This is an optimization exercise on Yosys and OpenROAD, whose aim is small area, a short achievable clock period and few clock cycles per item, not a production implementation.
Where RTL was checked, it was by simulation tests only, not by an equivalence proof against the original.
Not every run is shown, and edits may drop behaviour that the tests do not exercise.
For runs 9 to 11, only the layout was checked, not whether the RTL still works.
Power figures rest on the tool's default switching activity, not on a simulated workload.

### Close-up of the layout, run 1

The bar under the picture is 10 µm long. Window x 140 to 180, y 33 to 73 µm. Cells in gray, sequential cells in the stronger gray; small squares are vias.
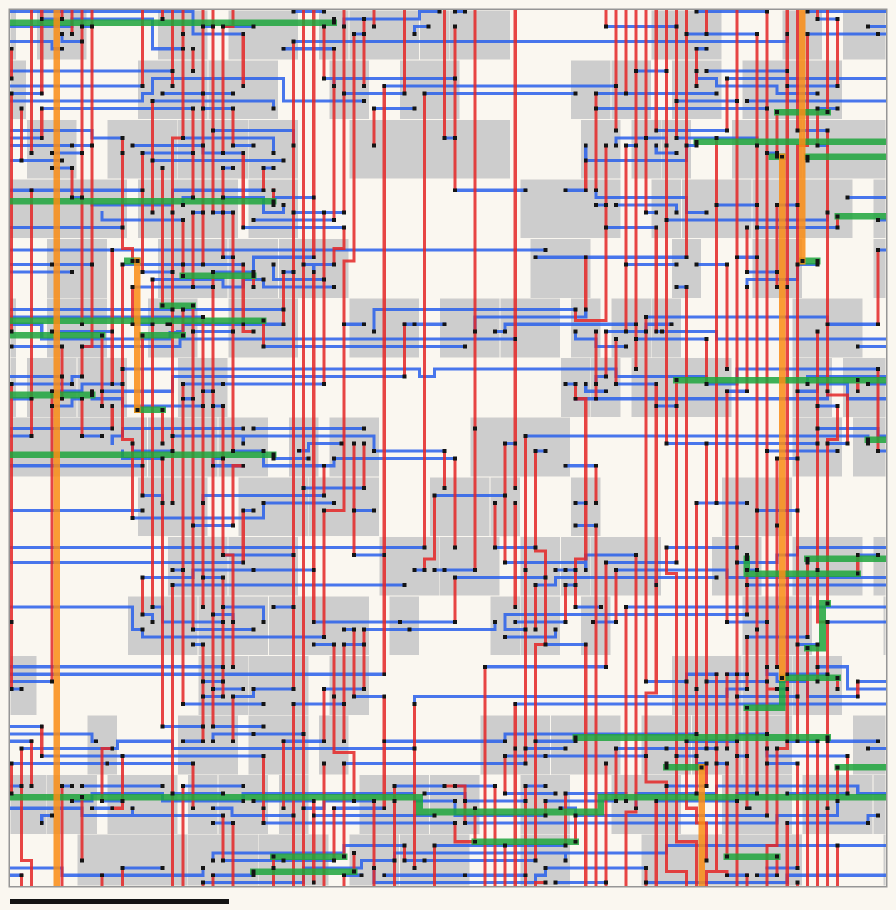
### Sequential cells grouped by signal name, run 1

Other sequential cells in the stronger gray, the rest of the logic in the fainter gray.
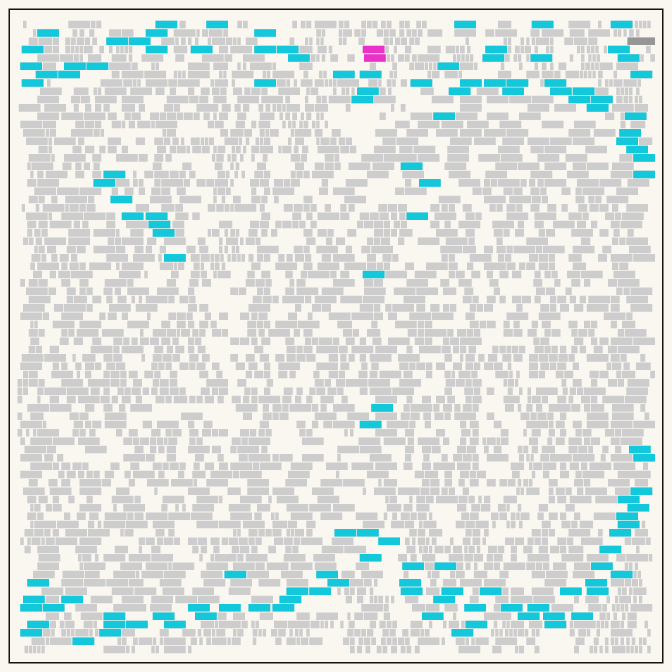
### Full-chip view from the flow's report step, run 1

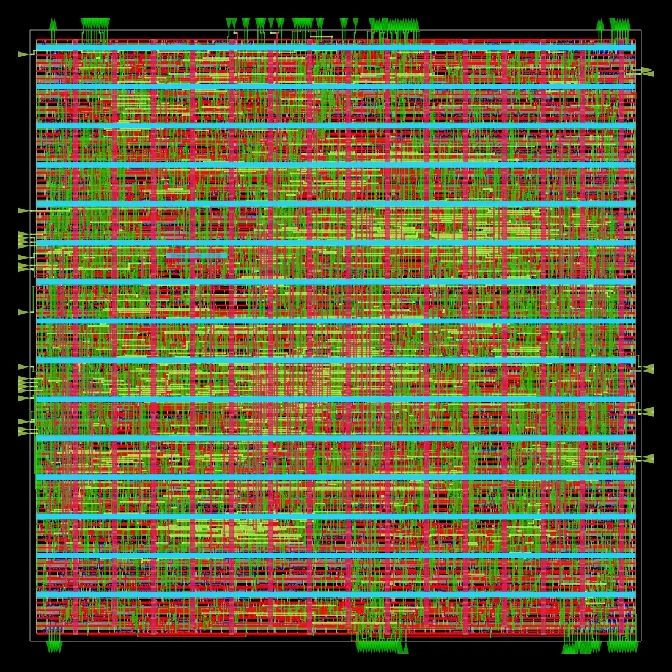
## flow/design.v in outline (module list and top-level ports)
// module mult_unit: 979 lines
// module mu_fa: 4 lines
// module mu_pp_lo: 12 lines
// module mu_pp_hi: 13 lines
// module mu_ha: 4 lines
module mult_unit (
    input  logic        clk_i,
    input  logic        rst_ni,
    input  logic        start_i,
    input  logic [2:0]  op_type_i,
    input  logic [31:0] operand_a_i,
    input  logic [31:0] operand_b_i,
    output logic [31:0] result_o,
    output logic        done_o,
    output logic        exception_valid_o,
    output logic [31:0] exception_cause_o
);
  // ...
==> flow/flow/run.sh <==
#!/bin/bash
# The standard layout, with repair_timing asked for extra setup slack and plain port buffers
bash standard.sh SETUP_SLACK_MARGIN=8.0 "BUFFER_PORTS_ARGS=-buffer_cell sky130_fd_sc_hd__buf_2" finish > standard.log 2>&1
==> flow/standard.sh <==
#!/bin/bash
# synth_recipe.tcl (not shown) runs the flow's synth.tcl, then flattens the netlist and writes it again
# the make line also repeats each setting of config.mk as NAME=value (left out here)
make -C /OpenROAD-flow-scripts/flow DESIGN_CONFIG=/design/flow/config.mk WORK_HOME=/design/flow/orfs CLKGATE_MAP_FILE= SYNTH_SCRIPT=/design/flow/synth_recipe.tcl "${@:-finish}"
==> flow/config.mk <==
export PLATFORM = sky130hd
export DESIGN_NAME = mult_unit
export DESIGN_NICKNAME = mult_unit
export VERILOG_FILES = /design/flow/design.v
export SDC_FILE = /design/flow/constraint.sdc
export NUM_CORES = 4
export LEC_CHECK = 0
export ABC_AREA = 1
export CAP_MARGIN = 20
export CORE_MARGIN = 2
export CORE_UTILIZATION = 60
export CTS_BUF_LIST = sky130_fd_sc_hd__clkbuf_8
export CTS_CLUSTER_SIZE = 40
export SLEW_MARGIN = 20
export SYNTH_HIERARCHICAL = 1
export SYNTH_MINIMUM_KEEP_SIZE = 0
==> flow/constraint.sdc <==
create_clock -name core_clock -period 15.0 [get_ports {clk_i}]
set_input_delay 3.0000 -clock core_clock [delete_from_list [all_inputs] [get_ports {clk_i}]]
set_output_delay 3.0000 -clock core_clock [all_outputs]
set_load 0.01 [all_outputs]
==> results.yml, run 1 <==
synthesis:
  synth.area.top_cells: "fa_1 38%, xnor2_1 17%, o22ai_1 12%, dfxtp_1 9.9%, ha_1 6.2%"
  synthXorXnorAreaFrac_pct: 18.7
  ys_warn_count: 7
  muxShareOfSynthArea_pct: 0
  synth_top_area_share_pct: 38.3
  synth_seq_cells: 130
  synth_top_area_cell: "fa_1"
  syn_inst: 2671
  synthFlopType: "dfxtp_1"
  syn_area_per_cell_um2: 9.80
sta:
  worst_pin_slew_ns: 1.02
  drv_slew: 0
  rsz0062_at_grt: "true"
  relSlewSlack_pct: 31.4
  hold_slack_ns: 2.20
setup_path:
  end_kind: "flop"
  path_class: "in2reg"
  cp-start-kind: "primary input"
  critPathArrivalTime_ns: 7.35
power:
  peakVddDrop_mv: 0.207
  power_density_mw_per_mm2: 212
  maxPowerGroup: "combinational logic"
  leakage_nw: 11.1
  pg_seq_uw: 706
  combPwrFrac_pct: 82.2
  power_mw: 5.81
  clk-power_uw: 326
final_layout:
  drive_above_1_share_pct: 9.57
  largest_reg_flops: 127
floorplanning:
  rows: 76
  coreArea_mm2: 0.0431
global_route:
  grt_most_used_layer: "met2"
  grt_pass1_vias: 21900
  antenna_found_initial: 3
detailed_routing:
  top_layer: "met5"
  antenna_left: 0
  dr.first_iter.drc_count: 2070
clocking:
  cts_tree: "built"
  cts-root-to-sink-buffers: 2
  h-tree-depth: 4
  cts_root_buffer: "clkbuf_8"
placed_design:
  routabilityCongestion: 0.974
  io_buffers: 102
worst_hold_path:
  worstHoldPathType: "in2async"
run_status:
  run_status: "no timing/DRC/antenna violations"
Testbench counts for the RTL of run 1, summed over its fixed seeds: cycles 1,608, ops 1,600.
About 'Close-up of the layout':
color	layer
blue	met1
red	met2
green	met3
orange	met4
cells with their middle in the window	125
most frequent	xnor2_1 (33), o22ai_1 (28)
sequential cells in the window	0

About 'Sequential cells grouped by signal name':
color	name in the netlist	sequential cells
cyan	`st_q`	127
magenta	`sel_q`	2
not colored	1

About 'Full-chip view from the flow's report step':
Die X: 213 µm
die area: 0.0453 mm²
Die Y: 213 µm
fin util: 63.7%
final wirelength: 86000 µm

-- run 1: layout make-up --
type / instances / area, µm²
multi-input combinational: 2092 / 21600
fill: 3631 / 15600
sequential: 130 / 2610
timing repair buffer: 166 / 1170
inverter: 215 / 871
tap: 585 / 732
clock buffer: 17 / 234
clock inverter: 15 / 169
timing repair inverter: 9 / 50.0
antenna: 2 / 5.00
-- run 1: worst max-delay path, cell delays in order --
cell and delay (ns):
buf_2 0.59, o21ai_2 0.11, buf_4 0.29, xor2_1 0.19, o21bai_1 0.32, fa_1 0.51
fa_1 0.54, fa_1 0.43, fa_1 0.39, fa_1 0.53, fa_1 0.43
-- run 1: layout by cell type, fill, tap and decap left out, types with 23 or more instances in the layout --
| cell type | n |
|---|---|
| inv_1 | 198 |
| nand2_1 | 117 |
| xnor2_1 | 515 |
| nor2_1 | 91 |
| fa_1 | 500 |
| dfxtp_1 | 129 |
| o21ai_0 | 31 |
| nand3_1 | 23 |
| clkinvlp_4 | 23 |
| ha_1 | 127 |
| buf_2 | 100 |
| o22ai_1 | 514 |
| buf_4 | 45 |
| xor2_1 | 44 |
| conb_1 | 33 |
## Run 2: what changed since run 1
==> flow/flow/run.sh (replaced) <==
#!/bin/bash
# The standard layout, with repair_timing asked for extra setup slack, plain port buffers
# and one tie cell for the constant outputs
bash standard.sh SETUP_SLACK_MARGIN=8.0 "BUFFER_PORTS_ARGS=-buffer_cell sky130_fd_sc_hd__buf_2" SKIP_REPAIR_TIE_FANOUT=1 finish > standard.log 2>&1
==> run 2 against run 1 <==
Die area did not move. Sequential cell count unchanged. Core utilization is 0.33 points lower. Final cell count decreased by 1.2%. Fmax down 1.9%. Cell area shrank 0.52%. Sequential share of layout area up 0.050 points. Critical path type unchanged. Critical endpoint is now st_q[90]. Largest cell class unchanged. Largest power group unchanged.
==> results.yml, run 2 <==
sta:
  relSlewSlack_pct: 25.8
  rsz0062_at_grt: "false"
  drv_slew: 0
  worst_pin_slew_ns: 1.10
  fin_crit_ns: 7.07
final_layout:
  drive_above_1_share_pct: 9.63
  mostFrequentLayoutCells: "515 x xnor2_1, 511 x o22ai_1, 500 x fa_1"
  largest_reg_flops: 127
  final_common_cell: "xnor2_1"
power:
  leakage_nw: 11.0
  clk-power_uw: 346
  maxPowerGroup: "combinational logic"
  power_density_mw_per_mm2: 214
  pg_seq_uw: 708
synthesis:
  synth_top_area_cell: "fa_1"
  synth.area.top_cells: "fa_1 38%, xnor2_1 17%, o22ai_1 12%, dfxtp_1 9.9%, ha_1 6.2%"
  synthFlopType: "dfxtp_1"
  ys_warn_count: 7
  syn_inst: 2671
  syn_area_per_cell_um2: 9.80
  synth_top_area_share_pct: 38.3
  synth_seq_cells: 130
setup_path:
  path_common_cell: "fa_1"
  critPathBufInv: 2
  critPathArrivalTime_ns: 7.50
  crit_chain: "buf_2, o21ai_2, buf_4, xor2_1, o21bai_1, fa_1, fa_1, fa_1, fa_1, fa_1"
  critPathTopFamily: "adder cells"
  cp.depth: 10
  cp-start-kind: "primary input"
  max_stage_delay_ns: 0.61
  cp_slowest_cell: "fa_1"
  path_class: "in2reg"
global_route:
  met1_usage_pct: 50.7
  grt_pass1_vias: 21500
  grt_most_used_layer: "met2"
clocking:
  cts_tree: "built"
  h-tree-depth: 4
  cts_root_buffer: "clkbuf_8"
floorplanning:
  coreArea_mm2: 0.0431
  die_area_mm2: 0.0453
  die_h_um: 213
detailed_routing:
  top_layer: "met5"
  dr.first_iter.drc_count: 2009
  antenna_left: 0
run_status:
  run_status: "no timing/DRC/antenna violations"
placed_design:
  io_buffers: 102
## run 2: changes by cell type in the layout (fill, tap and decap cells not counted), moves of 3 or more
cell	delta
clkinvlp_2	-5
o22ai_1	-3
clkbuf_8	+3
buf_12	-4
inv_1	-3
o22ai_2	+3
conb_1	-32
## run 2: area by class of cell
cell class	count	area (µm²)
diodes	1	2.50
clock buffers	18	248
clock inverters	12	181
fillers	3690	15800
inverters	215	875
multi-input cells	2060	21500
flip-flops and latches	130	2610
well taps	585	732
repair buffers	167	1140
repair inverters	4	25.0
## run 2: kinds of logic after synthesis
group           count (synthesis)  synth area share [%]
fa+ha+maj                     629                  44.4
compound gates                614                  14.7
xor+xnor                      559                  18.7
buf+inv                       481                  8.14
simple gates                  257                  4.08
flops                         130                  9.96
other cells                     1                0.0143
## run 2: through the flow
step	setup WS (ns)	hold WS (ns)	total power [mW]	instance area, µm²
floorplan	8.18	2.70	3.85	26200
global placement	6.94	2.77	5.35	26400
detailed placement	6.88	2.78	5.49	26400
CTS	7.99	2.14	5.87	27000
global route	7.99	2.17	6.49	27300
finish	7.93	2.20	5.84	27300
### Wiring heat map, run 2

The bar under the picture is 50 µm long. 21 x 21 tiles, from dark blue (low) to red (high), scaled to the fullest tile. Values are wire area over tile area, all layers added.
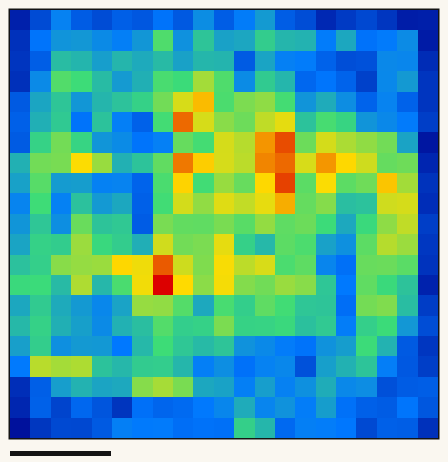
fullest tile	0.80
mean over tiles	0.33
densest ninth of the die	center
tiles over half the peak	32%

### Full-chip view from the flow's report step, run 2

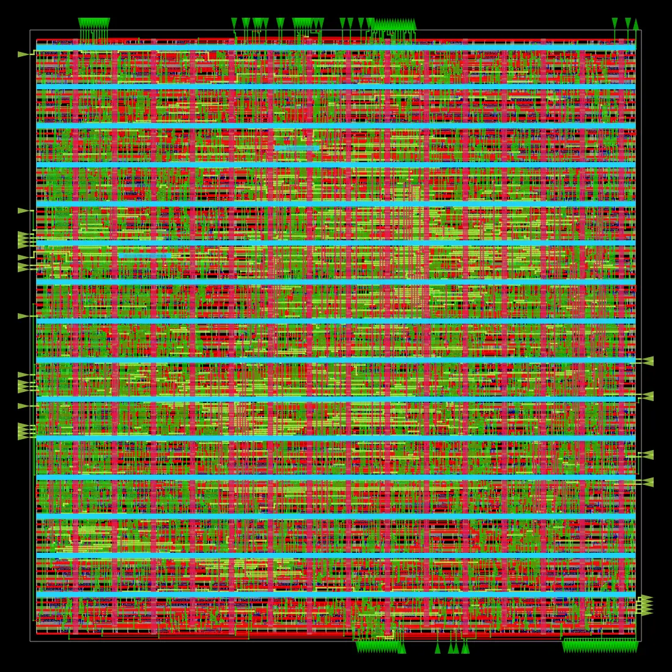
fin util: 63.4%
final design instance area without fill: 0.0273 mm²
final wirelength: 86800 µm
Rows: 76

### Close-up of the layout, run 2

The bar under the picture is 10 µm long. Window x 140 to 180, y 33 to 73 µm. Cells in gray, sequential cells in the stronger gray; small squares are vias.
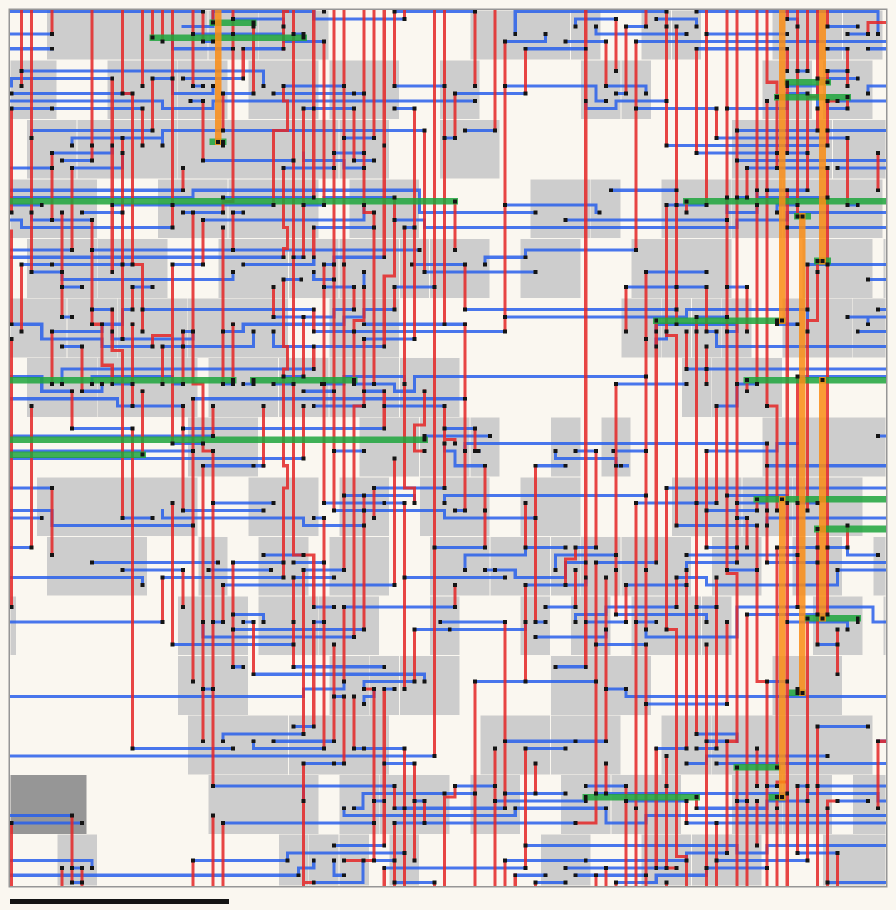
color	layer
red	met2
green	met3
orange	met4
blue	met1
most frequent	xnor2_1 (30), o22ai_1 (24)
cells with their middle in the window	126
sequential cells in the window	0

## Run 3: what changed since run 2
--- a/flow/config.mk
+++ b/flow/config.mk
@@ -8,7 +8,7 @@
 export ABC_AREA = 1
 export CAP_MARGIN = 20
 export CORE_MARGIN = 2
-export CORE_UTILIZATION = 60
+export CORE_UTILIZATION = 50
 export CTS_BUF_LIST = sky130_fd_sc_hd__clkbuf_8
 export CTS_CLUSTER_SIZE = 40
 export SLEW_MARGIN = 20
==> run 3 against run 2 <==
Clock power down 7.2%. Critical endpoint unchanged. Sequential share of layout area about the same. Largest power group unchanged. Core utilization down 10 points. Still clean. Hold slack improved by 0.0087 ns.
==> results.yml, run 3 <==
placed_design:
  io_buffers: 102
  placed_area_mm2: 0.0265
  place_ws_ns: 6.73
sta:
  drv_slew: 0
  finalWorstSetupSlack_ns: 8.07
  rsz0062_at_grt: "false"
  fin_crit_ns: 6.93
  hold_slack_ns: 2.21
  relSlewSlack_pct: 31.8
  worst_pin_slew_ns: 1.02
setup_path:
  critPathTopFamily: "adder cells"
  max_stage_delay_ns: 0.61
  path_class: "in2reg"
  cp.depth: 10
  path_common_cell: "fa_1"
  critPathBufInv: 2
  critPathArrivalTime_ns: 7.37
  cp-start-kind: "primary input"
  cp_slowest_cell: "fa_1"
final_layout:
  largest_reg_flops: 127
  drive_above_1_share_pct: 9.58
  mostFrequentLayoutCells: "515 x xnor2_1, 513 x o22ai_1, 500 x fa_1"
  nFillCells: 4758
  fin_nets: 3295
  final_common_cell: "xnor2_1"
synthesis:
  syn_inst: 2671
  ys_warn_count: 7
  synth_seq_cells: 130
  synth.area.top_cells: "fa_1 38%, xnor2_1 17%, o22ai_1 12%, dfxtp_1 9.9%, ha_1 6.2%"
  synth_top_area_cell: "fa_1"
  synthFlopType: "dfxtp_1"
  syn_area_per_cell_um2: 9.80
  synth_top_area_share_pct: 38.3
detailed_routing:
  wirelength_um: 87900
  antenna_left: 0
clocking:
  h-tree-depth: 4
  cts_tree: "built"
  clock_sinks: 130
  cts_root_buffer: "clkbuf_8"
power:
  leakage_nw: 10.9
  power_mw: 5.77
floorplanning:
  top_level_ports: 136
  coreArea_mm2: 0.0515
run_status:
  run_status: "no timing/DRC/antenna violations"
global_route:
  grt_pass1_vias: 21900
## run 3: cell counts after synthesis
Identical to the previous run, type by type.
## run 3: cell families after synthesis
| family | count (synthesis) | synth area share, % |
|---|---|---|
| fa+ha+maj | 629 | 44.4 |
| buf+inv | 481 | 8.14 |
| simple gates | 257 | 4.08 |
| flops | 130 | 9.96 |
| xor+xnor | 559 | 18.7 |
| other cells | 1 | 0.0143 |
| compound gates | 614 | 14.7 |
## run 3: layout make-up
type                            count  area (µm²)  share of cell area [%]
Antenna cell                        2        5.00                  0.0183
Clock buffer                       17         234                   0.854
Clock inverter                     15         159                   0.580
Inverter                          215         863                    3.15
Multi-Input combinational cell   2060       21500                    78.5
Sequential cell                   130        2610                    9.52
Tap cell                          680         851                    3.11
Timing Repair Buffer              162        1110                    4.06
Timing Repair inverter             10        60.1                   0.219
## run 3: power by group
| part | internal, mW | switching (mW) |
|---|---|---|
| combinational | 2.03 | 2.71 |
| sequential | 0.621 | 0.0872 |
| clock | 0.148 | 0.173 |
## run 3: per-layer routing
layer	vias up	share of wire, %	global-route usage [%]
met5	-	0	0
met1	10500	39	42.1
met3	270	8.6	7.59
met4	0	5.6	18.2
li1	8813	-	-
met2	1059	47	52.9
### Close-up of the layout, run 3

The bar under the picture is 10 µm long. Window x 155 to 195, y 38 to 78 µm. Cells in gray, sequential cells in the stronger gray; small squares are vias.
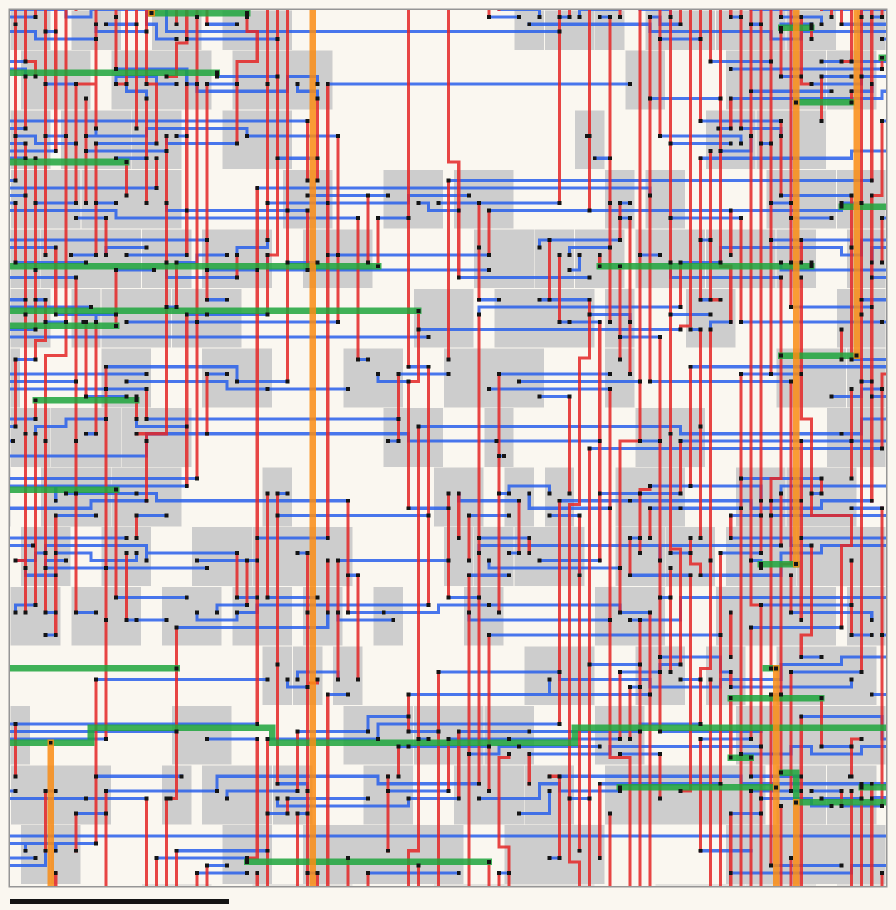
color	layer
red	met2
orange	met4
green	met3
blue	met1
most frequent	xnor2_1 (32), o22ai_1 (30), nor2_1 (9)
sequential cells in the window	0
cells with their middle in the window	126

### Full-chip view from the flow's report step, run 3

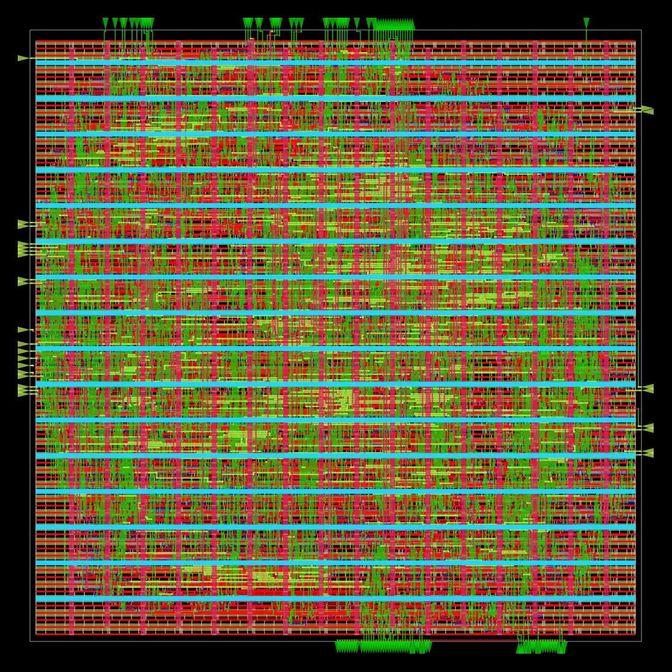
final design instance area without fill: 0.0274 mm²
Die X: 233 µm
Rows: 83
die area: 0.0542 mm²

### Congestion heat map, run 3

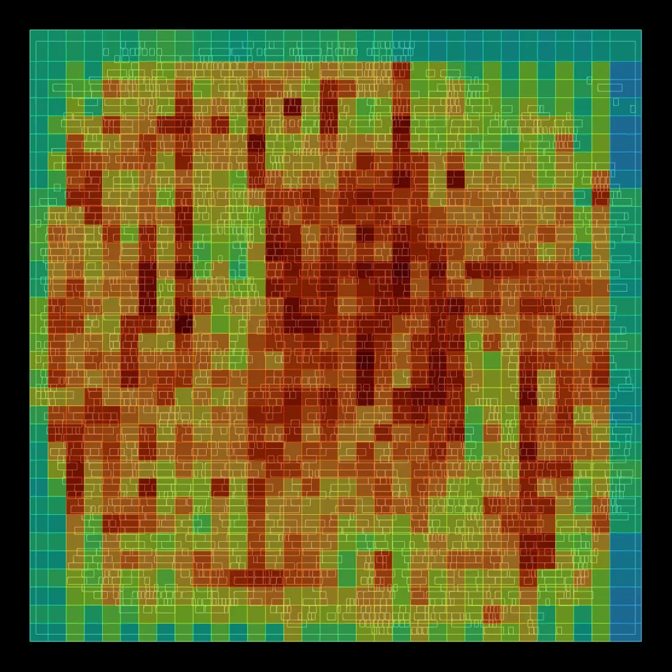
GR Layer Usage met3: 7.59%
M1 GR Usage: 42.1%
fin util: 53.2%
Global Route Usage Sum: 33.3%
GR Util met2: 52.9%

## Run 4: what changed since run 3
==> flow/flow/run.sh (replaced) <==
#!/bin/bash
# The standard layout, with repair_timing asked for extra setup slack, plain port buffers
# and one tie cell for the constant outputs
bash standard.sh SETUP_SLACK_MARGIN=8.4 "BUFFER_PORTS_ARGS=-buffer_cell sky130_fd_sc_hd__buf_2" SKIP_REPAIR_TIE_FANOUT=1 finish > standard.log 2>&1
--- a/flow/config.mk
+++ b/flow/config.mk
@@ -8,7 +8,7 @@
 export ABC_AREA = 1
 export CAP_MARGIN = 20
 export CORE_MARGIN = 2
-export CORE_UTILIZATION = 50
+export CORE_UTILIZATION = 60
 export CTS_BUF_LIST = sky130_fd_sc_hd__clkbuf_8
 export CTS_CLUSTER_SIZE = 40
 export SLEW_MARGIN = 20
==> run 4 against run 3 <==
Cell area up 7.0%. Hold slack worse by 0.032 ns. Still clean. Sequential share of layout area shrank 0.61 points. Synthesized cell count is the same. Critical endpoint is now st_q[64]. Fmax grew 4.4%. Power up 6.4%. Critical path depth grew 4. Die area decreased by 16%. Final cell count is 0.21% lower. Combinational power up 6.1%. Routed wire length increased by 4.4%. Critical path type unchanged. Via count grew 3.8%.
==> results.yml, run 4 <==
sta:
  fin_crit_ns: 6.63
  worst_pin_slew_ns: 0.975
  rsz0062_at_grt: "true"
  drv_slew: 0
  relSlewSlack_pct: 35.0
placed_design:
  place_ws_ns: 6.84
final_layout:
  fin_nets: 3384
  drive_above_1_share_pct: 16.7
  mostFrequentLayoutCells: "512 x xnor2_1, 486 x fa_1, 473 x o22ai_1"
  final_common_cell: "xnor2_1"
  nFillCells: 3453
  post-route-util_pct: 68.0
global_route:
  gr-usage-all-layers_pct: 41.1
  grt.met3_usage_pct: 11.2
setup_path:
  path_common_cell: "fa_1"
  cp.depth: 14
  critPathBufInv: 5
synthesis:
  synth_top_area_cell: "fa_1"
  ys_warn_count: 7
  syn_inst: 2671
  synth_compound_area_share_pct: 14.7
  synth_top_family_by_area: "adder cells"
  muxShareOfSynthArea_pct: 0
  yosys.area_share.simple_pct: 4.08
detailed_routing:
  antenna_left: 0
  top_layer: "met5"
run_status:
  run_status: "no timing/DRC/antenna violations"
clocking:
  cts_root_buffer: "clkbuf_8"
[run 4: cell count changes in the layout (fill, tap and decap cells not counted), moves of 13 or more]
cell | previous run | this run
fa_2 | 0 | 14
ha_4 | 0 | 13
buf_12 | 5 | 22
fa_1 | 500 | 486
clkinvlp_4 | 23 | 37
o22ai_2 | 5 | 41
buf_4 | 45 | 93
ha_1 | 129 | 112
nand2_1 | 114 | 100
o22ai_1 | 513 | 473
[run 4: report_power, final]
part           switching, mW  internal (mW)
registers              0.103          0.622
clock network          0.164          0.224
logic                   2.84           2.19
[run 4: layout make-up]
cell class | count | area [µm²] | area share [%]
Multi-Input combinational cell | 2060 | 22200 | 75.9
Sequential cell | 130 | 2610 | 8.91
Timing Repair Buffer | 245 | 2220 | 7.59
Inverter | 215 | 890 | 3.04
Tap cell | 585 | 732 | 2.50
Clock buffer | 19 | 262 | 0.893
Clock inverter | 13 | 231 | 0.790
Timing Repair inverter | 16 | 118 | 0.401
Antenna cell | 1 | 2.50 | 0.00854
### Logic cells by family, run 4

The bar under the picture is 50 µm long.
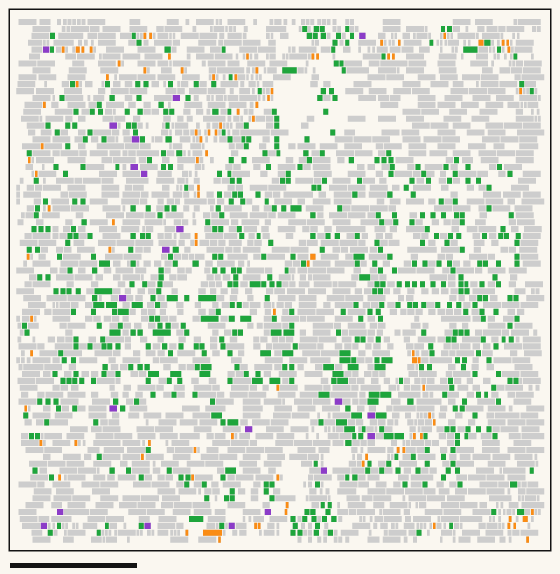
color	family	cells
green	inverting AOI/OAI gates	593
purple	AND-OR and OR-AND gates	21
orange	NOR gates	94

### Close-up of the layout, run 4

The bar under the picture is 10 µm long. Window x 140 to 180, y 33 to 73 µm. Cells in gray, sequential cells in the stronger gray; small squares are vias.
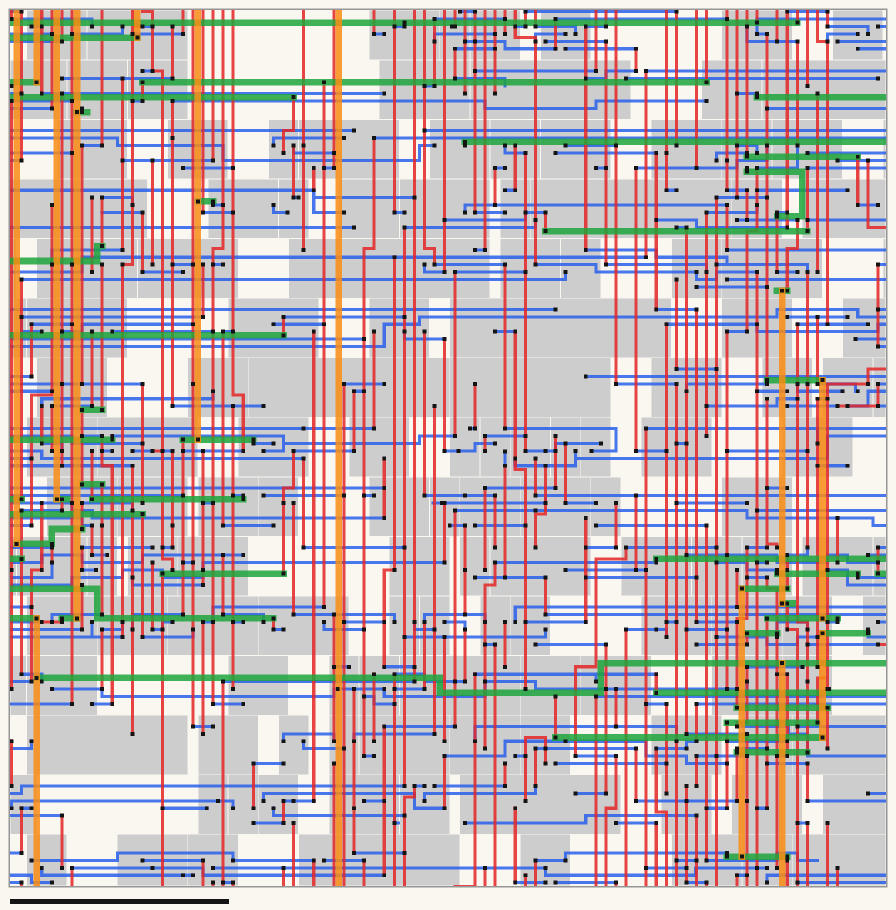
color	layer
red	met2
green	met3
blue	met1
orange	met4
sequential cells in the window	0
most frequent	xnor2_1 (30), o22ai_1 (21), clkinvlp_4 (11)
cells with their middle in the window	136

### Sequential cells grouped by signal name, run 4

Other sequential cells in the stronger gray, the rest of the logic in the fainter gray.
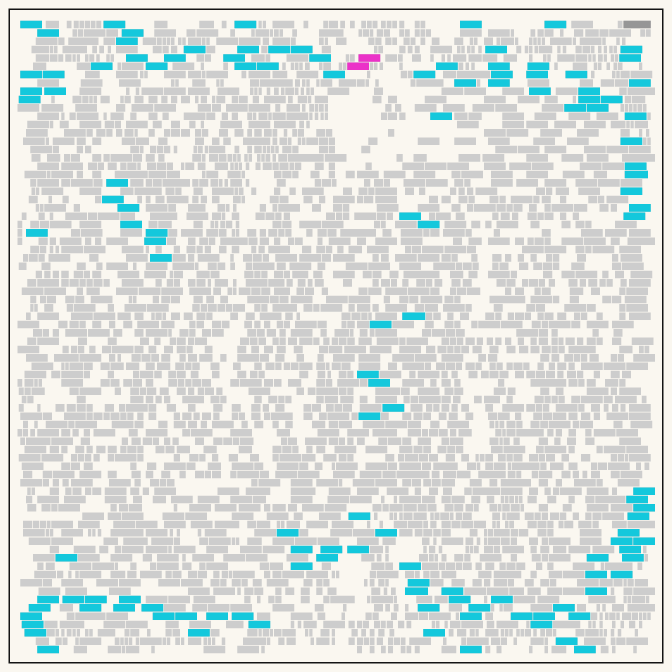
color	name in the netlist	sequential cells
magenta	`sel_q`	2
cyan	`st_q`	127
not colored	1

## Run 5: what changed since run 4
==> flow/flow/run.sh (replaced) <==
#!/bin/bash
# The standard layout, with repair_timing asked for extra setup slack, plain port buffers
# and one tie cell for the constant outputs
bash standard.sh SETUP_SLACK_MARGIN=8.1 "BUFFER_PORTS_ARGS=-buffer_cell sky130_fd_sc_hd__buf_2" SKIP_REPAIR_TIE_FANOUT=1 finish > standard.log 2>&1
==> run 5 against run 4 <==
First-iteration DRC count decreased by 7.1%. Largest cell class unchanged. Synthesized area unchanged. Sequential power decreased by 2%. Still clean on timing, DRC and antenna. Global-route usage decreased by 1.3 points. Cell area decreased by 5.4%. Routed wire length decreased by 4.4%. Via count decreased by 2.9%. Clock power decreased by 11%. Critical endpoint is now st_q[90]. Hold slack improved by 0.023 ns. Sequential cell count unchanged. Fmax decreased by 4.7%.
==> results.yml, run 5 <==
final_layout:
  regArea_mm2: 0.00261
  drive_above_1_share_pct: 10.9
  multi_input_cells: 2060
  mostFrequentLayoutCells: "515 x xnor2_1, 509 x o22ai_1, 500 x fa_1"
  sh_seq_area_pct: 9.41
  diodes: 1
  nClkBuffers: 18
  seq_cells: 130
  post-route-util_pct: 64.3
  largest_cell_class: "multi-input gates"
  fin_nets: 3321
  buf_share_pct: 5.21
  buffers: 193
  clkCellAreaFrac_pct: 1.55
  multiInputGateArea_mm2: 0.0216
  nFillCells: 3671
detailed_routing:
  antenna_left: 0
  post_drt_wl_per_cell_um: 27.2
run_status:
  run_status: "no timing/DRC/antenna violations"
sta:
  fin_crit_ns: 6.96
  drv_slew: 0
  worst_pin_slew_ns: 1.08
  rsz0062_at_grt: "false"
  finalWorstSetupSlack_ns: 8.04
power:
  p_seq_share_pct: 12.0
  switching_share_pct: 51.2
  p_switching_mw: 3.02
  clkPwrFrac_pct: 5.9
  power.internal_mw: 2.88
synthesis:
  synth_top_family_by_area: "adder cells"
  muxShareOfSynthArea_pct: 0
  ys_warn_count: 7
  synth_top_area_cell: "fa_1"
  synth_compound_area_share_pct: 14.7
  yosys.area_share.simple_pct: 4.08
  syn_inst: 2671
clocking:
  cts_buffers: 17
  cts_root_buffer: "clkbuf_8"
global_route:
  gr-usage-all-layers_pct: 39.8
floorplanning:
  n_tap_cell: 585
setup_path:
  path_common_cell: "fa_1"
  cp.depth: 10
placed_design:
  io_buffers: 102
  place_ws_ns: 6.88
==> run 5: cell count changes in the layout (fill, tap and decap cells not counted), sizes merged <==
cell      before  now
inv          195  194
bufinv         6    4
buf          232  187
bufbuf         5    0
clkinvlp      38   27
clkbuf        27   24
clkinv         5    7
==> run 5: repair_timing <==
| action | CTS | global route |
|---|---|---|
| endpoints found under the setup margin | 64 | 46 |
| resized for setup | 38 | 58 |
| buffers inserted | 6 | 40 |
| cloned | 4 | 3 |
==> run 5: power groups by stage <==
stage | Sequential, mW | Combinational, mW | Clock, mW
6_report | 0.709 | 4.84 | 0.347
2_1_floorplan | 0.683 | 3.17 | 0
4_1_cts | 0.710 | 4.81 | 0.358
3_3_place_gp | 0.715 | 4.64 | 0
5_1_grt | 0.722 | 5.44 | 0.368
3_5_place_dp | 0.717 | 4.78 | 0
==> run 5: layer usage <==
layer / wire length, µm / vias to the layer above / GRT usage [%]
met3: 8460 / 278 / 9.57
met1: 34000 / 10500 / 51.1
li1: - / 8873 / -
met4: 4770 / 4 / 20.6
met2: 40400 / 1159 / 62.7
met5: 30 / - / 0
### Sequential cells grouped by signal name, run 5

Other sequential cells in the stronger gray, the rest of the logic in the fainter gray.
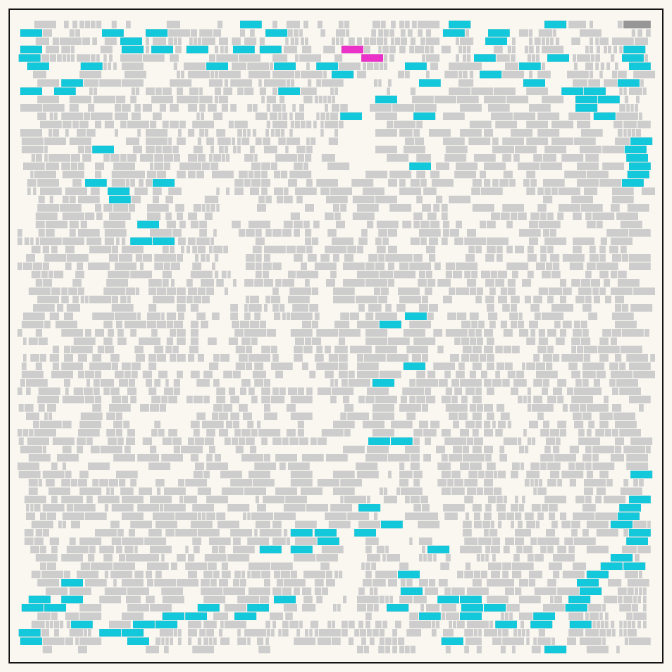
color	name in the netlist	sequential cells
magenta	`sel_q`	2
cyan	`st_q`	127
not colored	1

### Close-up of the layout, run 5

The bar under the picture is 10 µm long. Window x 140 to 180, y 33 to 73 µm. Cells in gray, sequential cells in the stronger gray; small squares are vias.
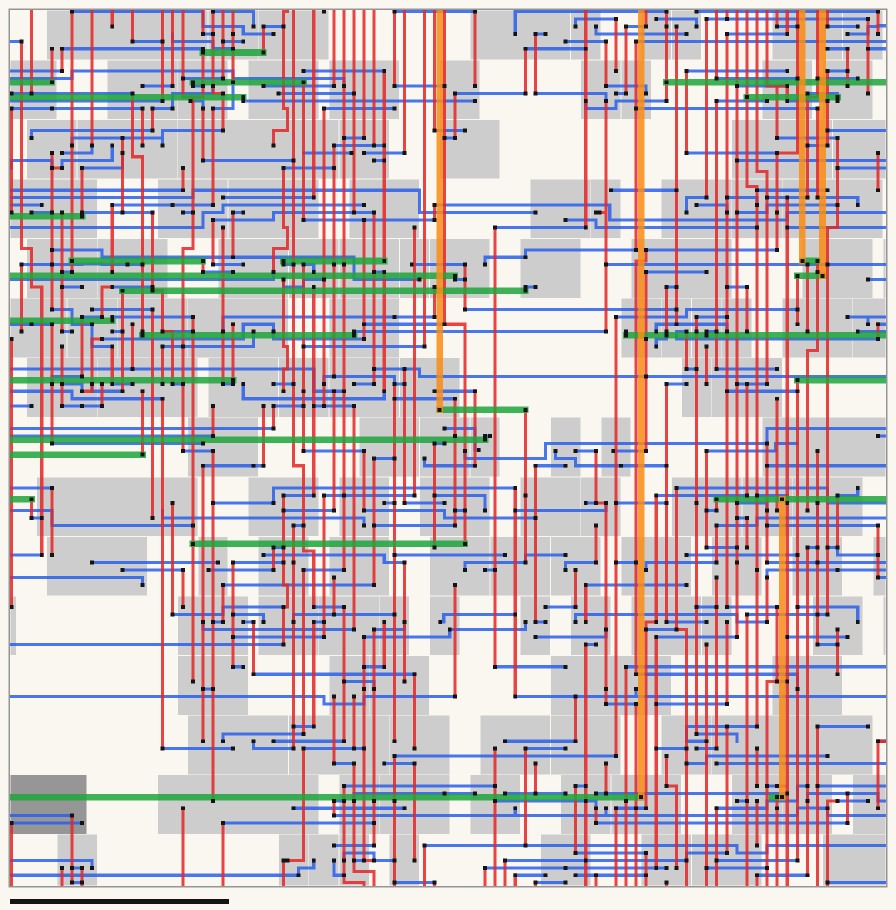
color	layer
orange	met4
green	met3
blue	met1
red	met2
cells with their middle in the window	127
sequential cells in the window	0
most frequent	xnor2_1 (30), o22ai_1 (24), nor2_1 (8)

### Logic cells by family, run 5

The bar under the picture is 50 µm long.
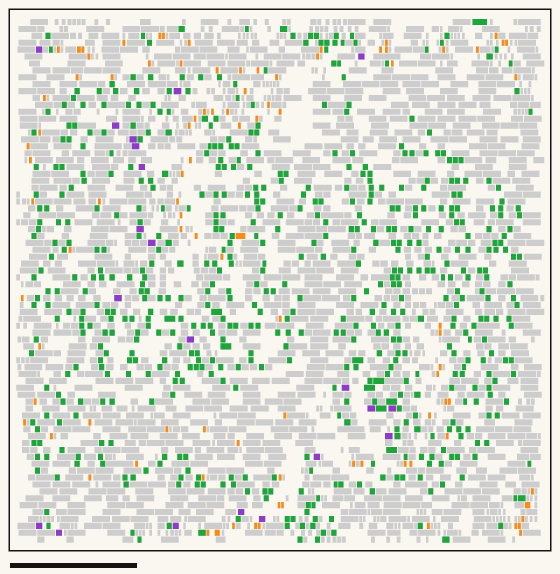
Non-Filler Instances: 3219
multi-input combinational area share: 77.9%
most common cell after layout, fill and taps aside: xnor2_1

## Run 6: what changed since run 5
==> flow/flow/run.sh (replaced) <==
#!/bin/bash
# The standard layout, with repair_timing asked for extra setup slack, plain port buffers
# one tie cell for the constant outputs, and synthesis buffers removed before placement
bash standard.sh SETUP_SLACK_MARGIN=8.0 "BUFFER_PORTS_ARGS=-buffer_cell sky130_fd_sc_hd__buf_2" SKIP_REPAIR_TIE_FANOUT=1 REMOVE_ABC_BUFFERS=1 finish > standard.log 2>&1
--- a/flow/config.mk
+++ b/flow/config.mk
@@ -8,7 +8,7 @@
 export ABC_AREA = 1
 export CAP_MARGIN = 20
 export CORE_MARGIN = 2
-export CORE_UTILIZATION = 60
+export CORE_UTILIZATION = 50
 export CTS_BUF_LIST = sky130_fd_sc_hd__clkbuf_8
 export CTS_CLUSTER_SIZE = 40
 export SLEW_MARGIN = 20
==> run 6 against run 5 <==
Still clean on timing, DRC and antenna. Sequential share of layout area grew 0.094 points. Die area is 20% higher. Global-route usage fell by 6.1 points. First-iteration DRC count rose by 13%. Combinational power fell by 4%. Final cell count is 2.4% higher. Hold slack worse by 0.0086 ns. Core utilization is 11 points lower. Sequential power about the same. Non-clock buffer count shrank 21. Synthesized cell count stayed put. Critical endpoint is now st_q[66]. Largest cell class unchanged. Largest power group unchanged.
==> results.yml, run 6 <==
final_layout:
  fin_nets: 3303
  diodes: 0
  multiInputGateArea_mm2: 0.0215
  buf_share_pct: 4.22
  drive_above_1_share_pct: 9.94
  regArea_mm2: 0.00261
  final_common_cell: "o22ai_1"
  mostFrequentLayoutCells: "517 x o22ai_1, 513 x xnor2_1, 500 x fa_1"
  multi_input_area_share_pct: 78.4
  sh_seq_area_pct: 9.51
  post-route-util_pct: 53.2
  nClkBuffers: 17
  clkCellAreaFrac_pct: 1.44
  nFillCells: 4736
global_route:
  grt_most_used_layer: "met2"
  grt_pass1_wl_um: 133000
  grt.met3_usage_pct: 7.06
setup_path:
  max_stage_delay_ns: 0.52
  crit_chain: "buf_2, buf_8, inv_1, nor2_1, nand2_1, nand2_1, clkinvlp_4, buf_4, o22ai_1, fa_1, fa_1, fa_1, fa_1, fa_1, fa_1"
  path_common_cell: "fa_1"
floorplanning:
  die_area_mm2: 0.0542
  n_tap_cell: 680
power:
  clkPwrFrac_pct: 5.6
  power.internal_mw: 2.77
  p_seq_share_pct: 12.5
  p_switching_mw: 2.92
  switching_share_pct: 51.3
  leakage_nw: 11.0
clocking:
  cts_buffers: 17
  cts_root_buffer: "clkbuf_8"
sta:
  fin_crit_ns: 6.91
  drv_slew: 0
  rsz0062_at_grt: "true"
  worst_pin_slew_ns: 1.03
  finalWorstSetupSlack_ns: 8.09
  hold_viol: 0
detailed_routing:
  wl_met1_um: 35100
  top_layer: "met4"
  antenna_left: 0
  routed-wl-met2_um: 41300
synthesis:
  synth_top_family_by_area: "adder cells"
  ys_warn_count: 7
  synth_top_area_cell: "fa_1"
  synth_compound_area_share_pct: 14.7
  syn_inst: 2671
placed_design:
  io_buffers: 102
  place_ws_ns: 6.73
run_status:
  run_status: "no timing/DRC/antenna violations"
==> run 6: cell types whose count changed in the layout (fill, tap and decap cells not counted), moves of 3 or more <==
cell	previous run	this run
clkinvlp_2	3	7
buf_8	3	6
clkbuf_8	21	18
o22ai_2	9	1
buf_4	69	55
buf_6	4	7
xor2_1	44	41
xor2_2	0	3
buf_12	12	3
o22ai_1	509	517
inv_1	192	196
==> run 6: timing repair <==
action | 4_1_cts | 5_1_grt
buffers inserted | 1 | 21
hold buffers | 0 | 0
gates cloned | 5 | 3
setup endpoints to repair | 66 | 64
resized for setup | 30 | 29
==> run 6: worst max-delay path: cells and delay by family <==
kind / cells / cell delay, ns
and+or+nand+nor: 3 / 0.37
buffers and inverters: 5 / 0.90
AOI/OAI and AO/OA: 1 / 0.27
adders and majority gates: 6 / 2.77
==> run 6: power groups by stage <==
stage	Clock (mW)	Sequential (mW)	Combinational, mW
after floorplan	0	0.683	3.09
after global placement	0	0.716	4.48
after detailed placement	0	0.719	4.64
after CTS	0.335	0.712	4.69
after global routing	0.345	0.725	5.29
final	0.320	0.711	4.65
### Congestion heat map, run 6

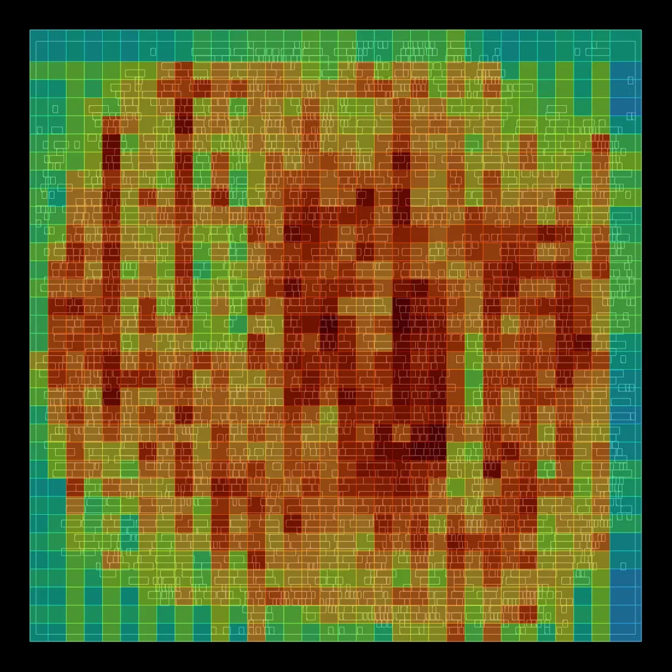
WL/cell: 26.8 µm
Global Route Usage Sum: 33.7%
M1 GR Usage: 44.3%
GR Util met2: 54.0%

### Full-chip view from the flow's report step, run 6

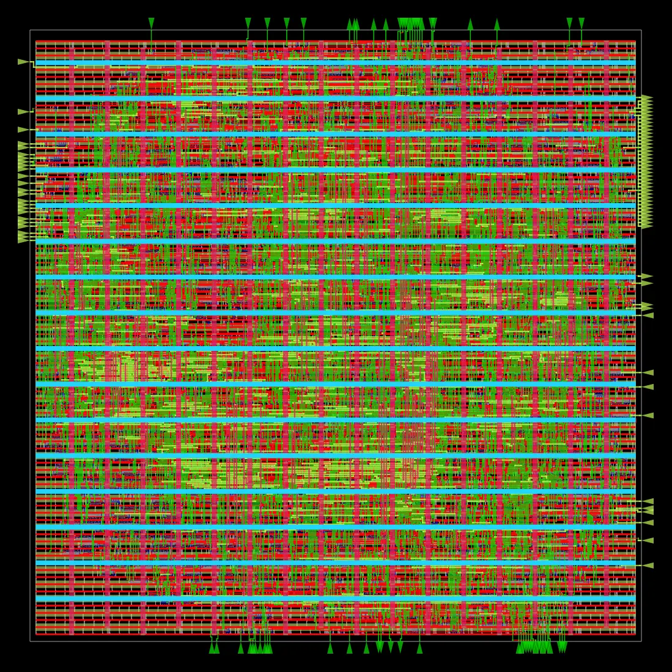
final wirelength: 88500 µm
Die Y: 233 µm
final design instance area without fill: 0.0274 mm²

### Sequential cells grouped by signal name, run 6

Other sequential cells in the stronger gray, the rest of the logic in the fainter gray.
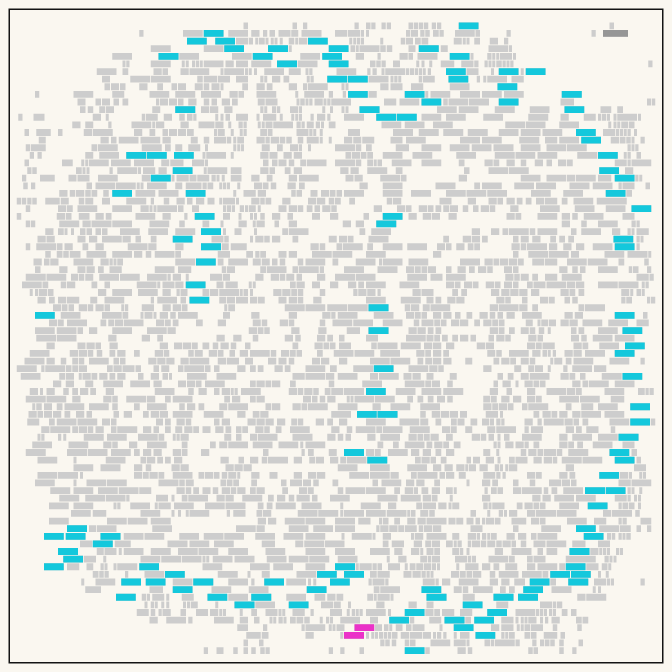
color	name in the netlist	sequential cells
cyan	`st_q`	127
magenta	`sel_q`	2
not colored	1

## Run 7: what changed since run 6
--- a/flow/config.mk
+++ b/flow/config.mk
@@ -8,7 +8,7 @@
 export ABC_AREA = 1
 export CAP_MARGIN = 20
 export CORE_MARGIN = 2
-export CORE_UTILIZATION = 50
+export CORE_UTILIZATION = 60
 export CTS_BUF_LIST = sky130_fd_sc_hd__clkbuf_8
 export CTS_CLUSTER_SIZE = 40
 export SLEW_MARGIN = 20
==> run 7 against run 6 <==
Still clean on timing, DRC and antenna. Combinational power is 3% higher. Fmax is 0.69% lower. Synthesized area stayed put.
==> results.yml, run 7 <==
synthesis:
  muxShareOfSynthArea_pct: 0
  synth_top_area_cell: "fa_1"
  synth_top_family_by_area: "adder cells"
  ys_warn_count: 7
  post-synth-top-count-cell: "o22ai_1"
  syn_inst: 2671
  synth_compound_area_share_pct: 14.7
placed_design:
  io_buffers: 102
  routabilityCongestion: 0.984
  place_ws_ns: 6.88
  placed_area_mm2: 0.0264
sta:
  hold_viol: 0
  drv_slew: 0
  finalWorstSetupSlack_ns: 8.04
  worst_pin_slew_ns: 0.974
final_layout:
  drive_above_1_share_pct: 10.1
  final_common_cell: "xnor2_1"
  mostFrequentLayoutCells: "513 x xnor2_1, 512 x o22ai_1, 500 x fa_1"
  fin_nets: 3305
  nFillCells: 3672
  post-route-util_pct: 63.6
run_status:
  run_status: "no timing/DRC/antenna violations"
detailed_routing:
  wirelength_um: 87100
  antenna_left: 0
  dr.first_iter.drc_count: 2241
  post_drt_wl_per_cell_um: 27.2
setup_path:
  crit_chain: "clkbuf_4, o21ai_2, buf_4, xor2_1, o21bai_1, fa_1, fa_1, fa_1, fa_1, fa_1"
  path_common_cell: "fa_1"
  cp.depth: 10
  max_stage_delay_ns: 0.61
  critPathTopFamily: "adder cells"
clocking:
  cts_root_buffer: "clkbuf_8"
  cts_buffers: 17
  hold_buffers: 0
  cts_resized: 29
floorplanning:
  die_area_mm2: 0.0453
  die_h_um: 213
global_route:
  grt_most_used_layer: "met2"
  use_met2_pct: 62.3
  gr-usage-all-layers_pct: 40.1
  met1_usage_pct: 52.2
  grt.met3_usage_pct: 10.8
  grt_pass1_wl_um: 132000
power:
  power_density_mw_per_mm2: 212
  leakage_nw: 11.0
-- run 7: changes by cell type in the layout (fill, tap and decap cells not counted), moves of 3 or more --
cell and change:
buf_4 -6, buf_12 +5, o22ai_1 -5, o22ai_2 +5, buf_8 -4, clkbuf_8 +3
clkinv_4 -3
-- run 7: power breakdown --
group	leakage [nW]	internal [mW]	switching, mW	total, mW
Sequential	1.10	0.621	0.0876	0.708
Combinational	9.70	2.03	2.74	4.77
Clock	0.209	0.168	0.173	0.341
-- run 7: area by class of cell --
type,count,area [µm²],area share [%]
tap,585,732,2.67
antenna,1,2.50,0.00913
inverter,215,867,3.16
sequential,130,2610,9.51
timing repair inverter,11,70.1,0.256
clock inverter,14,164,0.598
multi-input combinational,2060,21500,78.5
clock buffer,18,248,0.904
timing repair buffer,171,1200,4.37
-- run 7: routing by layer --
| metal | part of all wire [%] | vias up | wire length [µm] |
|---|---|---|---|
| met1 | 39 | 10500 | 33700 |
| met4 | 5.3 | 0 | 4580 |
| li1 | - | 8832 | - |
| met3 | 11 | 273 | 9200 |
| met2 | 46 | 1243 | 39600 |
| met5 | 0 | - | 0 |
### Close-up of the layout, run 7

The bar under the picture is 10 µm long. Window x 140 to 180, y 33 to 73 µm. Cells in gray, sequential cells in the stronger gray; small squares are vias.
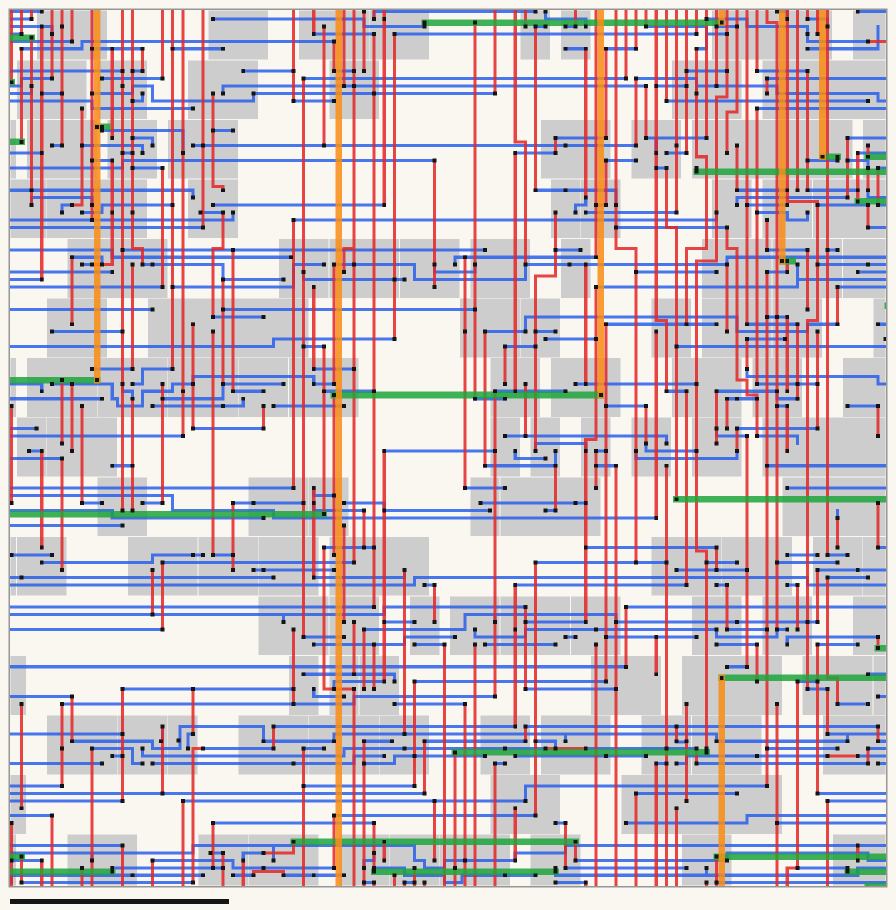
color	layer
orange	met4
red	met2
green	met3
blue	met1
sequential cells in the window	0
most frequent	xnor2_1 (36), o22ai_1 (28)
cells with their middle in the window	112

### Logic cells by family, run 7

The bar under the picture is 50 µm long.
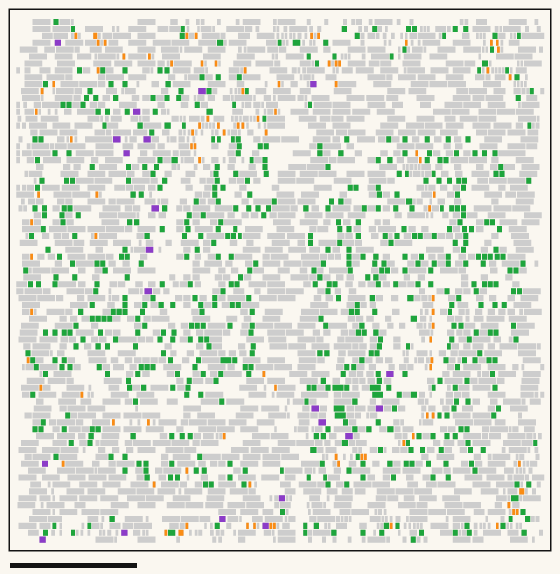
color	family	cells
green	inverting AOI/OAI gates	593
purple	AND-OR and OR-AND gates	21
orange	NOR gates	94

### Sequential cells grouped by signal name, run 7

Other sequential cells in the stronger gray, the rest of the logic in the fainter gray.
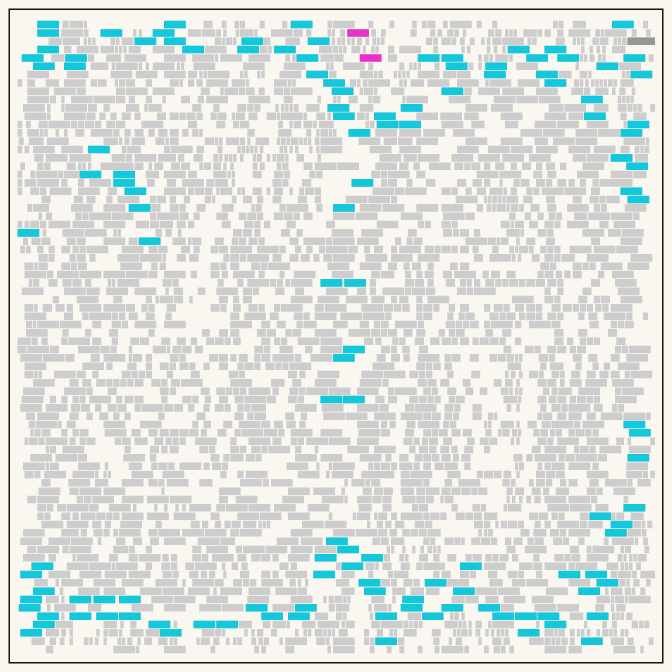
color	name in the netlist	sequential cells
magenta	`sel_q`	2
cyan	`st_q`	127
not colored	1

## Run 8: what changed since run 7
==> flow/flow/run.sh (replaced) <==
#!/bin/bash
# The standard layout, with: fanout-limited repair_design at placement, repair_timing asked
# for extra setup slack, plain port buffers and one tie cell for the constant outputs
bash standard.sh SETUP_SLACK_MARGIN=8.0 "BUFFER_PORTS_ARGS=-buffer_cell sky130_fd_sc_hd__buf_2" SKIP_REPAIR_TIE_FANOUT=1 PRE_RESIZE_TCL=$PWD/flow/fanout.tcl finish > standard.log 2>&1
==> flow/flow/fanout.tcl (new file) <==
# limit fanout for the placement-stage repair_design (buffer trees on the Booth select nets)
set_max_fanout 12 [current_design]
==> run 8 against run 7 <==
Synthesized cell count did not move. Still clean. Routed wire length rose by 13%. First-iteration DRC count rose by 19%. Critical path depth rose by 7. Die area did not move. Critical path type unchanged.
==> results.yml, run 8 <==
sta:
  drv_slew: 0
  hold_viol: 0
  relSlewSlack_pct: 23.2
  worst_pin_slew_ns: 1.15
final_layout:
  drive_above_1_share_pct: 13.5
  multiInputGateArea_mm2: 0.0217
  mostFrequentLayoutCells: "513 x xnor2_1, 493 x fa_1, 484 x o22ai_1"
  regArea_mm2: 0.00261
  fin_nets: 3492
  nFillCells: 3526
  post-route-util_pct: 67.8
  final_common_cell: "xnor2_1"
floorplanning:
  die_area_mm2: 0.0453
setup_path:
  path_common_cell: "fa_1"
  max_stage_delay_ns: 0.55
  crit_chain: "buf_2, buf_4, clkbuf_4, inv_1, nor2_2, nand2_1, nand2_1, inv_1, buf_4, buf_4, o22ai_2, fa_1, fa_2, fa_1, fa_1, fa_1, fa_1"
  cp.depth: 17
  critPathTopFamily: "adder cells"
synthesis:
  ys_warn_count: 7
  synth_top_area_cell: "fa_1"
  post-synth-top-count-cell: "o22ai_1"
  syn_inst: 2671
detailed_routing:
  met3_length_um: 12300
  wl_met1_um: 36000
  wirelength_um: 98300
  antenna_left: 0
  dr.first_iter.drc_count: 2656
  post_drt_wl_per_cell_um: 28.9
  routed-wl-met2_um: 42300
placed_design:
  io_buffers: 102
  routabilityCongestion: 0.961
  placed_area_mm2: 0.0286
  place_ws_ns: 3.56
clocking:
  hold_buffers: 0
  cts_root_buffer: "clkbuf_8"
  cts_buffers: 17
power:
  power_density_mw_per_mm2: 205
global_route:
  use_met2_pct: 66.5
  gr-usage-all-layers_pct: 45.0
run_status:
  run_status: "no timing/DRC/antenna violations"
run 8: cell counts after synthesis:
No cell type changed its count.
run 8: kinds of logic (layout without fill, tap and decap cells):
family | Yosys count | count (layout) | synth area share, %
AOI/OAI and AO/OA | 614 | 614 | 14.7
buffers and inverters | 481 | 616 | 8.14
adders and majority gates | 629 | 629 | 44.4
DFF | 130 | 130 | 9.96
and+or+nand+nor | 257 | 257 | 4.08
other | 1 | 6 | 0.0143
xor gates and xnor gates | 559 | 559 | 18.7
run 8: repair_timing:
item / in CTS / in global routing
gates resized for setup: 661 / 133
buffers inserted: 2 / 0
pin swaps: 1 / 3
endpoints found under the setup margin: 123 / 69
run 8: final cells by class:
| cell class | count | share of cell area [%] |
|---|---|---|
| antenna | 5 | 0.0428 |
| clock buffer | 17 | 0.801 |
| clock inverter | 15 | 0.660 |
| inverter | 215 | 2.78 |
| multi-input combinational | 2060 | 74.4 |
| sequential | 130 | 8.93 |
| tap | 585 | 2.51 |
| timing repair buffer | 369 | 9.93 |
run 8: report_power, final:
part	switching, mW	internal, mW
clock network	0.164	0.180
registers	0.0868	0.621
logic	2.82	2.11
### Full-chip view from the flow's report step, run 8

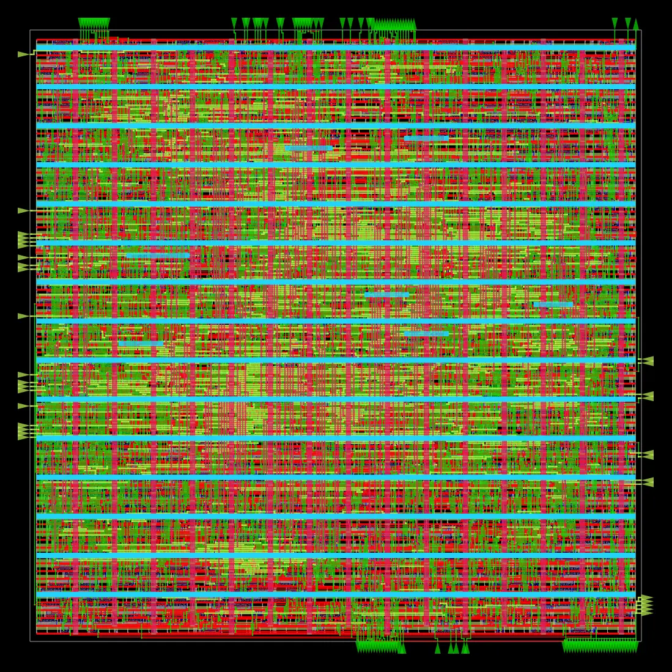
Rows: 76
Boundary Pins: 136

### Congestion heat map, run 8

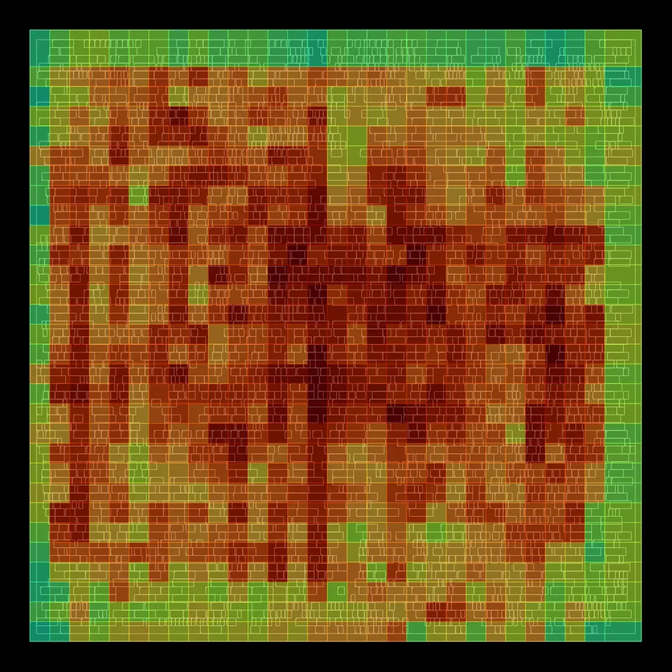
GR Layer Usage met3: 15.4%
GRT busiest layer: met2
M1 GR Usage: 56.1%

### Close-up of the layout, run 8

The bar under the picture is 10 µm long. Window x 140 to 180, y 33 to 73 µm. Cells in gray, sequential cells in the stronger gray; small squares are vias.
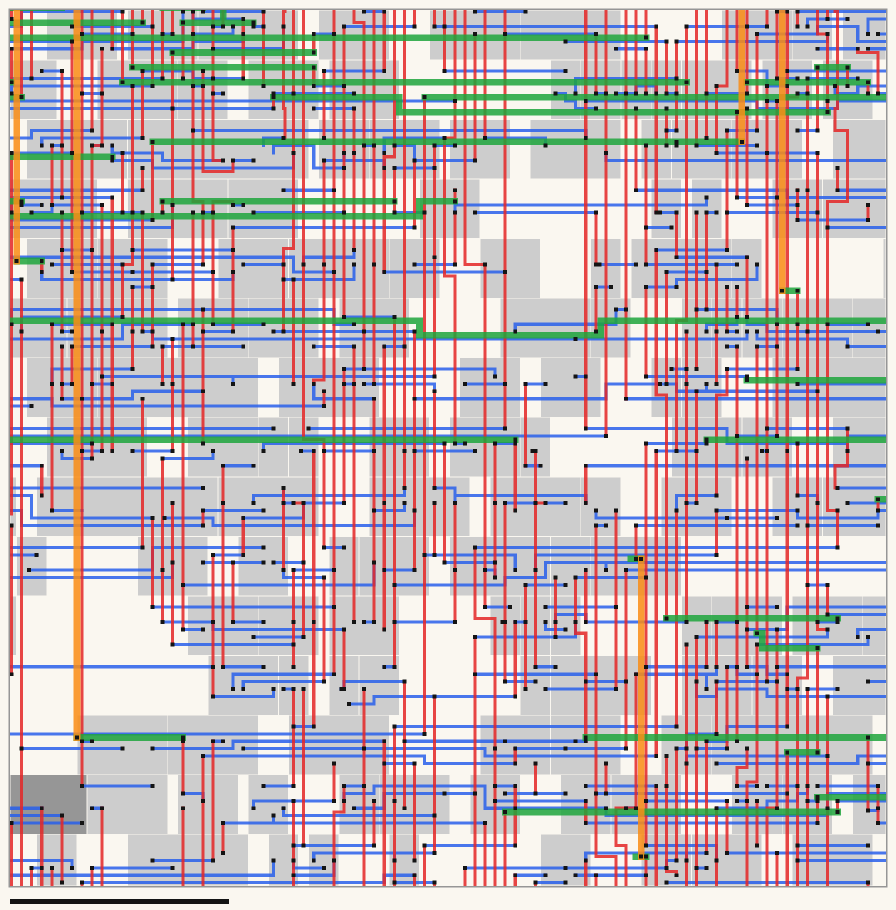

## Run 9: what changed since run 8
--- a/flow/design.v
+++ b/flow/design.v
@@ -25,7 +25,7 @@
     generate
         for (gj = 0; gj < 16; gj = gj + 1) begin : g_booth
             logic [33:0] x;    
-            assign one[gj]  = bm[2*gj+1] ^ bm[2*gj];
+            mu_xor u_one (.a(bm[2*gj+1]), .b(bm[2*gj]), .y(one[gj]));
             assign two[gj]  = (bm[2*gj+2] & ~bm[2*gj+1] & ~bm[2*gj]) | (~bm[2*gj+2] & bm[2*gj+1] & bm[2*gj]);
             assign neg[gj]  = bm[2*gj+2];
             assign negz[gj] = bm[2*gj+2] & ~(bm[2*gj+1] & bm[2*gj]);
@@ -983,30 +983,8 @@
     assign s  = a ^ b ^ c;
     assign co = (a & b) | (a & c) | (b & c);
 endmodule
-module mu_pp_lo (input logic [2:0] b, input logic [17:0] am, output logic [16:0] pp, output logic neg);
-    logic one, two;
-    assign one = b[1] ^ b[0];
-    assign two = (b[2] & ~b[1] & ~b[0]) | (~b[2] & b[1] & b[0]);
-    assign neg = b[2] & ~(b[1] & b[0]);
-    genvar i;
-    generate
-        for (i = 0; i < 17; i = i + 1) begin : g_bit
-            assign pp[i] = ((one & am[i+1]) | (two & am[i])) ^ neg;
-        end
-    endgenerate
-endmodule
-module mu_pp_hi (input logic [2:0] b, input logic [16:0] am, output logic [16:0] pp);
-    logic one, two, neg;
-    assign one = b[1] ^ b[0];
-    assign two = (b[2] & ~b[1] & ~b[0]) | (~b[2] & b[1] & b[0]);
-    assign neg = b[2] & ~(b[1] & b[0]);
-    genvar i;
-    generate
-        for (i = 0; i < 16; i = i + 1) begin : g_bit
-            assign pp[i] = ((one & am[i+1]) | (two & am[i])) ^ neg;
-        end
-    endgenerate
-    assign pp[16] = ~(((one | two) & am[16]) ^ neg);
+module mu_xor (input logic a, input logic b, output logic y);
+    assign y = a ^ b;
 endmodule
 module mu_ha (input logic a, input logic b, output logic s, output logic co);
     assign s  = a ^ b;
==> flow/flow/run.sh (replaced) <==
#!/bin/bash
# The standard layout, with repair_timing asked for extra setup slack and plain port buffers
bash standard.sh SETUP_SLACK_MARGIN=8.0 "BUFFER_PORTS_ARGS=-buffer_cell sky130_fd_sc_hd__buf_2" finish > standard.log 2>&1
removed: flow/flow/fanout.tcl
==> run 9 against run 8 <==
Highest routed layer unchanged. Combinational power shrank 4.9%. Setup slack gained 0.082 ns. Critical path type unchanged. Core utilization shrank 4.1 points. Critical path depth shrank 5. Final cell count shrank 3.6%.
==> results.yml, run 9 <==
run_status:
  run_status: "no timing/DRC/antenna violations"
final_layout:
  diodes: 1
  seq_cells: 130
  multiInputGateArea_mm2: 0.0216
  inv_count: 236
  buf_share_pct: 4.18
  regArea_mm2: 0.00261
  buffers: 165
  sh_seq_area_pct: 9.49
  largest_cell_class: "multi-input gates"
  mostFrequentLayoutCells: "518 x o22ai_1, 514 x xnor2_1, 500 x fa_1"
  nFillCells: 3655
  clkCellAreaFrac_pct: 1.54
  multi_input_cells: 2126
  drive_above_1_share_pct: 9.04
power:
  p_seq_share_pct: 12.8
  clkPwrFrac_pct: 5.9
  switching_share_pct: 53.1
  power_density_mw_per_mm2: 210
  combPwrFrac_pct: 81.3
  clk-power_uw: 341
  p_comb_mw: 4.69
  maxPowerGroup: "combinational logic"
floorplanning:
  n_tap_cell: 585
  rows: 76
  top_level_ports: 136
  die_area_mm2: 0.0454
sta:
  relSlewSlack_pct: 25.5
  drv_slew: 0
  worst_pin_slew_ns: 1.11
  hold_viol: 0
clocking:
  cts_buffers: 17
  cts_root_buffer: "clkbuf_8"
setup_path:
  crit_chain: "buf_2, buf_6, nand2_1, o21ai_1, inv_1, buf_4, o22ai_1, fa_1, fa_1, fa_1, fa_1, fa_1"
  cp.depth: 12
  critPathTopFamily: "adder cells"
  max_stage_delay_ns: 0.56
detailed_routing:
  wirelength_um: 96600
  antenna_left: 0
placed_design:
  placed_area_mm2: 0.0267
  place_ws_ns: 6.87
  io_buffers: 102
synthesis:
  post-synth-top-count-cell: "o22ai_1"
  syn_inst: 2720
-- run 9: cell count changes after synthesis, moves of 6 or more --
cell	previous run	this run
nor2_1	91	75
a21boi_0	0	9
inv_1	213	231
buf_2	157	128
and2_1	0	6
nand2_1	118	165
ha_1	129	114
o21ai_0	31	48
nand3_1	24	7
clkbuf_1	72	101
-- run 9: cell families after synthesis --
| family | Yosys count | share of synthesized area, % |
|---|---|---|
| other | 1 | 0.0143 |
| buffers and inverters | 498 | 8.22 |
| flip-flops | 130 | 9.94 |
| AO/OA/AOI/OAI | 641 | 15.3 |
| AND/OR/NAND/NOR | 279 | 4.38 |
| XOR/XNOR | 557 | 18.6 |
| adder cells (fa/ha/maj) | 614 | 43.6 |
-- run 9: routing by layer --
layer	routed length, µm	vias up	track usage (%)
li1	-	8988	-
met1	37800	10600	60.0
met2	38400	1643	59.9
met3	14800	248	17.5
met4	5480	6	21.3
met5	30	-	0
-- run 9: timing repair --
| action | 4_1_cts | 5_1_grt |
|---|---|---|
| buffers inserted | 9 | 5 |
| setup endpoints to repair | 43 | 51 |
| cloned | 4 | 0 |
| hold buffers | 0 | 0 |
| gates resized for setup | 37 | 43 |
### Congestion heat map, run 9

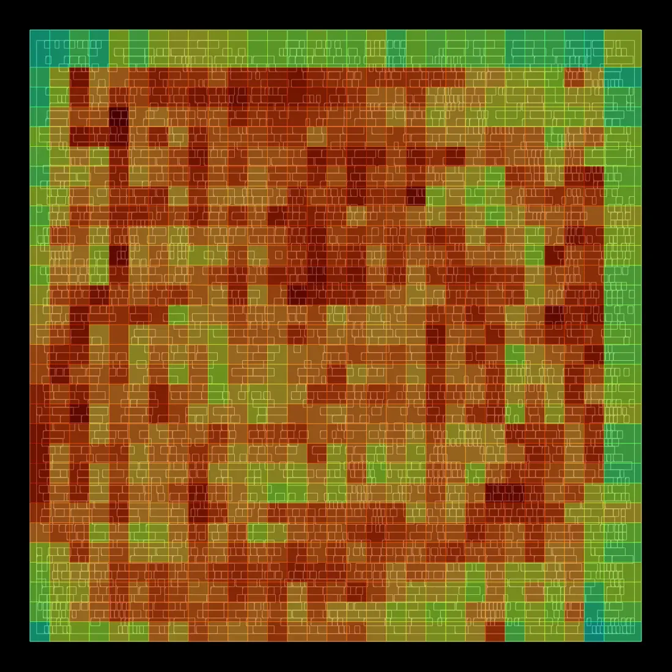
Global Route Usage Sum: 43.7%
M1 GR Usage: 60.0%
WL/cell: 29.5 µm
fin util: 63.8%

### Close-up of the layout, run 9

The bar under the picture is 10 µm long. Window x 140 to 180, y 33 to 73 µm. Cells in gray, sequential cells in the stronger gray; small squares are vias.
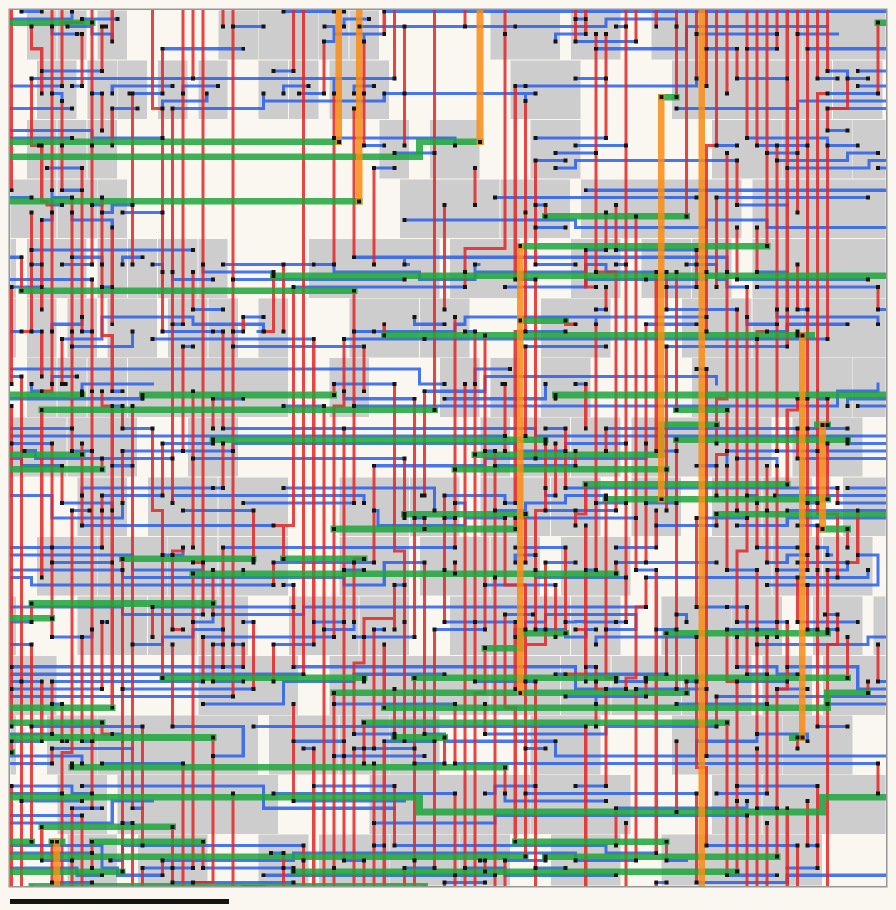
color	layer
orange	met4
green	met3
red	met2
blue	met1
cells with their middle in the window	144
most frequent	xnor2_1 (39), o22ai_1 (37), nand2_1 (15)
sequential cells in the window	0

### Wiring heat map, run 9

The bar under the picture is 50 µm long. 21 x 21 tiles, from dark blue (low) to red (high), scaled to the fullest tile. Values are wire area over tile area, all layers added.
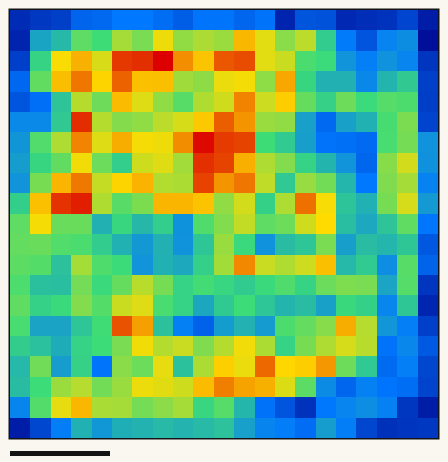
tiles over half the peak	52%
fullest tile	0.76
mean over tiles	0.38
densest ninth of the die	top center

## Run 10: what changed since run 9
--- a/flow/design.v
+++ b/flow/design.v
@@ -19,22 +19,22 @@
     assign am = {operand_a_i[31] & a_sgn, operand_a_i, 1'b0};
     logic [32:0] bm;    
     assign bm = {operand_b_i, 1'b0};
-    logic [15:0] one, two, neg, negz;
+    logic [15:0] neg, negz;
     logic [577:0] pp;
     genvar gj, gi;
     generate
         for (gj = 0; gj < 16; gj = gj + 1) begin : g_booth
             logic [33:0] x;    
-            mu_xor u_one (.a(bm[2*gj+1]), .b(bm[2*gj]), .y(one[gj]));
-            assign two[gj]  = (bm[2*gj+2] & ~bm[2*gj+1] & ~bm[2*gj]) | (~bm[2*gj+2] & bm[2*gj+1] & bm[2*gj]);
+            logic [1:0] one2, two2;
+            mu_benc u_enc0 (.b(bm[2*gj+2:2*gj]), .one(one2[0]), .two(two2[0]), .negz(negz[gj]));
+            mu_benc u_enc1 (.b(bm[2*gj+2:2*gj]), .one(one2[1]), .two(two2[1]), .negz());
             assign neg[gj]  = bm[2*gj+2];
-            assign negz[gj] = bm[2*gj+2] & ~(bm[2*gj+1] & bm[2*gj]);
             assign x = {am[33], am[33:1]} ^ {34{neg[gj]}};
-            assign pp[gj*34] = (one[gj] & x[0]) | (two[gj] & neg[gj]);
+            assign pp[gj*34] = (one2[0] & x[0]) | (two2[0] & neg[gj]);
             for (gi = 1; gi < 33; gi = gi + 1) begin : g_bit
-                assign pp[gj*34+gi] = (one[gj] & x[gi]) | (two[gj] & x[gi-1]);
+                assign pp[gj*34+gi] = (one2[gi/17] & x[gi]) | (two2[gi/17] & x[gi-1]);
             end
-            assign pp[gj*34+33] = ~((one[gj] | two[gj]) & x[33]);
+            assign pp[gj*34+33] = ~((one2[1] | two2[1]) & x[33]);
         end
     endgenerate
     logic d16;
@@ -983,8 +983,10 @@
     assign s  = a ^ b ^ c;
     assign co = (a & b) | (a & c) | (b & c);
 endmodule
-module mu_xor (input logic a, input logic b, output logic y);
-    assign y = a ^ b;
+module mu_benc (input logic [2:0] b, output logic one, output logic two, output logic negz);
+    assign one  = b[1] ^ b[0];
+    assign two  = ~one & (b[2] ^ b[1]);
+    assign negz = b[2] & (one | ~b[1]);
 endmodule
 module mu_ha (input logic a, input logic b, output logic s, output logic co);
     assign s  = a ^ b;
==> run 10 against run 9 <==
Combinational power grew 7.9%. Sequential power down 1%. Global-route usage is 6.5 points lower. Power grew 5.9%. Sequential share of layout area is 0.15 points lower. Non-clock buffer count down 30. Largest cell class unchanged. Largest power group unchanged.
==> results.yml, run 10 <==
run_status:
  run_status: "no timing/DRC/antenna violations"
synthesis:
  syn_inst: 2811
setup_path:
  cp.depth: 15
  max_stage_delay_ns: 0.56
  critPathTopFamily: "adder cells"
  critPathBufInv: 6
  crit_chain: "buf_2, buf_12, ha_1, inv_1, nand2_1, nor2_1, clkinvlp_4, buf_12, o21ai_0, inv_1, fa_1, fa_1, fa_1, fa_1, fa_1"
floorplanning:
  die_h_um: 215
  initial_core_util_pct: 60.6
power:
  switching_share_pct: 51.1
  combPwrFrac_pct: 82.7
  power_density_mw_per_mm2: 219
  p_seq_share_pct: 11.9
  clkPwrFrac_pct: 5.5
detailed_routing:
  drc_errors: 0
  antenna_left: 0
  wirelength_um: 84100
  post_drt_wl_per_cell_um: 24.9
sta:
  hold_viol: 0
  worst_pin_slew_ns: 1.02
  relSlewSlack_pct: 31.6
  drv_slew: 0
final_layout:
  mostFrequentLayoutCells: "528 x o22ai_1, 516 x xnor2_1, 500 x fa_1"
  drive_above_1_share_pct: 7.13
  largest_reg_flops: 127
  nFillCells: 3826
placed_design:
  placed_area_mm2: 0.0271
  io_buffers: 102
  place_ws_ns: 6.96
global_route:
  grt_most_used_layer: "met2"
  gr-usage-all-layers_pct: 37.2
  grt.met3_usage_pct: 7.81
  use_met2_pct: 60.4
  met1_usage_pct: 46.7
clocking:
  cts_root_buffer: "clkbuf_8"
  cts_buffers: 17
## run 10: cell type report
cell class                 instances  area [µm²]  share of cell area (%)
clock inverter                    14         164                   0.587
tap                              592         741                    2.65
inverter                         292        1120                    4.03
timing repair buffer             135         957                    3.43
sequential                       130        2610                    9.34
clock buffer                      18         248                   0.888
antenna                            3        7.51                  0.0269
multi-input combinational       2189       22100                    79.0
## run 10: timing repair
action	4_1_cts	5_1_grt
hold buffers	0	0
gates resized for setup	14	43
buffers inserted	2	8
hold endpoints to repair	0	0
setup endpoints to repair	33	36
cloned	0	2
## run 10: per-layer routing
layer	routed length, µm	part of all wire [%]	vias to the layer above
li1	-	-	9231
met1	32600	39	10700
met2	39500	47	1137
met3	7070	8.4	299
met4	4870	5.8	2
met5	13	0.015	-
## run 10: power by group through the flow
stage / sequential, mW / combinational (mW) / clock [mW]
6_report: 0.728 / 5.06 / 0.333
5_1_grt: 0.743 / 5.73 / 0.354
4_1_cts: 0.728 / 5.10 / 0.343
3_5_place_dp: 0.736 / 5.07 / 0
3_3_place_gp: 0.733 / 4.90 / 0
2_1_floorplan: 0.702 / 3.44 / 0
### Full-chip view from the flow's report step, run 10

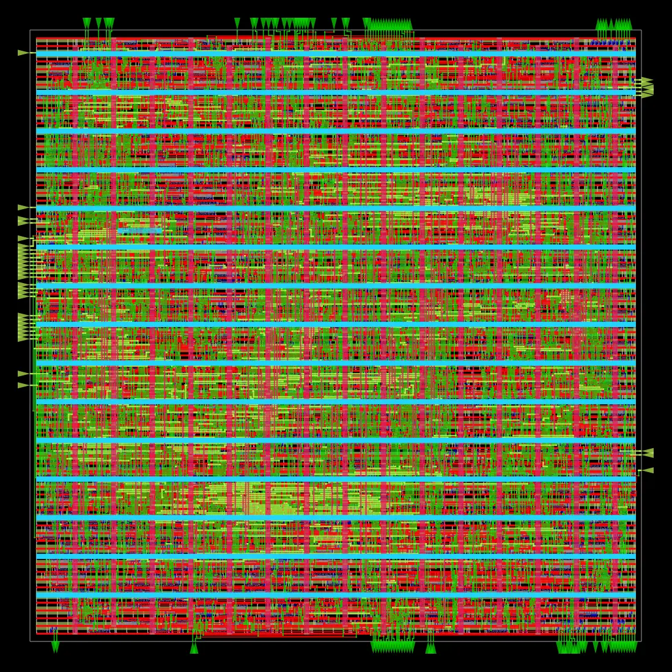
fin util: 63.2%
Rows: 77
die area: 0.0463 mm²

### Close-up of the layout, run 10

The bar under the picture is 10 µm long. Window x 141 to 181, y 34 to 74 µm. Cells in gray, sequential cells in the stronger gray; small squares are vias.
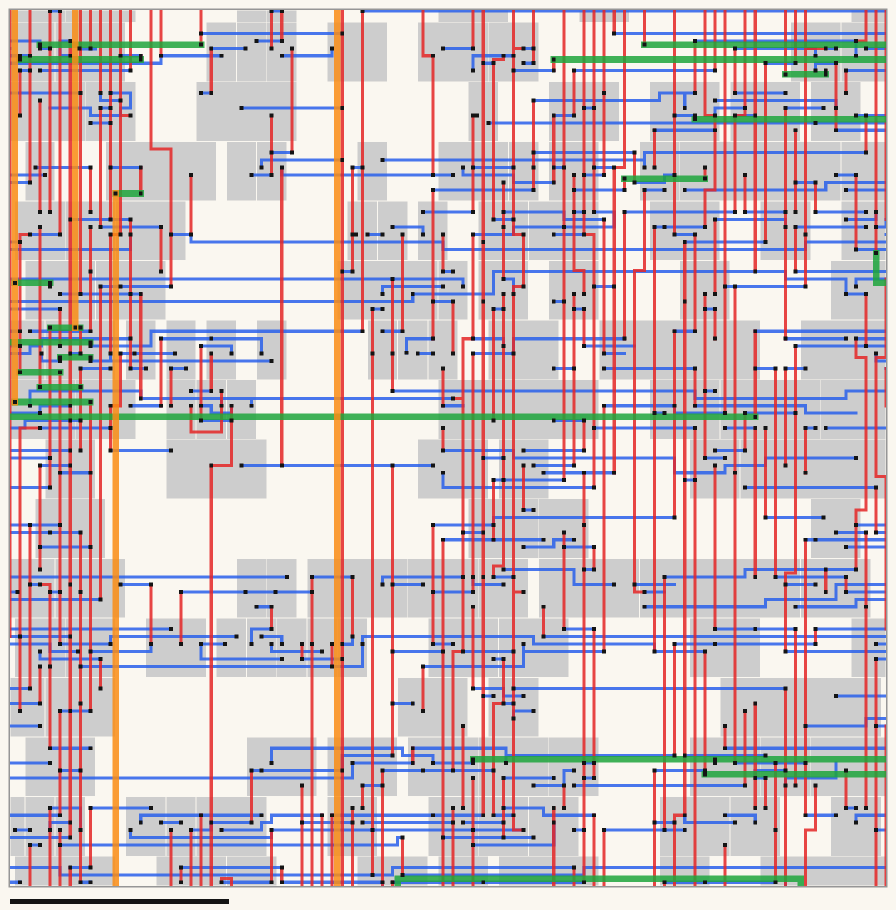
color	layer
green	met3
red	met2
orange	met4
blue	met1
most frequent	o22ai_1 (36), xnor2_1 (34)
cells with their middle in the window	129
sequential cells in the window	0

### Logic cells by family, run 10

The bar under the picture is 50 µm long.
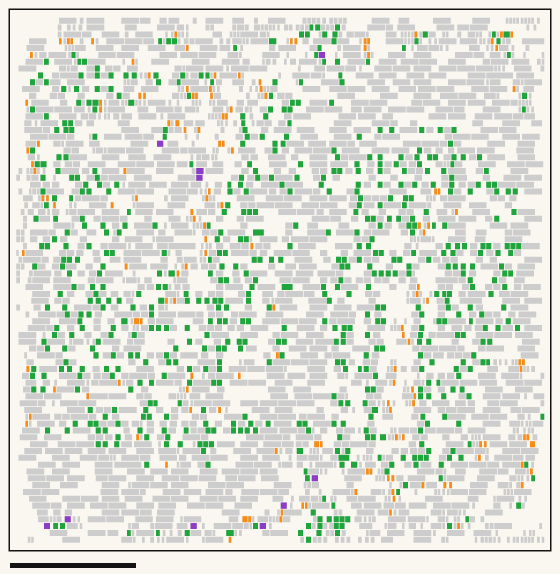
color	family	cells
orange	NOR gates	143
purple	AND-OR and OR-AND gates	10
green	inverting AOI/OAI gates	609

## Run 11: what changed since run 10
--- a/flow/design.v
+++ b/flow/design.v
@@ -19,22 +19,20 @@
     assign am = {operand_a_i[31] & a_sgn, operand_a_i, 1'b0};
     logic [32:0] bm;    
     assign bm = {operand_b_i, 1'b0};
-    logic [15:0] neg, negz;
+    logic [15:0] one, two, neg, negz;
     logic [577:0] pp;
     genvar gj, gi;
     generate
         for (gj = 0; gj < 16; gj = gj + 1) begin : g_booth
             logic [33:0] x;    
-            logic [1:0] one2, two2;
-            mu_benc u_enc0 (.b(bm[2*gj+2:2*gj]), .one(one2[0]), .two(two2[0]), .negz(negz[gj]));
-            mu_benc u_enc1 (.b(bm[2*gj+2:2*gj]), .one(one2[1]), .two(two2[1]), .negz());
+            mu_benc u_enc (.b(bm[2*gj+2:2*gj]), .one(one[gj]), .two(two[gj]), .negz(negz[gj]));
             assign neg[gj]  = bm[2*gj+2];
             assign x = {am[33], am[33:1]} ^ {34{neg[gj]}};
-            assign pp[gj*34] = (one2[0] & x[0]) | (two2[0] & neg[gj]);
+            assign pp[gj*34] = (one[gj] & x[0]) | (two[gj] & neg[gj]);
             for (gi = 1; gi < 33; gi = gi + 1) begin : g_bit
-                assign pp[gj*34+gi] = (one2[gi/17] & x[gi]) | (two2[gi/17] & x[gi-1]);
+                assign pp[gj*34+gi] = (one[gj] & x[gi]) | (two[gj] & x[gi-1]);
             end
-            assign pp[gj*34+33] = ~((one2[1] | two2[1]) & x[33]);
+            assign pp[gj*34+33] = ~((one[gj] | two[gj]) & x[33]);
         end
     endgenerate
     logic d16;
==> flow/flow/run.sh (replaced) <==
#!/bin/bash
# The standard layout, with repair_timing asked for extra setup slack, plain port buffers
# and one tie cell for the constant outputs
bash standard.sh SETUP_SLACK_MARGIN=8.0 "BUFFER_PORTS_ARGS=-buffer_cell sky130_fd_sc_hd__buf_2" SKIP_REPAIR_TIE_FANOUT=1 finish > standard.log 2>&1
==> run 11 against run 10 <==
Hold slack improved by 0.015 ns. Clock power fell by 2%. Combinational power rose by 1%. Sequential cell count did not move. Synthesized area fell by 1.9%. Core utilization rose by 1.0 points. Highest routed layer is now met4. Critical path type unchanged. Still clean.
==> results.yml, run 11 <==
run_status:
  run_status: "no timing/DRC/antenna violations"
floorplanning:
  die_area_mm2: 0.0454
  initial_core_util_pct: 60.9
  rows: 76
  die_h_um: 213
final_layout:
  multiInputGateArea_mm2: 0.0216
  largest_reg_flops: 127
  regArea_mm2: 0.00261
  mostFrequentLayoutCells: "517 x o22ai_1, 516 x xnor2_1, 500 x fa_1"
  nFillCells: 3652
sta:
  period_share_pct: 46.8
  hold_viol: 0
  drv_slew: 0
  worst_pin_slew_ns: 0.992
clocking:
  postCtsSetupRepairBufs: 5
  cts_root_buffer: "clkbuf_8"
  cts_resized: 36
detailed_routing:
  top_layer: "met4"
  antenna_left: 0
  post_drt_wl_per_cell_um: 26.0
  wirelength_um: 84300
  wl_met1_um: 33100
  drc_errors: 0
global_route:
  grt_most_used_layer: "met2"
  grt.met3_usage_pct: 7.75
  gr-usage-all-layers_pct: 38.2
power:
  switching_share_pct: 51.2
  power_density_mw_per_mm2: 223
  combPwrFrac_pct: 82.9
  p_seq_share_pct: 11.8
  clkPwrFrac_pct: 5.3
placed_design:
  io_buffers: 102
  place_ws_ns: 6.97
  placed_area_mm2: 0.0266
## run 11: critical path, stage by stage
cell      delay [ns]
buf_2           0.58
o21ai_2         0.13
buf_4           0.29
xor2_1          0.44
o21bai_1        0.37
fa_1            0.56
fa_1            0.51
fa_1            0.59
fa_1            0.48
fa_1            0.46
## run 11: logic make-up after synthesis
| kind of cell | count (synthesis) | synth area share [%] |
|---|---|---|
| AO/OA/AOI/OAI | 619 | 14.6 |
| XOR/XNOR | 559 | 18.7 |
| adder cells (fa/ha/maj) | 630 | 44.4 |
| buffers and inverters | 510 | 8.30 |
| flip-flops | 130 | 9.94 |
| other | 1 | 0.0143 |
| AND/OR/NAND/NOR | 266 | 4.09 |
## run 11: cell type report
class,count,share of cell area [%]
multi-input cells,2075,78.1
flip-flops and latches,130,9.42
repair buffers,169,4.84
inverters,244,3.44
well taps,585,2.64
clock buffers,19,0.945
clock inverters,12,0.511
repair inverters,2,0.0542
diodes,4,0.0362
## run 11: power groups by stage
stage	logic, mW	registers, mW	clock network, mW
after global routing	5.79	0.744	0.350
after global placement	4.95	0.732	0
after CTS	5.16	0.729	0.340
after detailed placement	5.12	0.737	0
after floorplan	3.44	0.702	0
final	5.13	0.728	0.327
### Congestion heat map, run 11

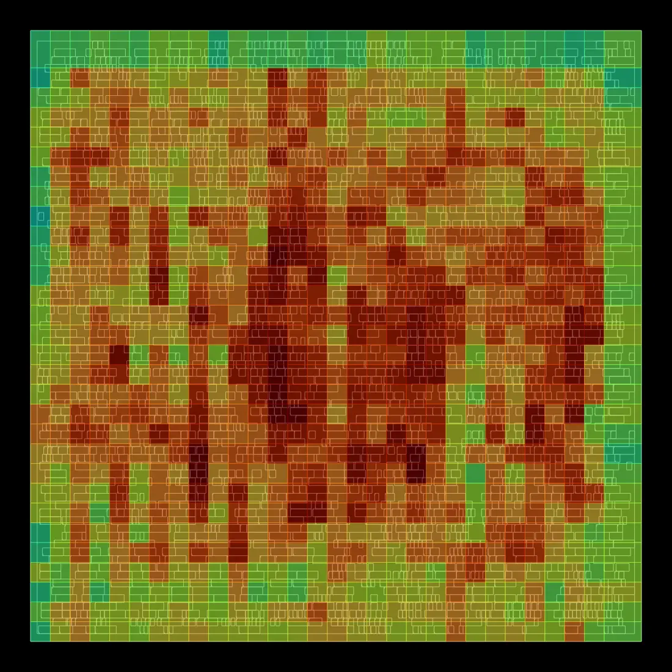
fin util: 64.3%
GR Util met2: 61.1%

### Logic cells by family, run 11

The bar under the picture is 50 µm long.
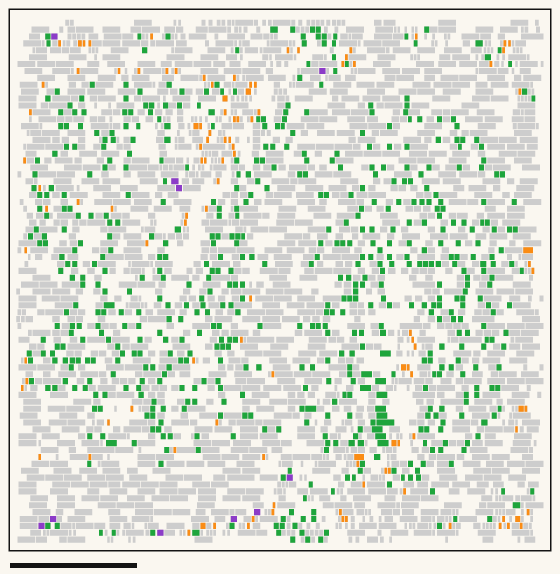
Non-Filler Instances: 3240
most common cell after layout, fill and taps aside: o22ai_1
multi-input combinational area share: 78.1%

### Close-up of the layout, run 11

The bar under the picture is 10 µm long. Window x 140 to 180, y 33 to 73 µm. Cells in gray, sequential cells in the stronger gray; small squares are vias.
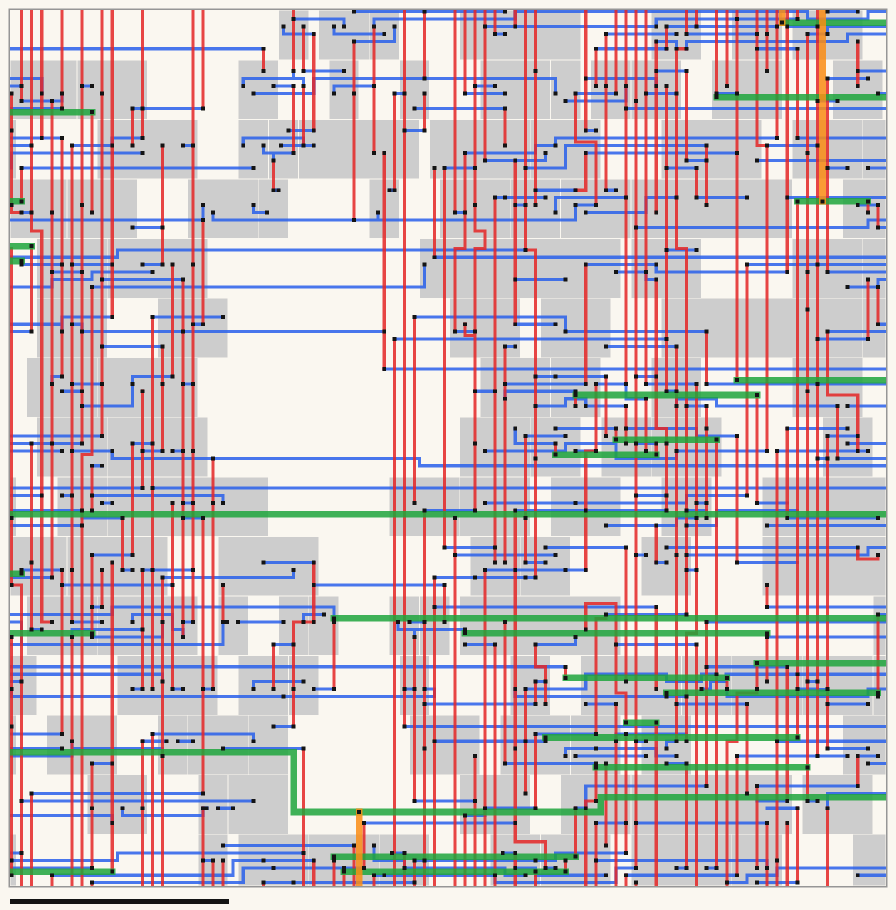
color	layer
green	met3
blue	met1
orange	met4
red	met2
most frequent	xnor2_1 (37), o22ai_1 (22), o22ai_2 (9)
cells with their middle in the window	115
sequential cells in the window	0


## Gallery

Wiring heat map.
Plate I
The bar under the picture is 50 µm long. 23 x 23 tiles, from dark blue (low) to red (high), scaled to the fullest tile. Values are wire area over tile area, all layers added.
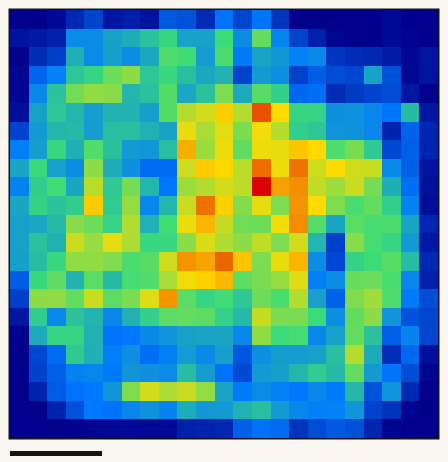
Plate II
The bar under the picture is 50 µm long. 23 x 23 tiles, from dark blue (low) to red (high), scaled to the fullest tile. Values are wire area over tile area, all layers added.
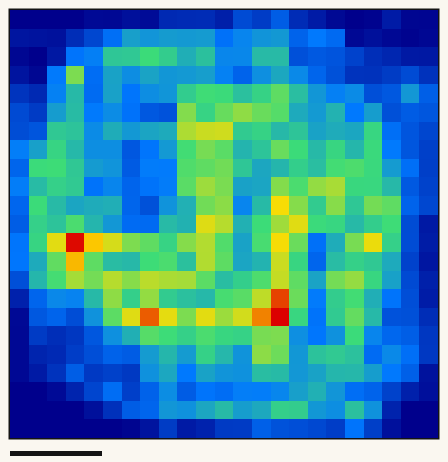
Plate III
The bar under the picture is 50 µm long. 21 x 21 tiles, from dark blue (low) to red (high), scaled to the fullest tile. Values are wire area over tile area, all layers added.
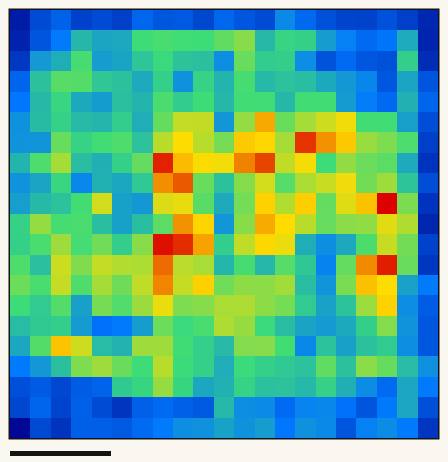
Plate IV
The bar under the picture is 50 µm long. 22 x 22 tiles, from dark blue (low) to red (high), scaled to the fullest tile. Values are wire area over tile area, all layers added.
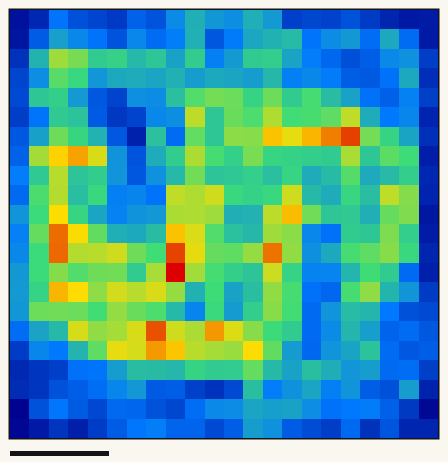
Plate V
The bar under the picture is 50 µm long. 21 x 21 tiles, from dark blue (low) to red (high), scaled to the fullest tile. Values are wire area over tile area, all layers added.
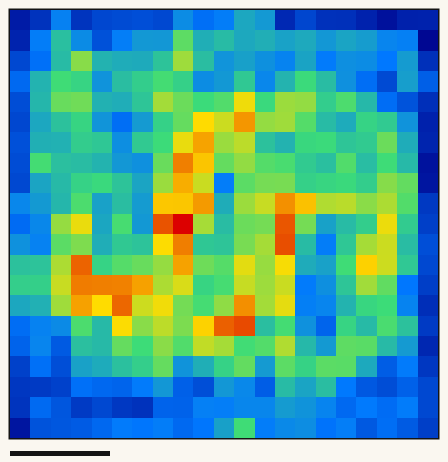
Plate V is run 11.
Plate III is run 7.
Plate IV is run 10.
Plate II is run 6.
Plate I is run 3.

Key to Plate I:
mean over tiles	0.27
tiles over half the peak	31%
fullest tile	0.73
emptiest ninth of the die	upper right
nearly empty tiles	8.3%


## Gallery

Logic cells by family.
The bar under the picture is 50 µm long.
image #1
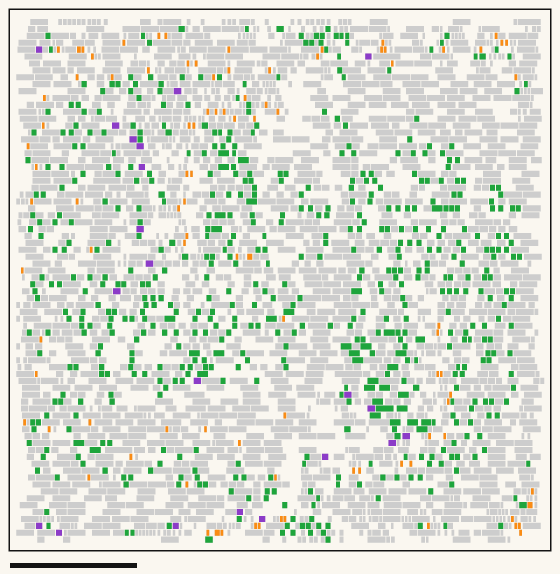
image #2
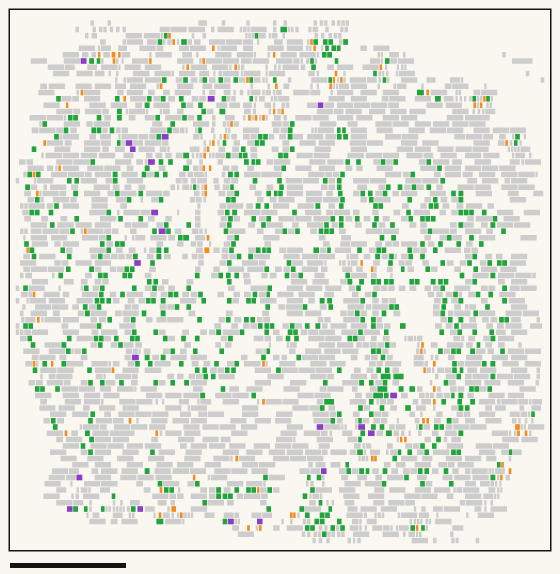
image #3
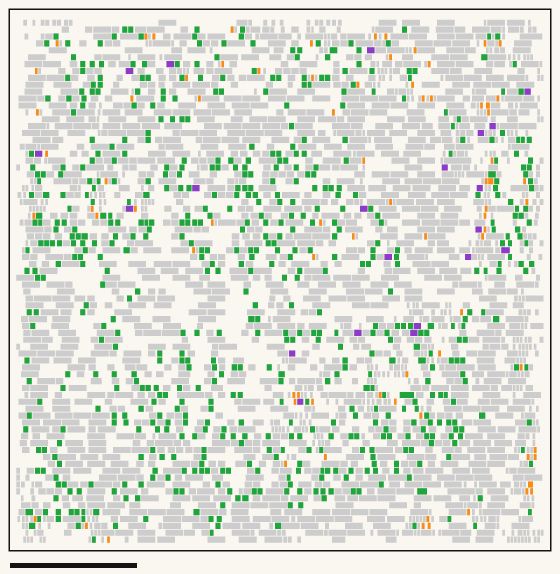
Of these, largest die: image #2
- run 9 = image #3
- run 8 = image #1
- run 3 = image #2

Key to image #2:
color	family	cells
orange	NOR gates	94
purple	AND-OR and OR-AND gates	21
green	inverting AOI/OAI gates	593

[re-timing with driven ports]
In the flow no input, the clock included, has a driving cell. The finished layouts below were timed again as built, in two steps.
Step 1: set_driving_cell puts a clkbuf_16 on clk_i and a buf_2 on each other input, an assumption about the parent block.
Step 2 adds t to the input delays and takes it off the output delays; t is the mean of the earliest and latest rising clock arrival at the registers after step 1. Input paths then give back, and output paths get back, about the clock's delay inside the block.
Three values: ideal, step 1, step 2; two values: the first two.
run | shift t [ns] | slack for setup (ns) | worst data-port slew with drivers (ns)
run 1 | 0.601 | 8.069 / 8.101 / 7.500 | 0.08
run 2 | 0.611 | 7.934 / 7.967 / 7.356 | 0.07
run 3 | 0.607 | 8.075 / 8.108 / 7.500 | 0.09
run 4 | 0.621 | 8.366 / 8.362 / 7.784 | 0.09
run 5 | 0.612 | 8.041 / 8.078 / 7.466 | 0.09
run 6 | 0.617 | 8.093 / 8.125 / 7.507 | 0.07
run 7 | 0.602 | 8.045 / 8.080 / 7.478 | 0.06
run 8 | 0.631 | 7.913 / 7.950 / 7.318 | 0.07
run 9 | 0.564 | 7.995 / 8.023 / 7.459 | 0.08
run 10 | 0.623 | 8.053 / 8.079 / 7.455 | 0.08
run 11 | 0.595 | 7.981 / 8.013 / 7.418 | 0.07
After both steps every run listed still meets setup and hold. The setup slack of run 10, which loses most, moves by +0.026 ns with the drivers and by -0.598 ns with both steps.
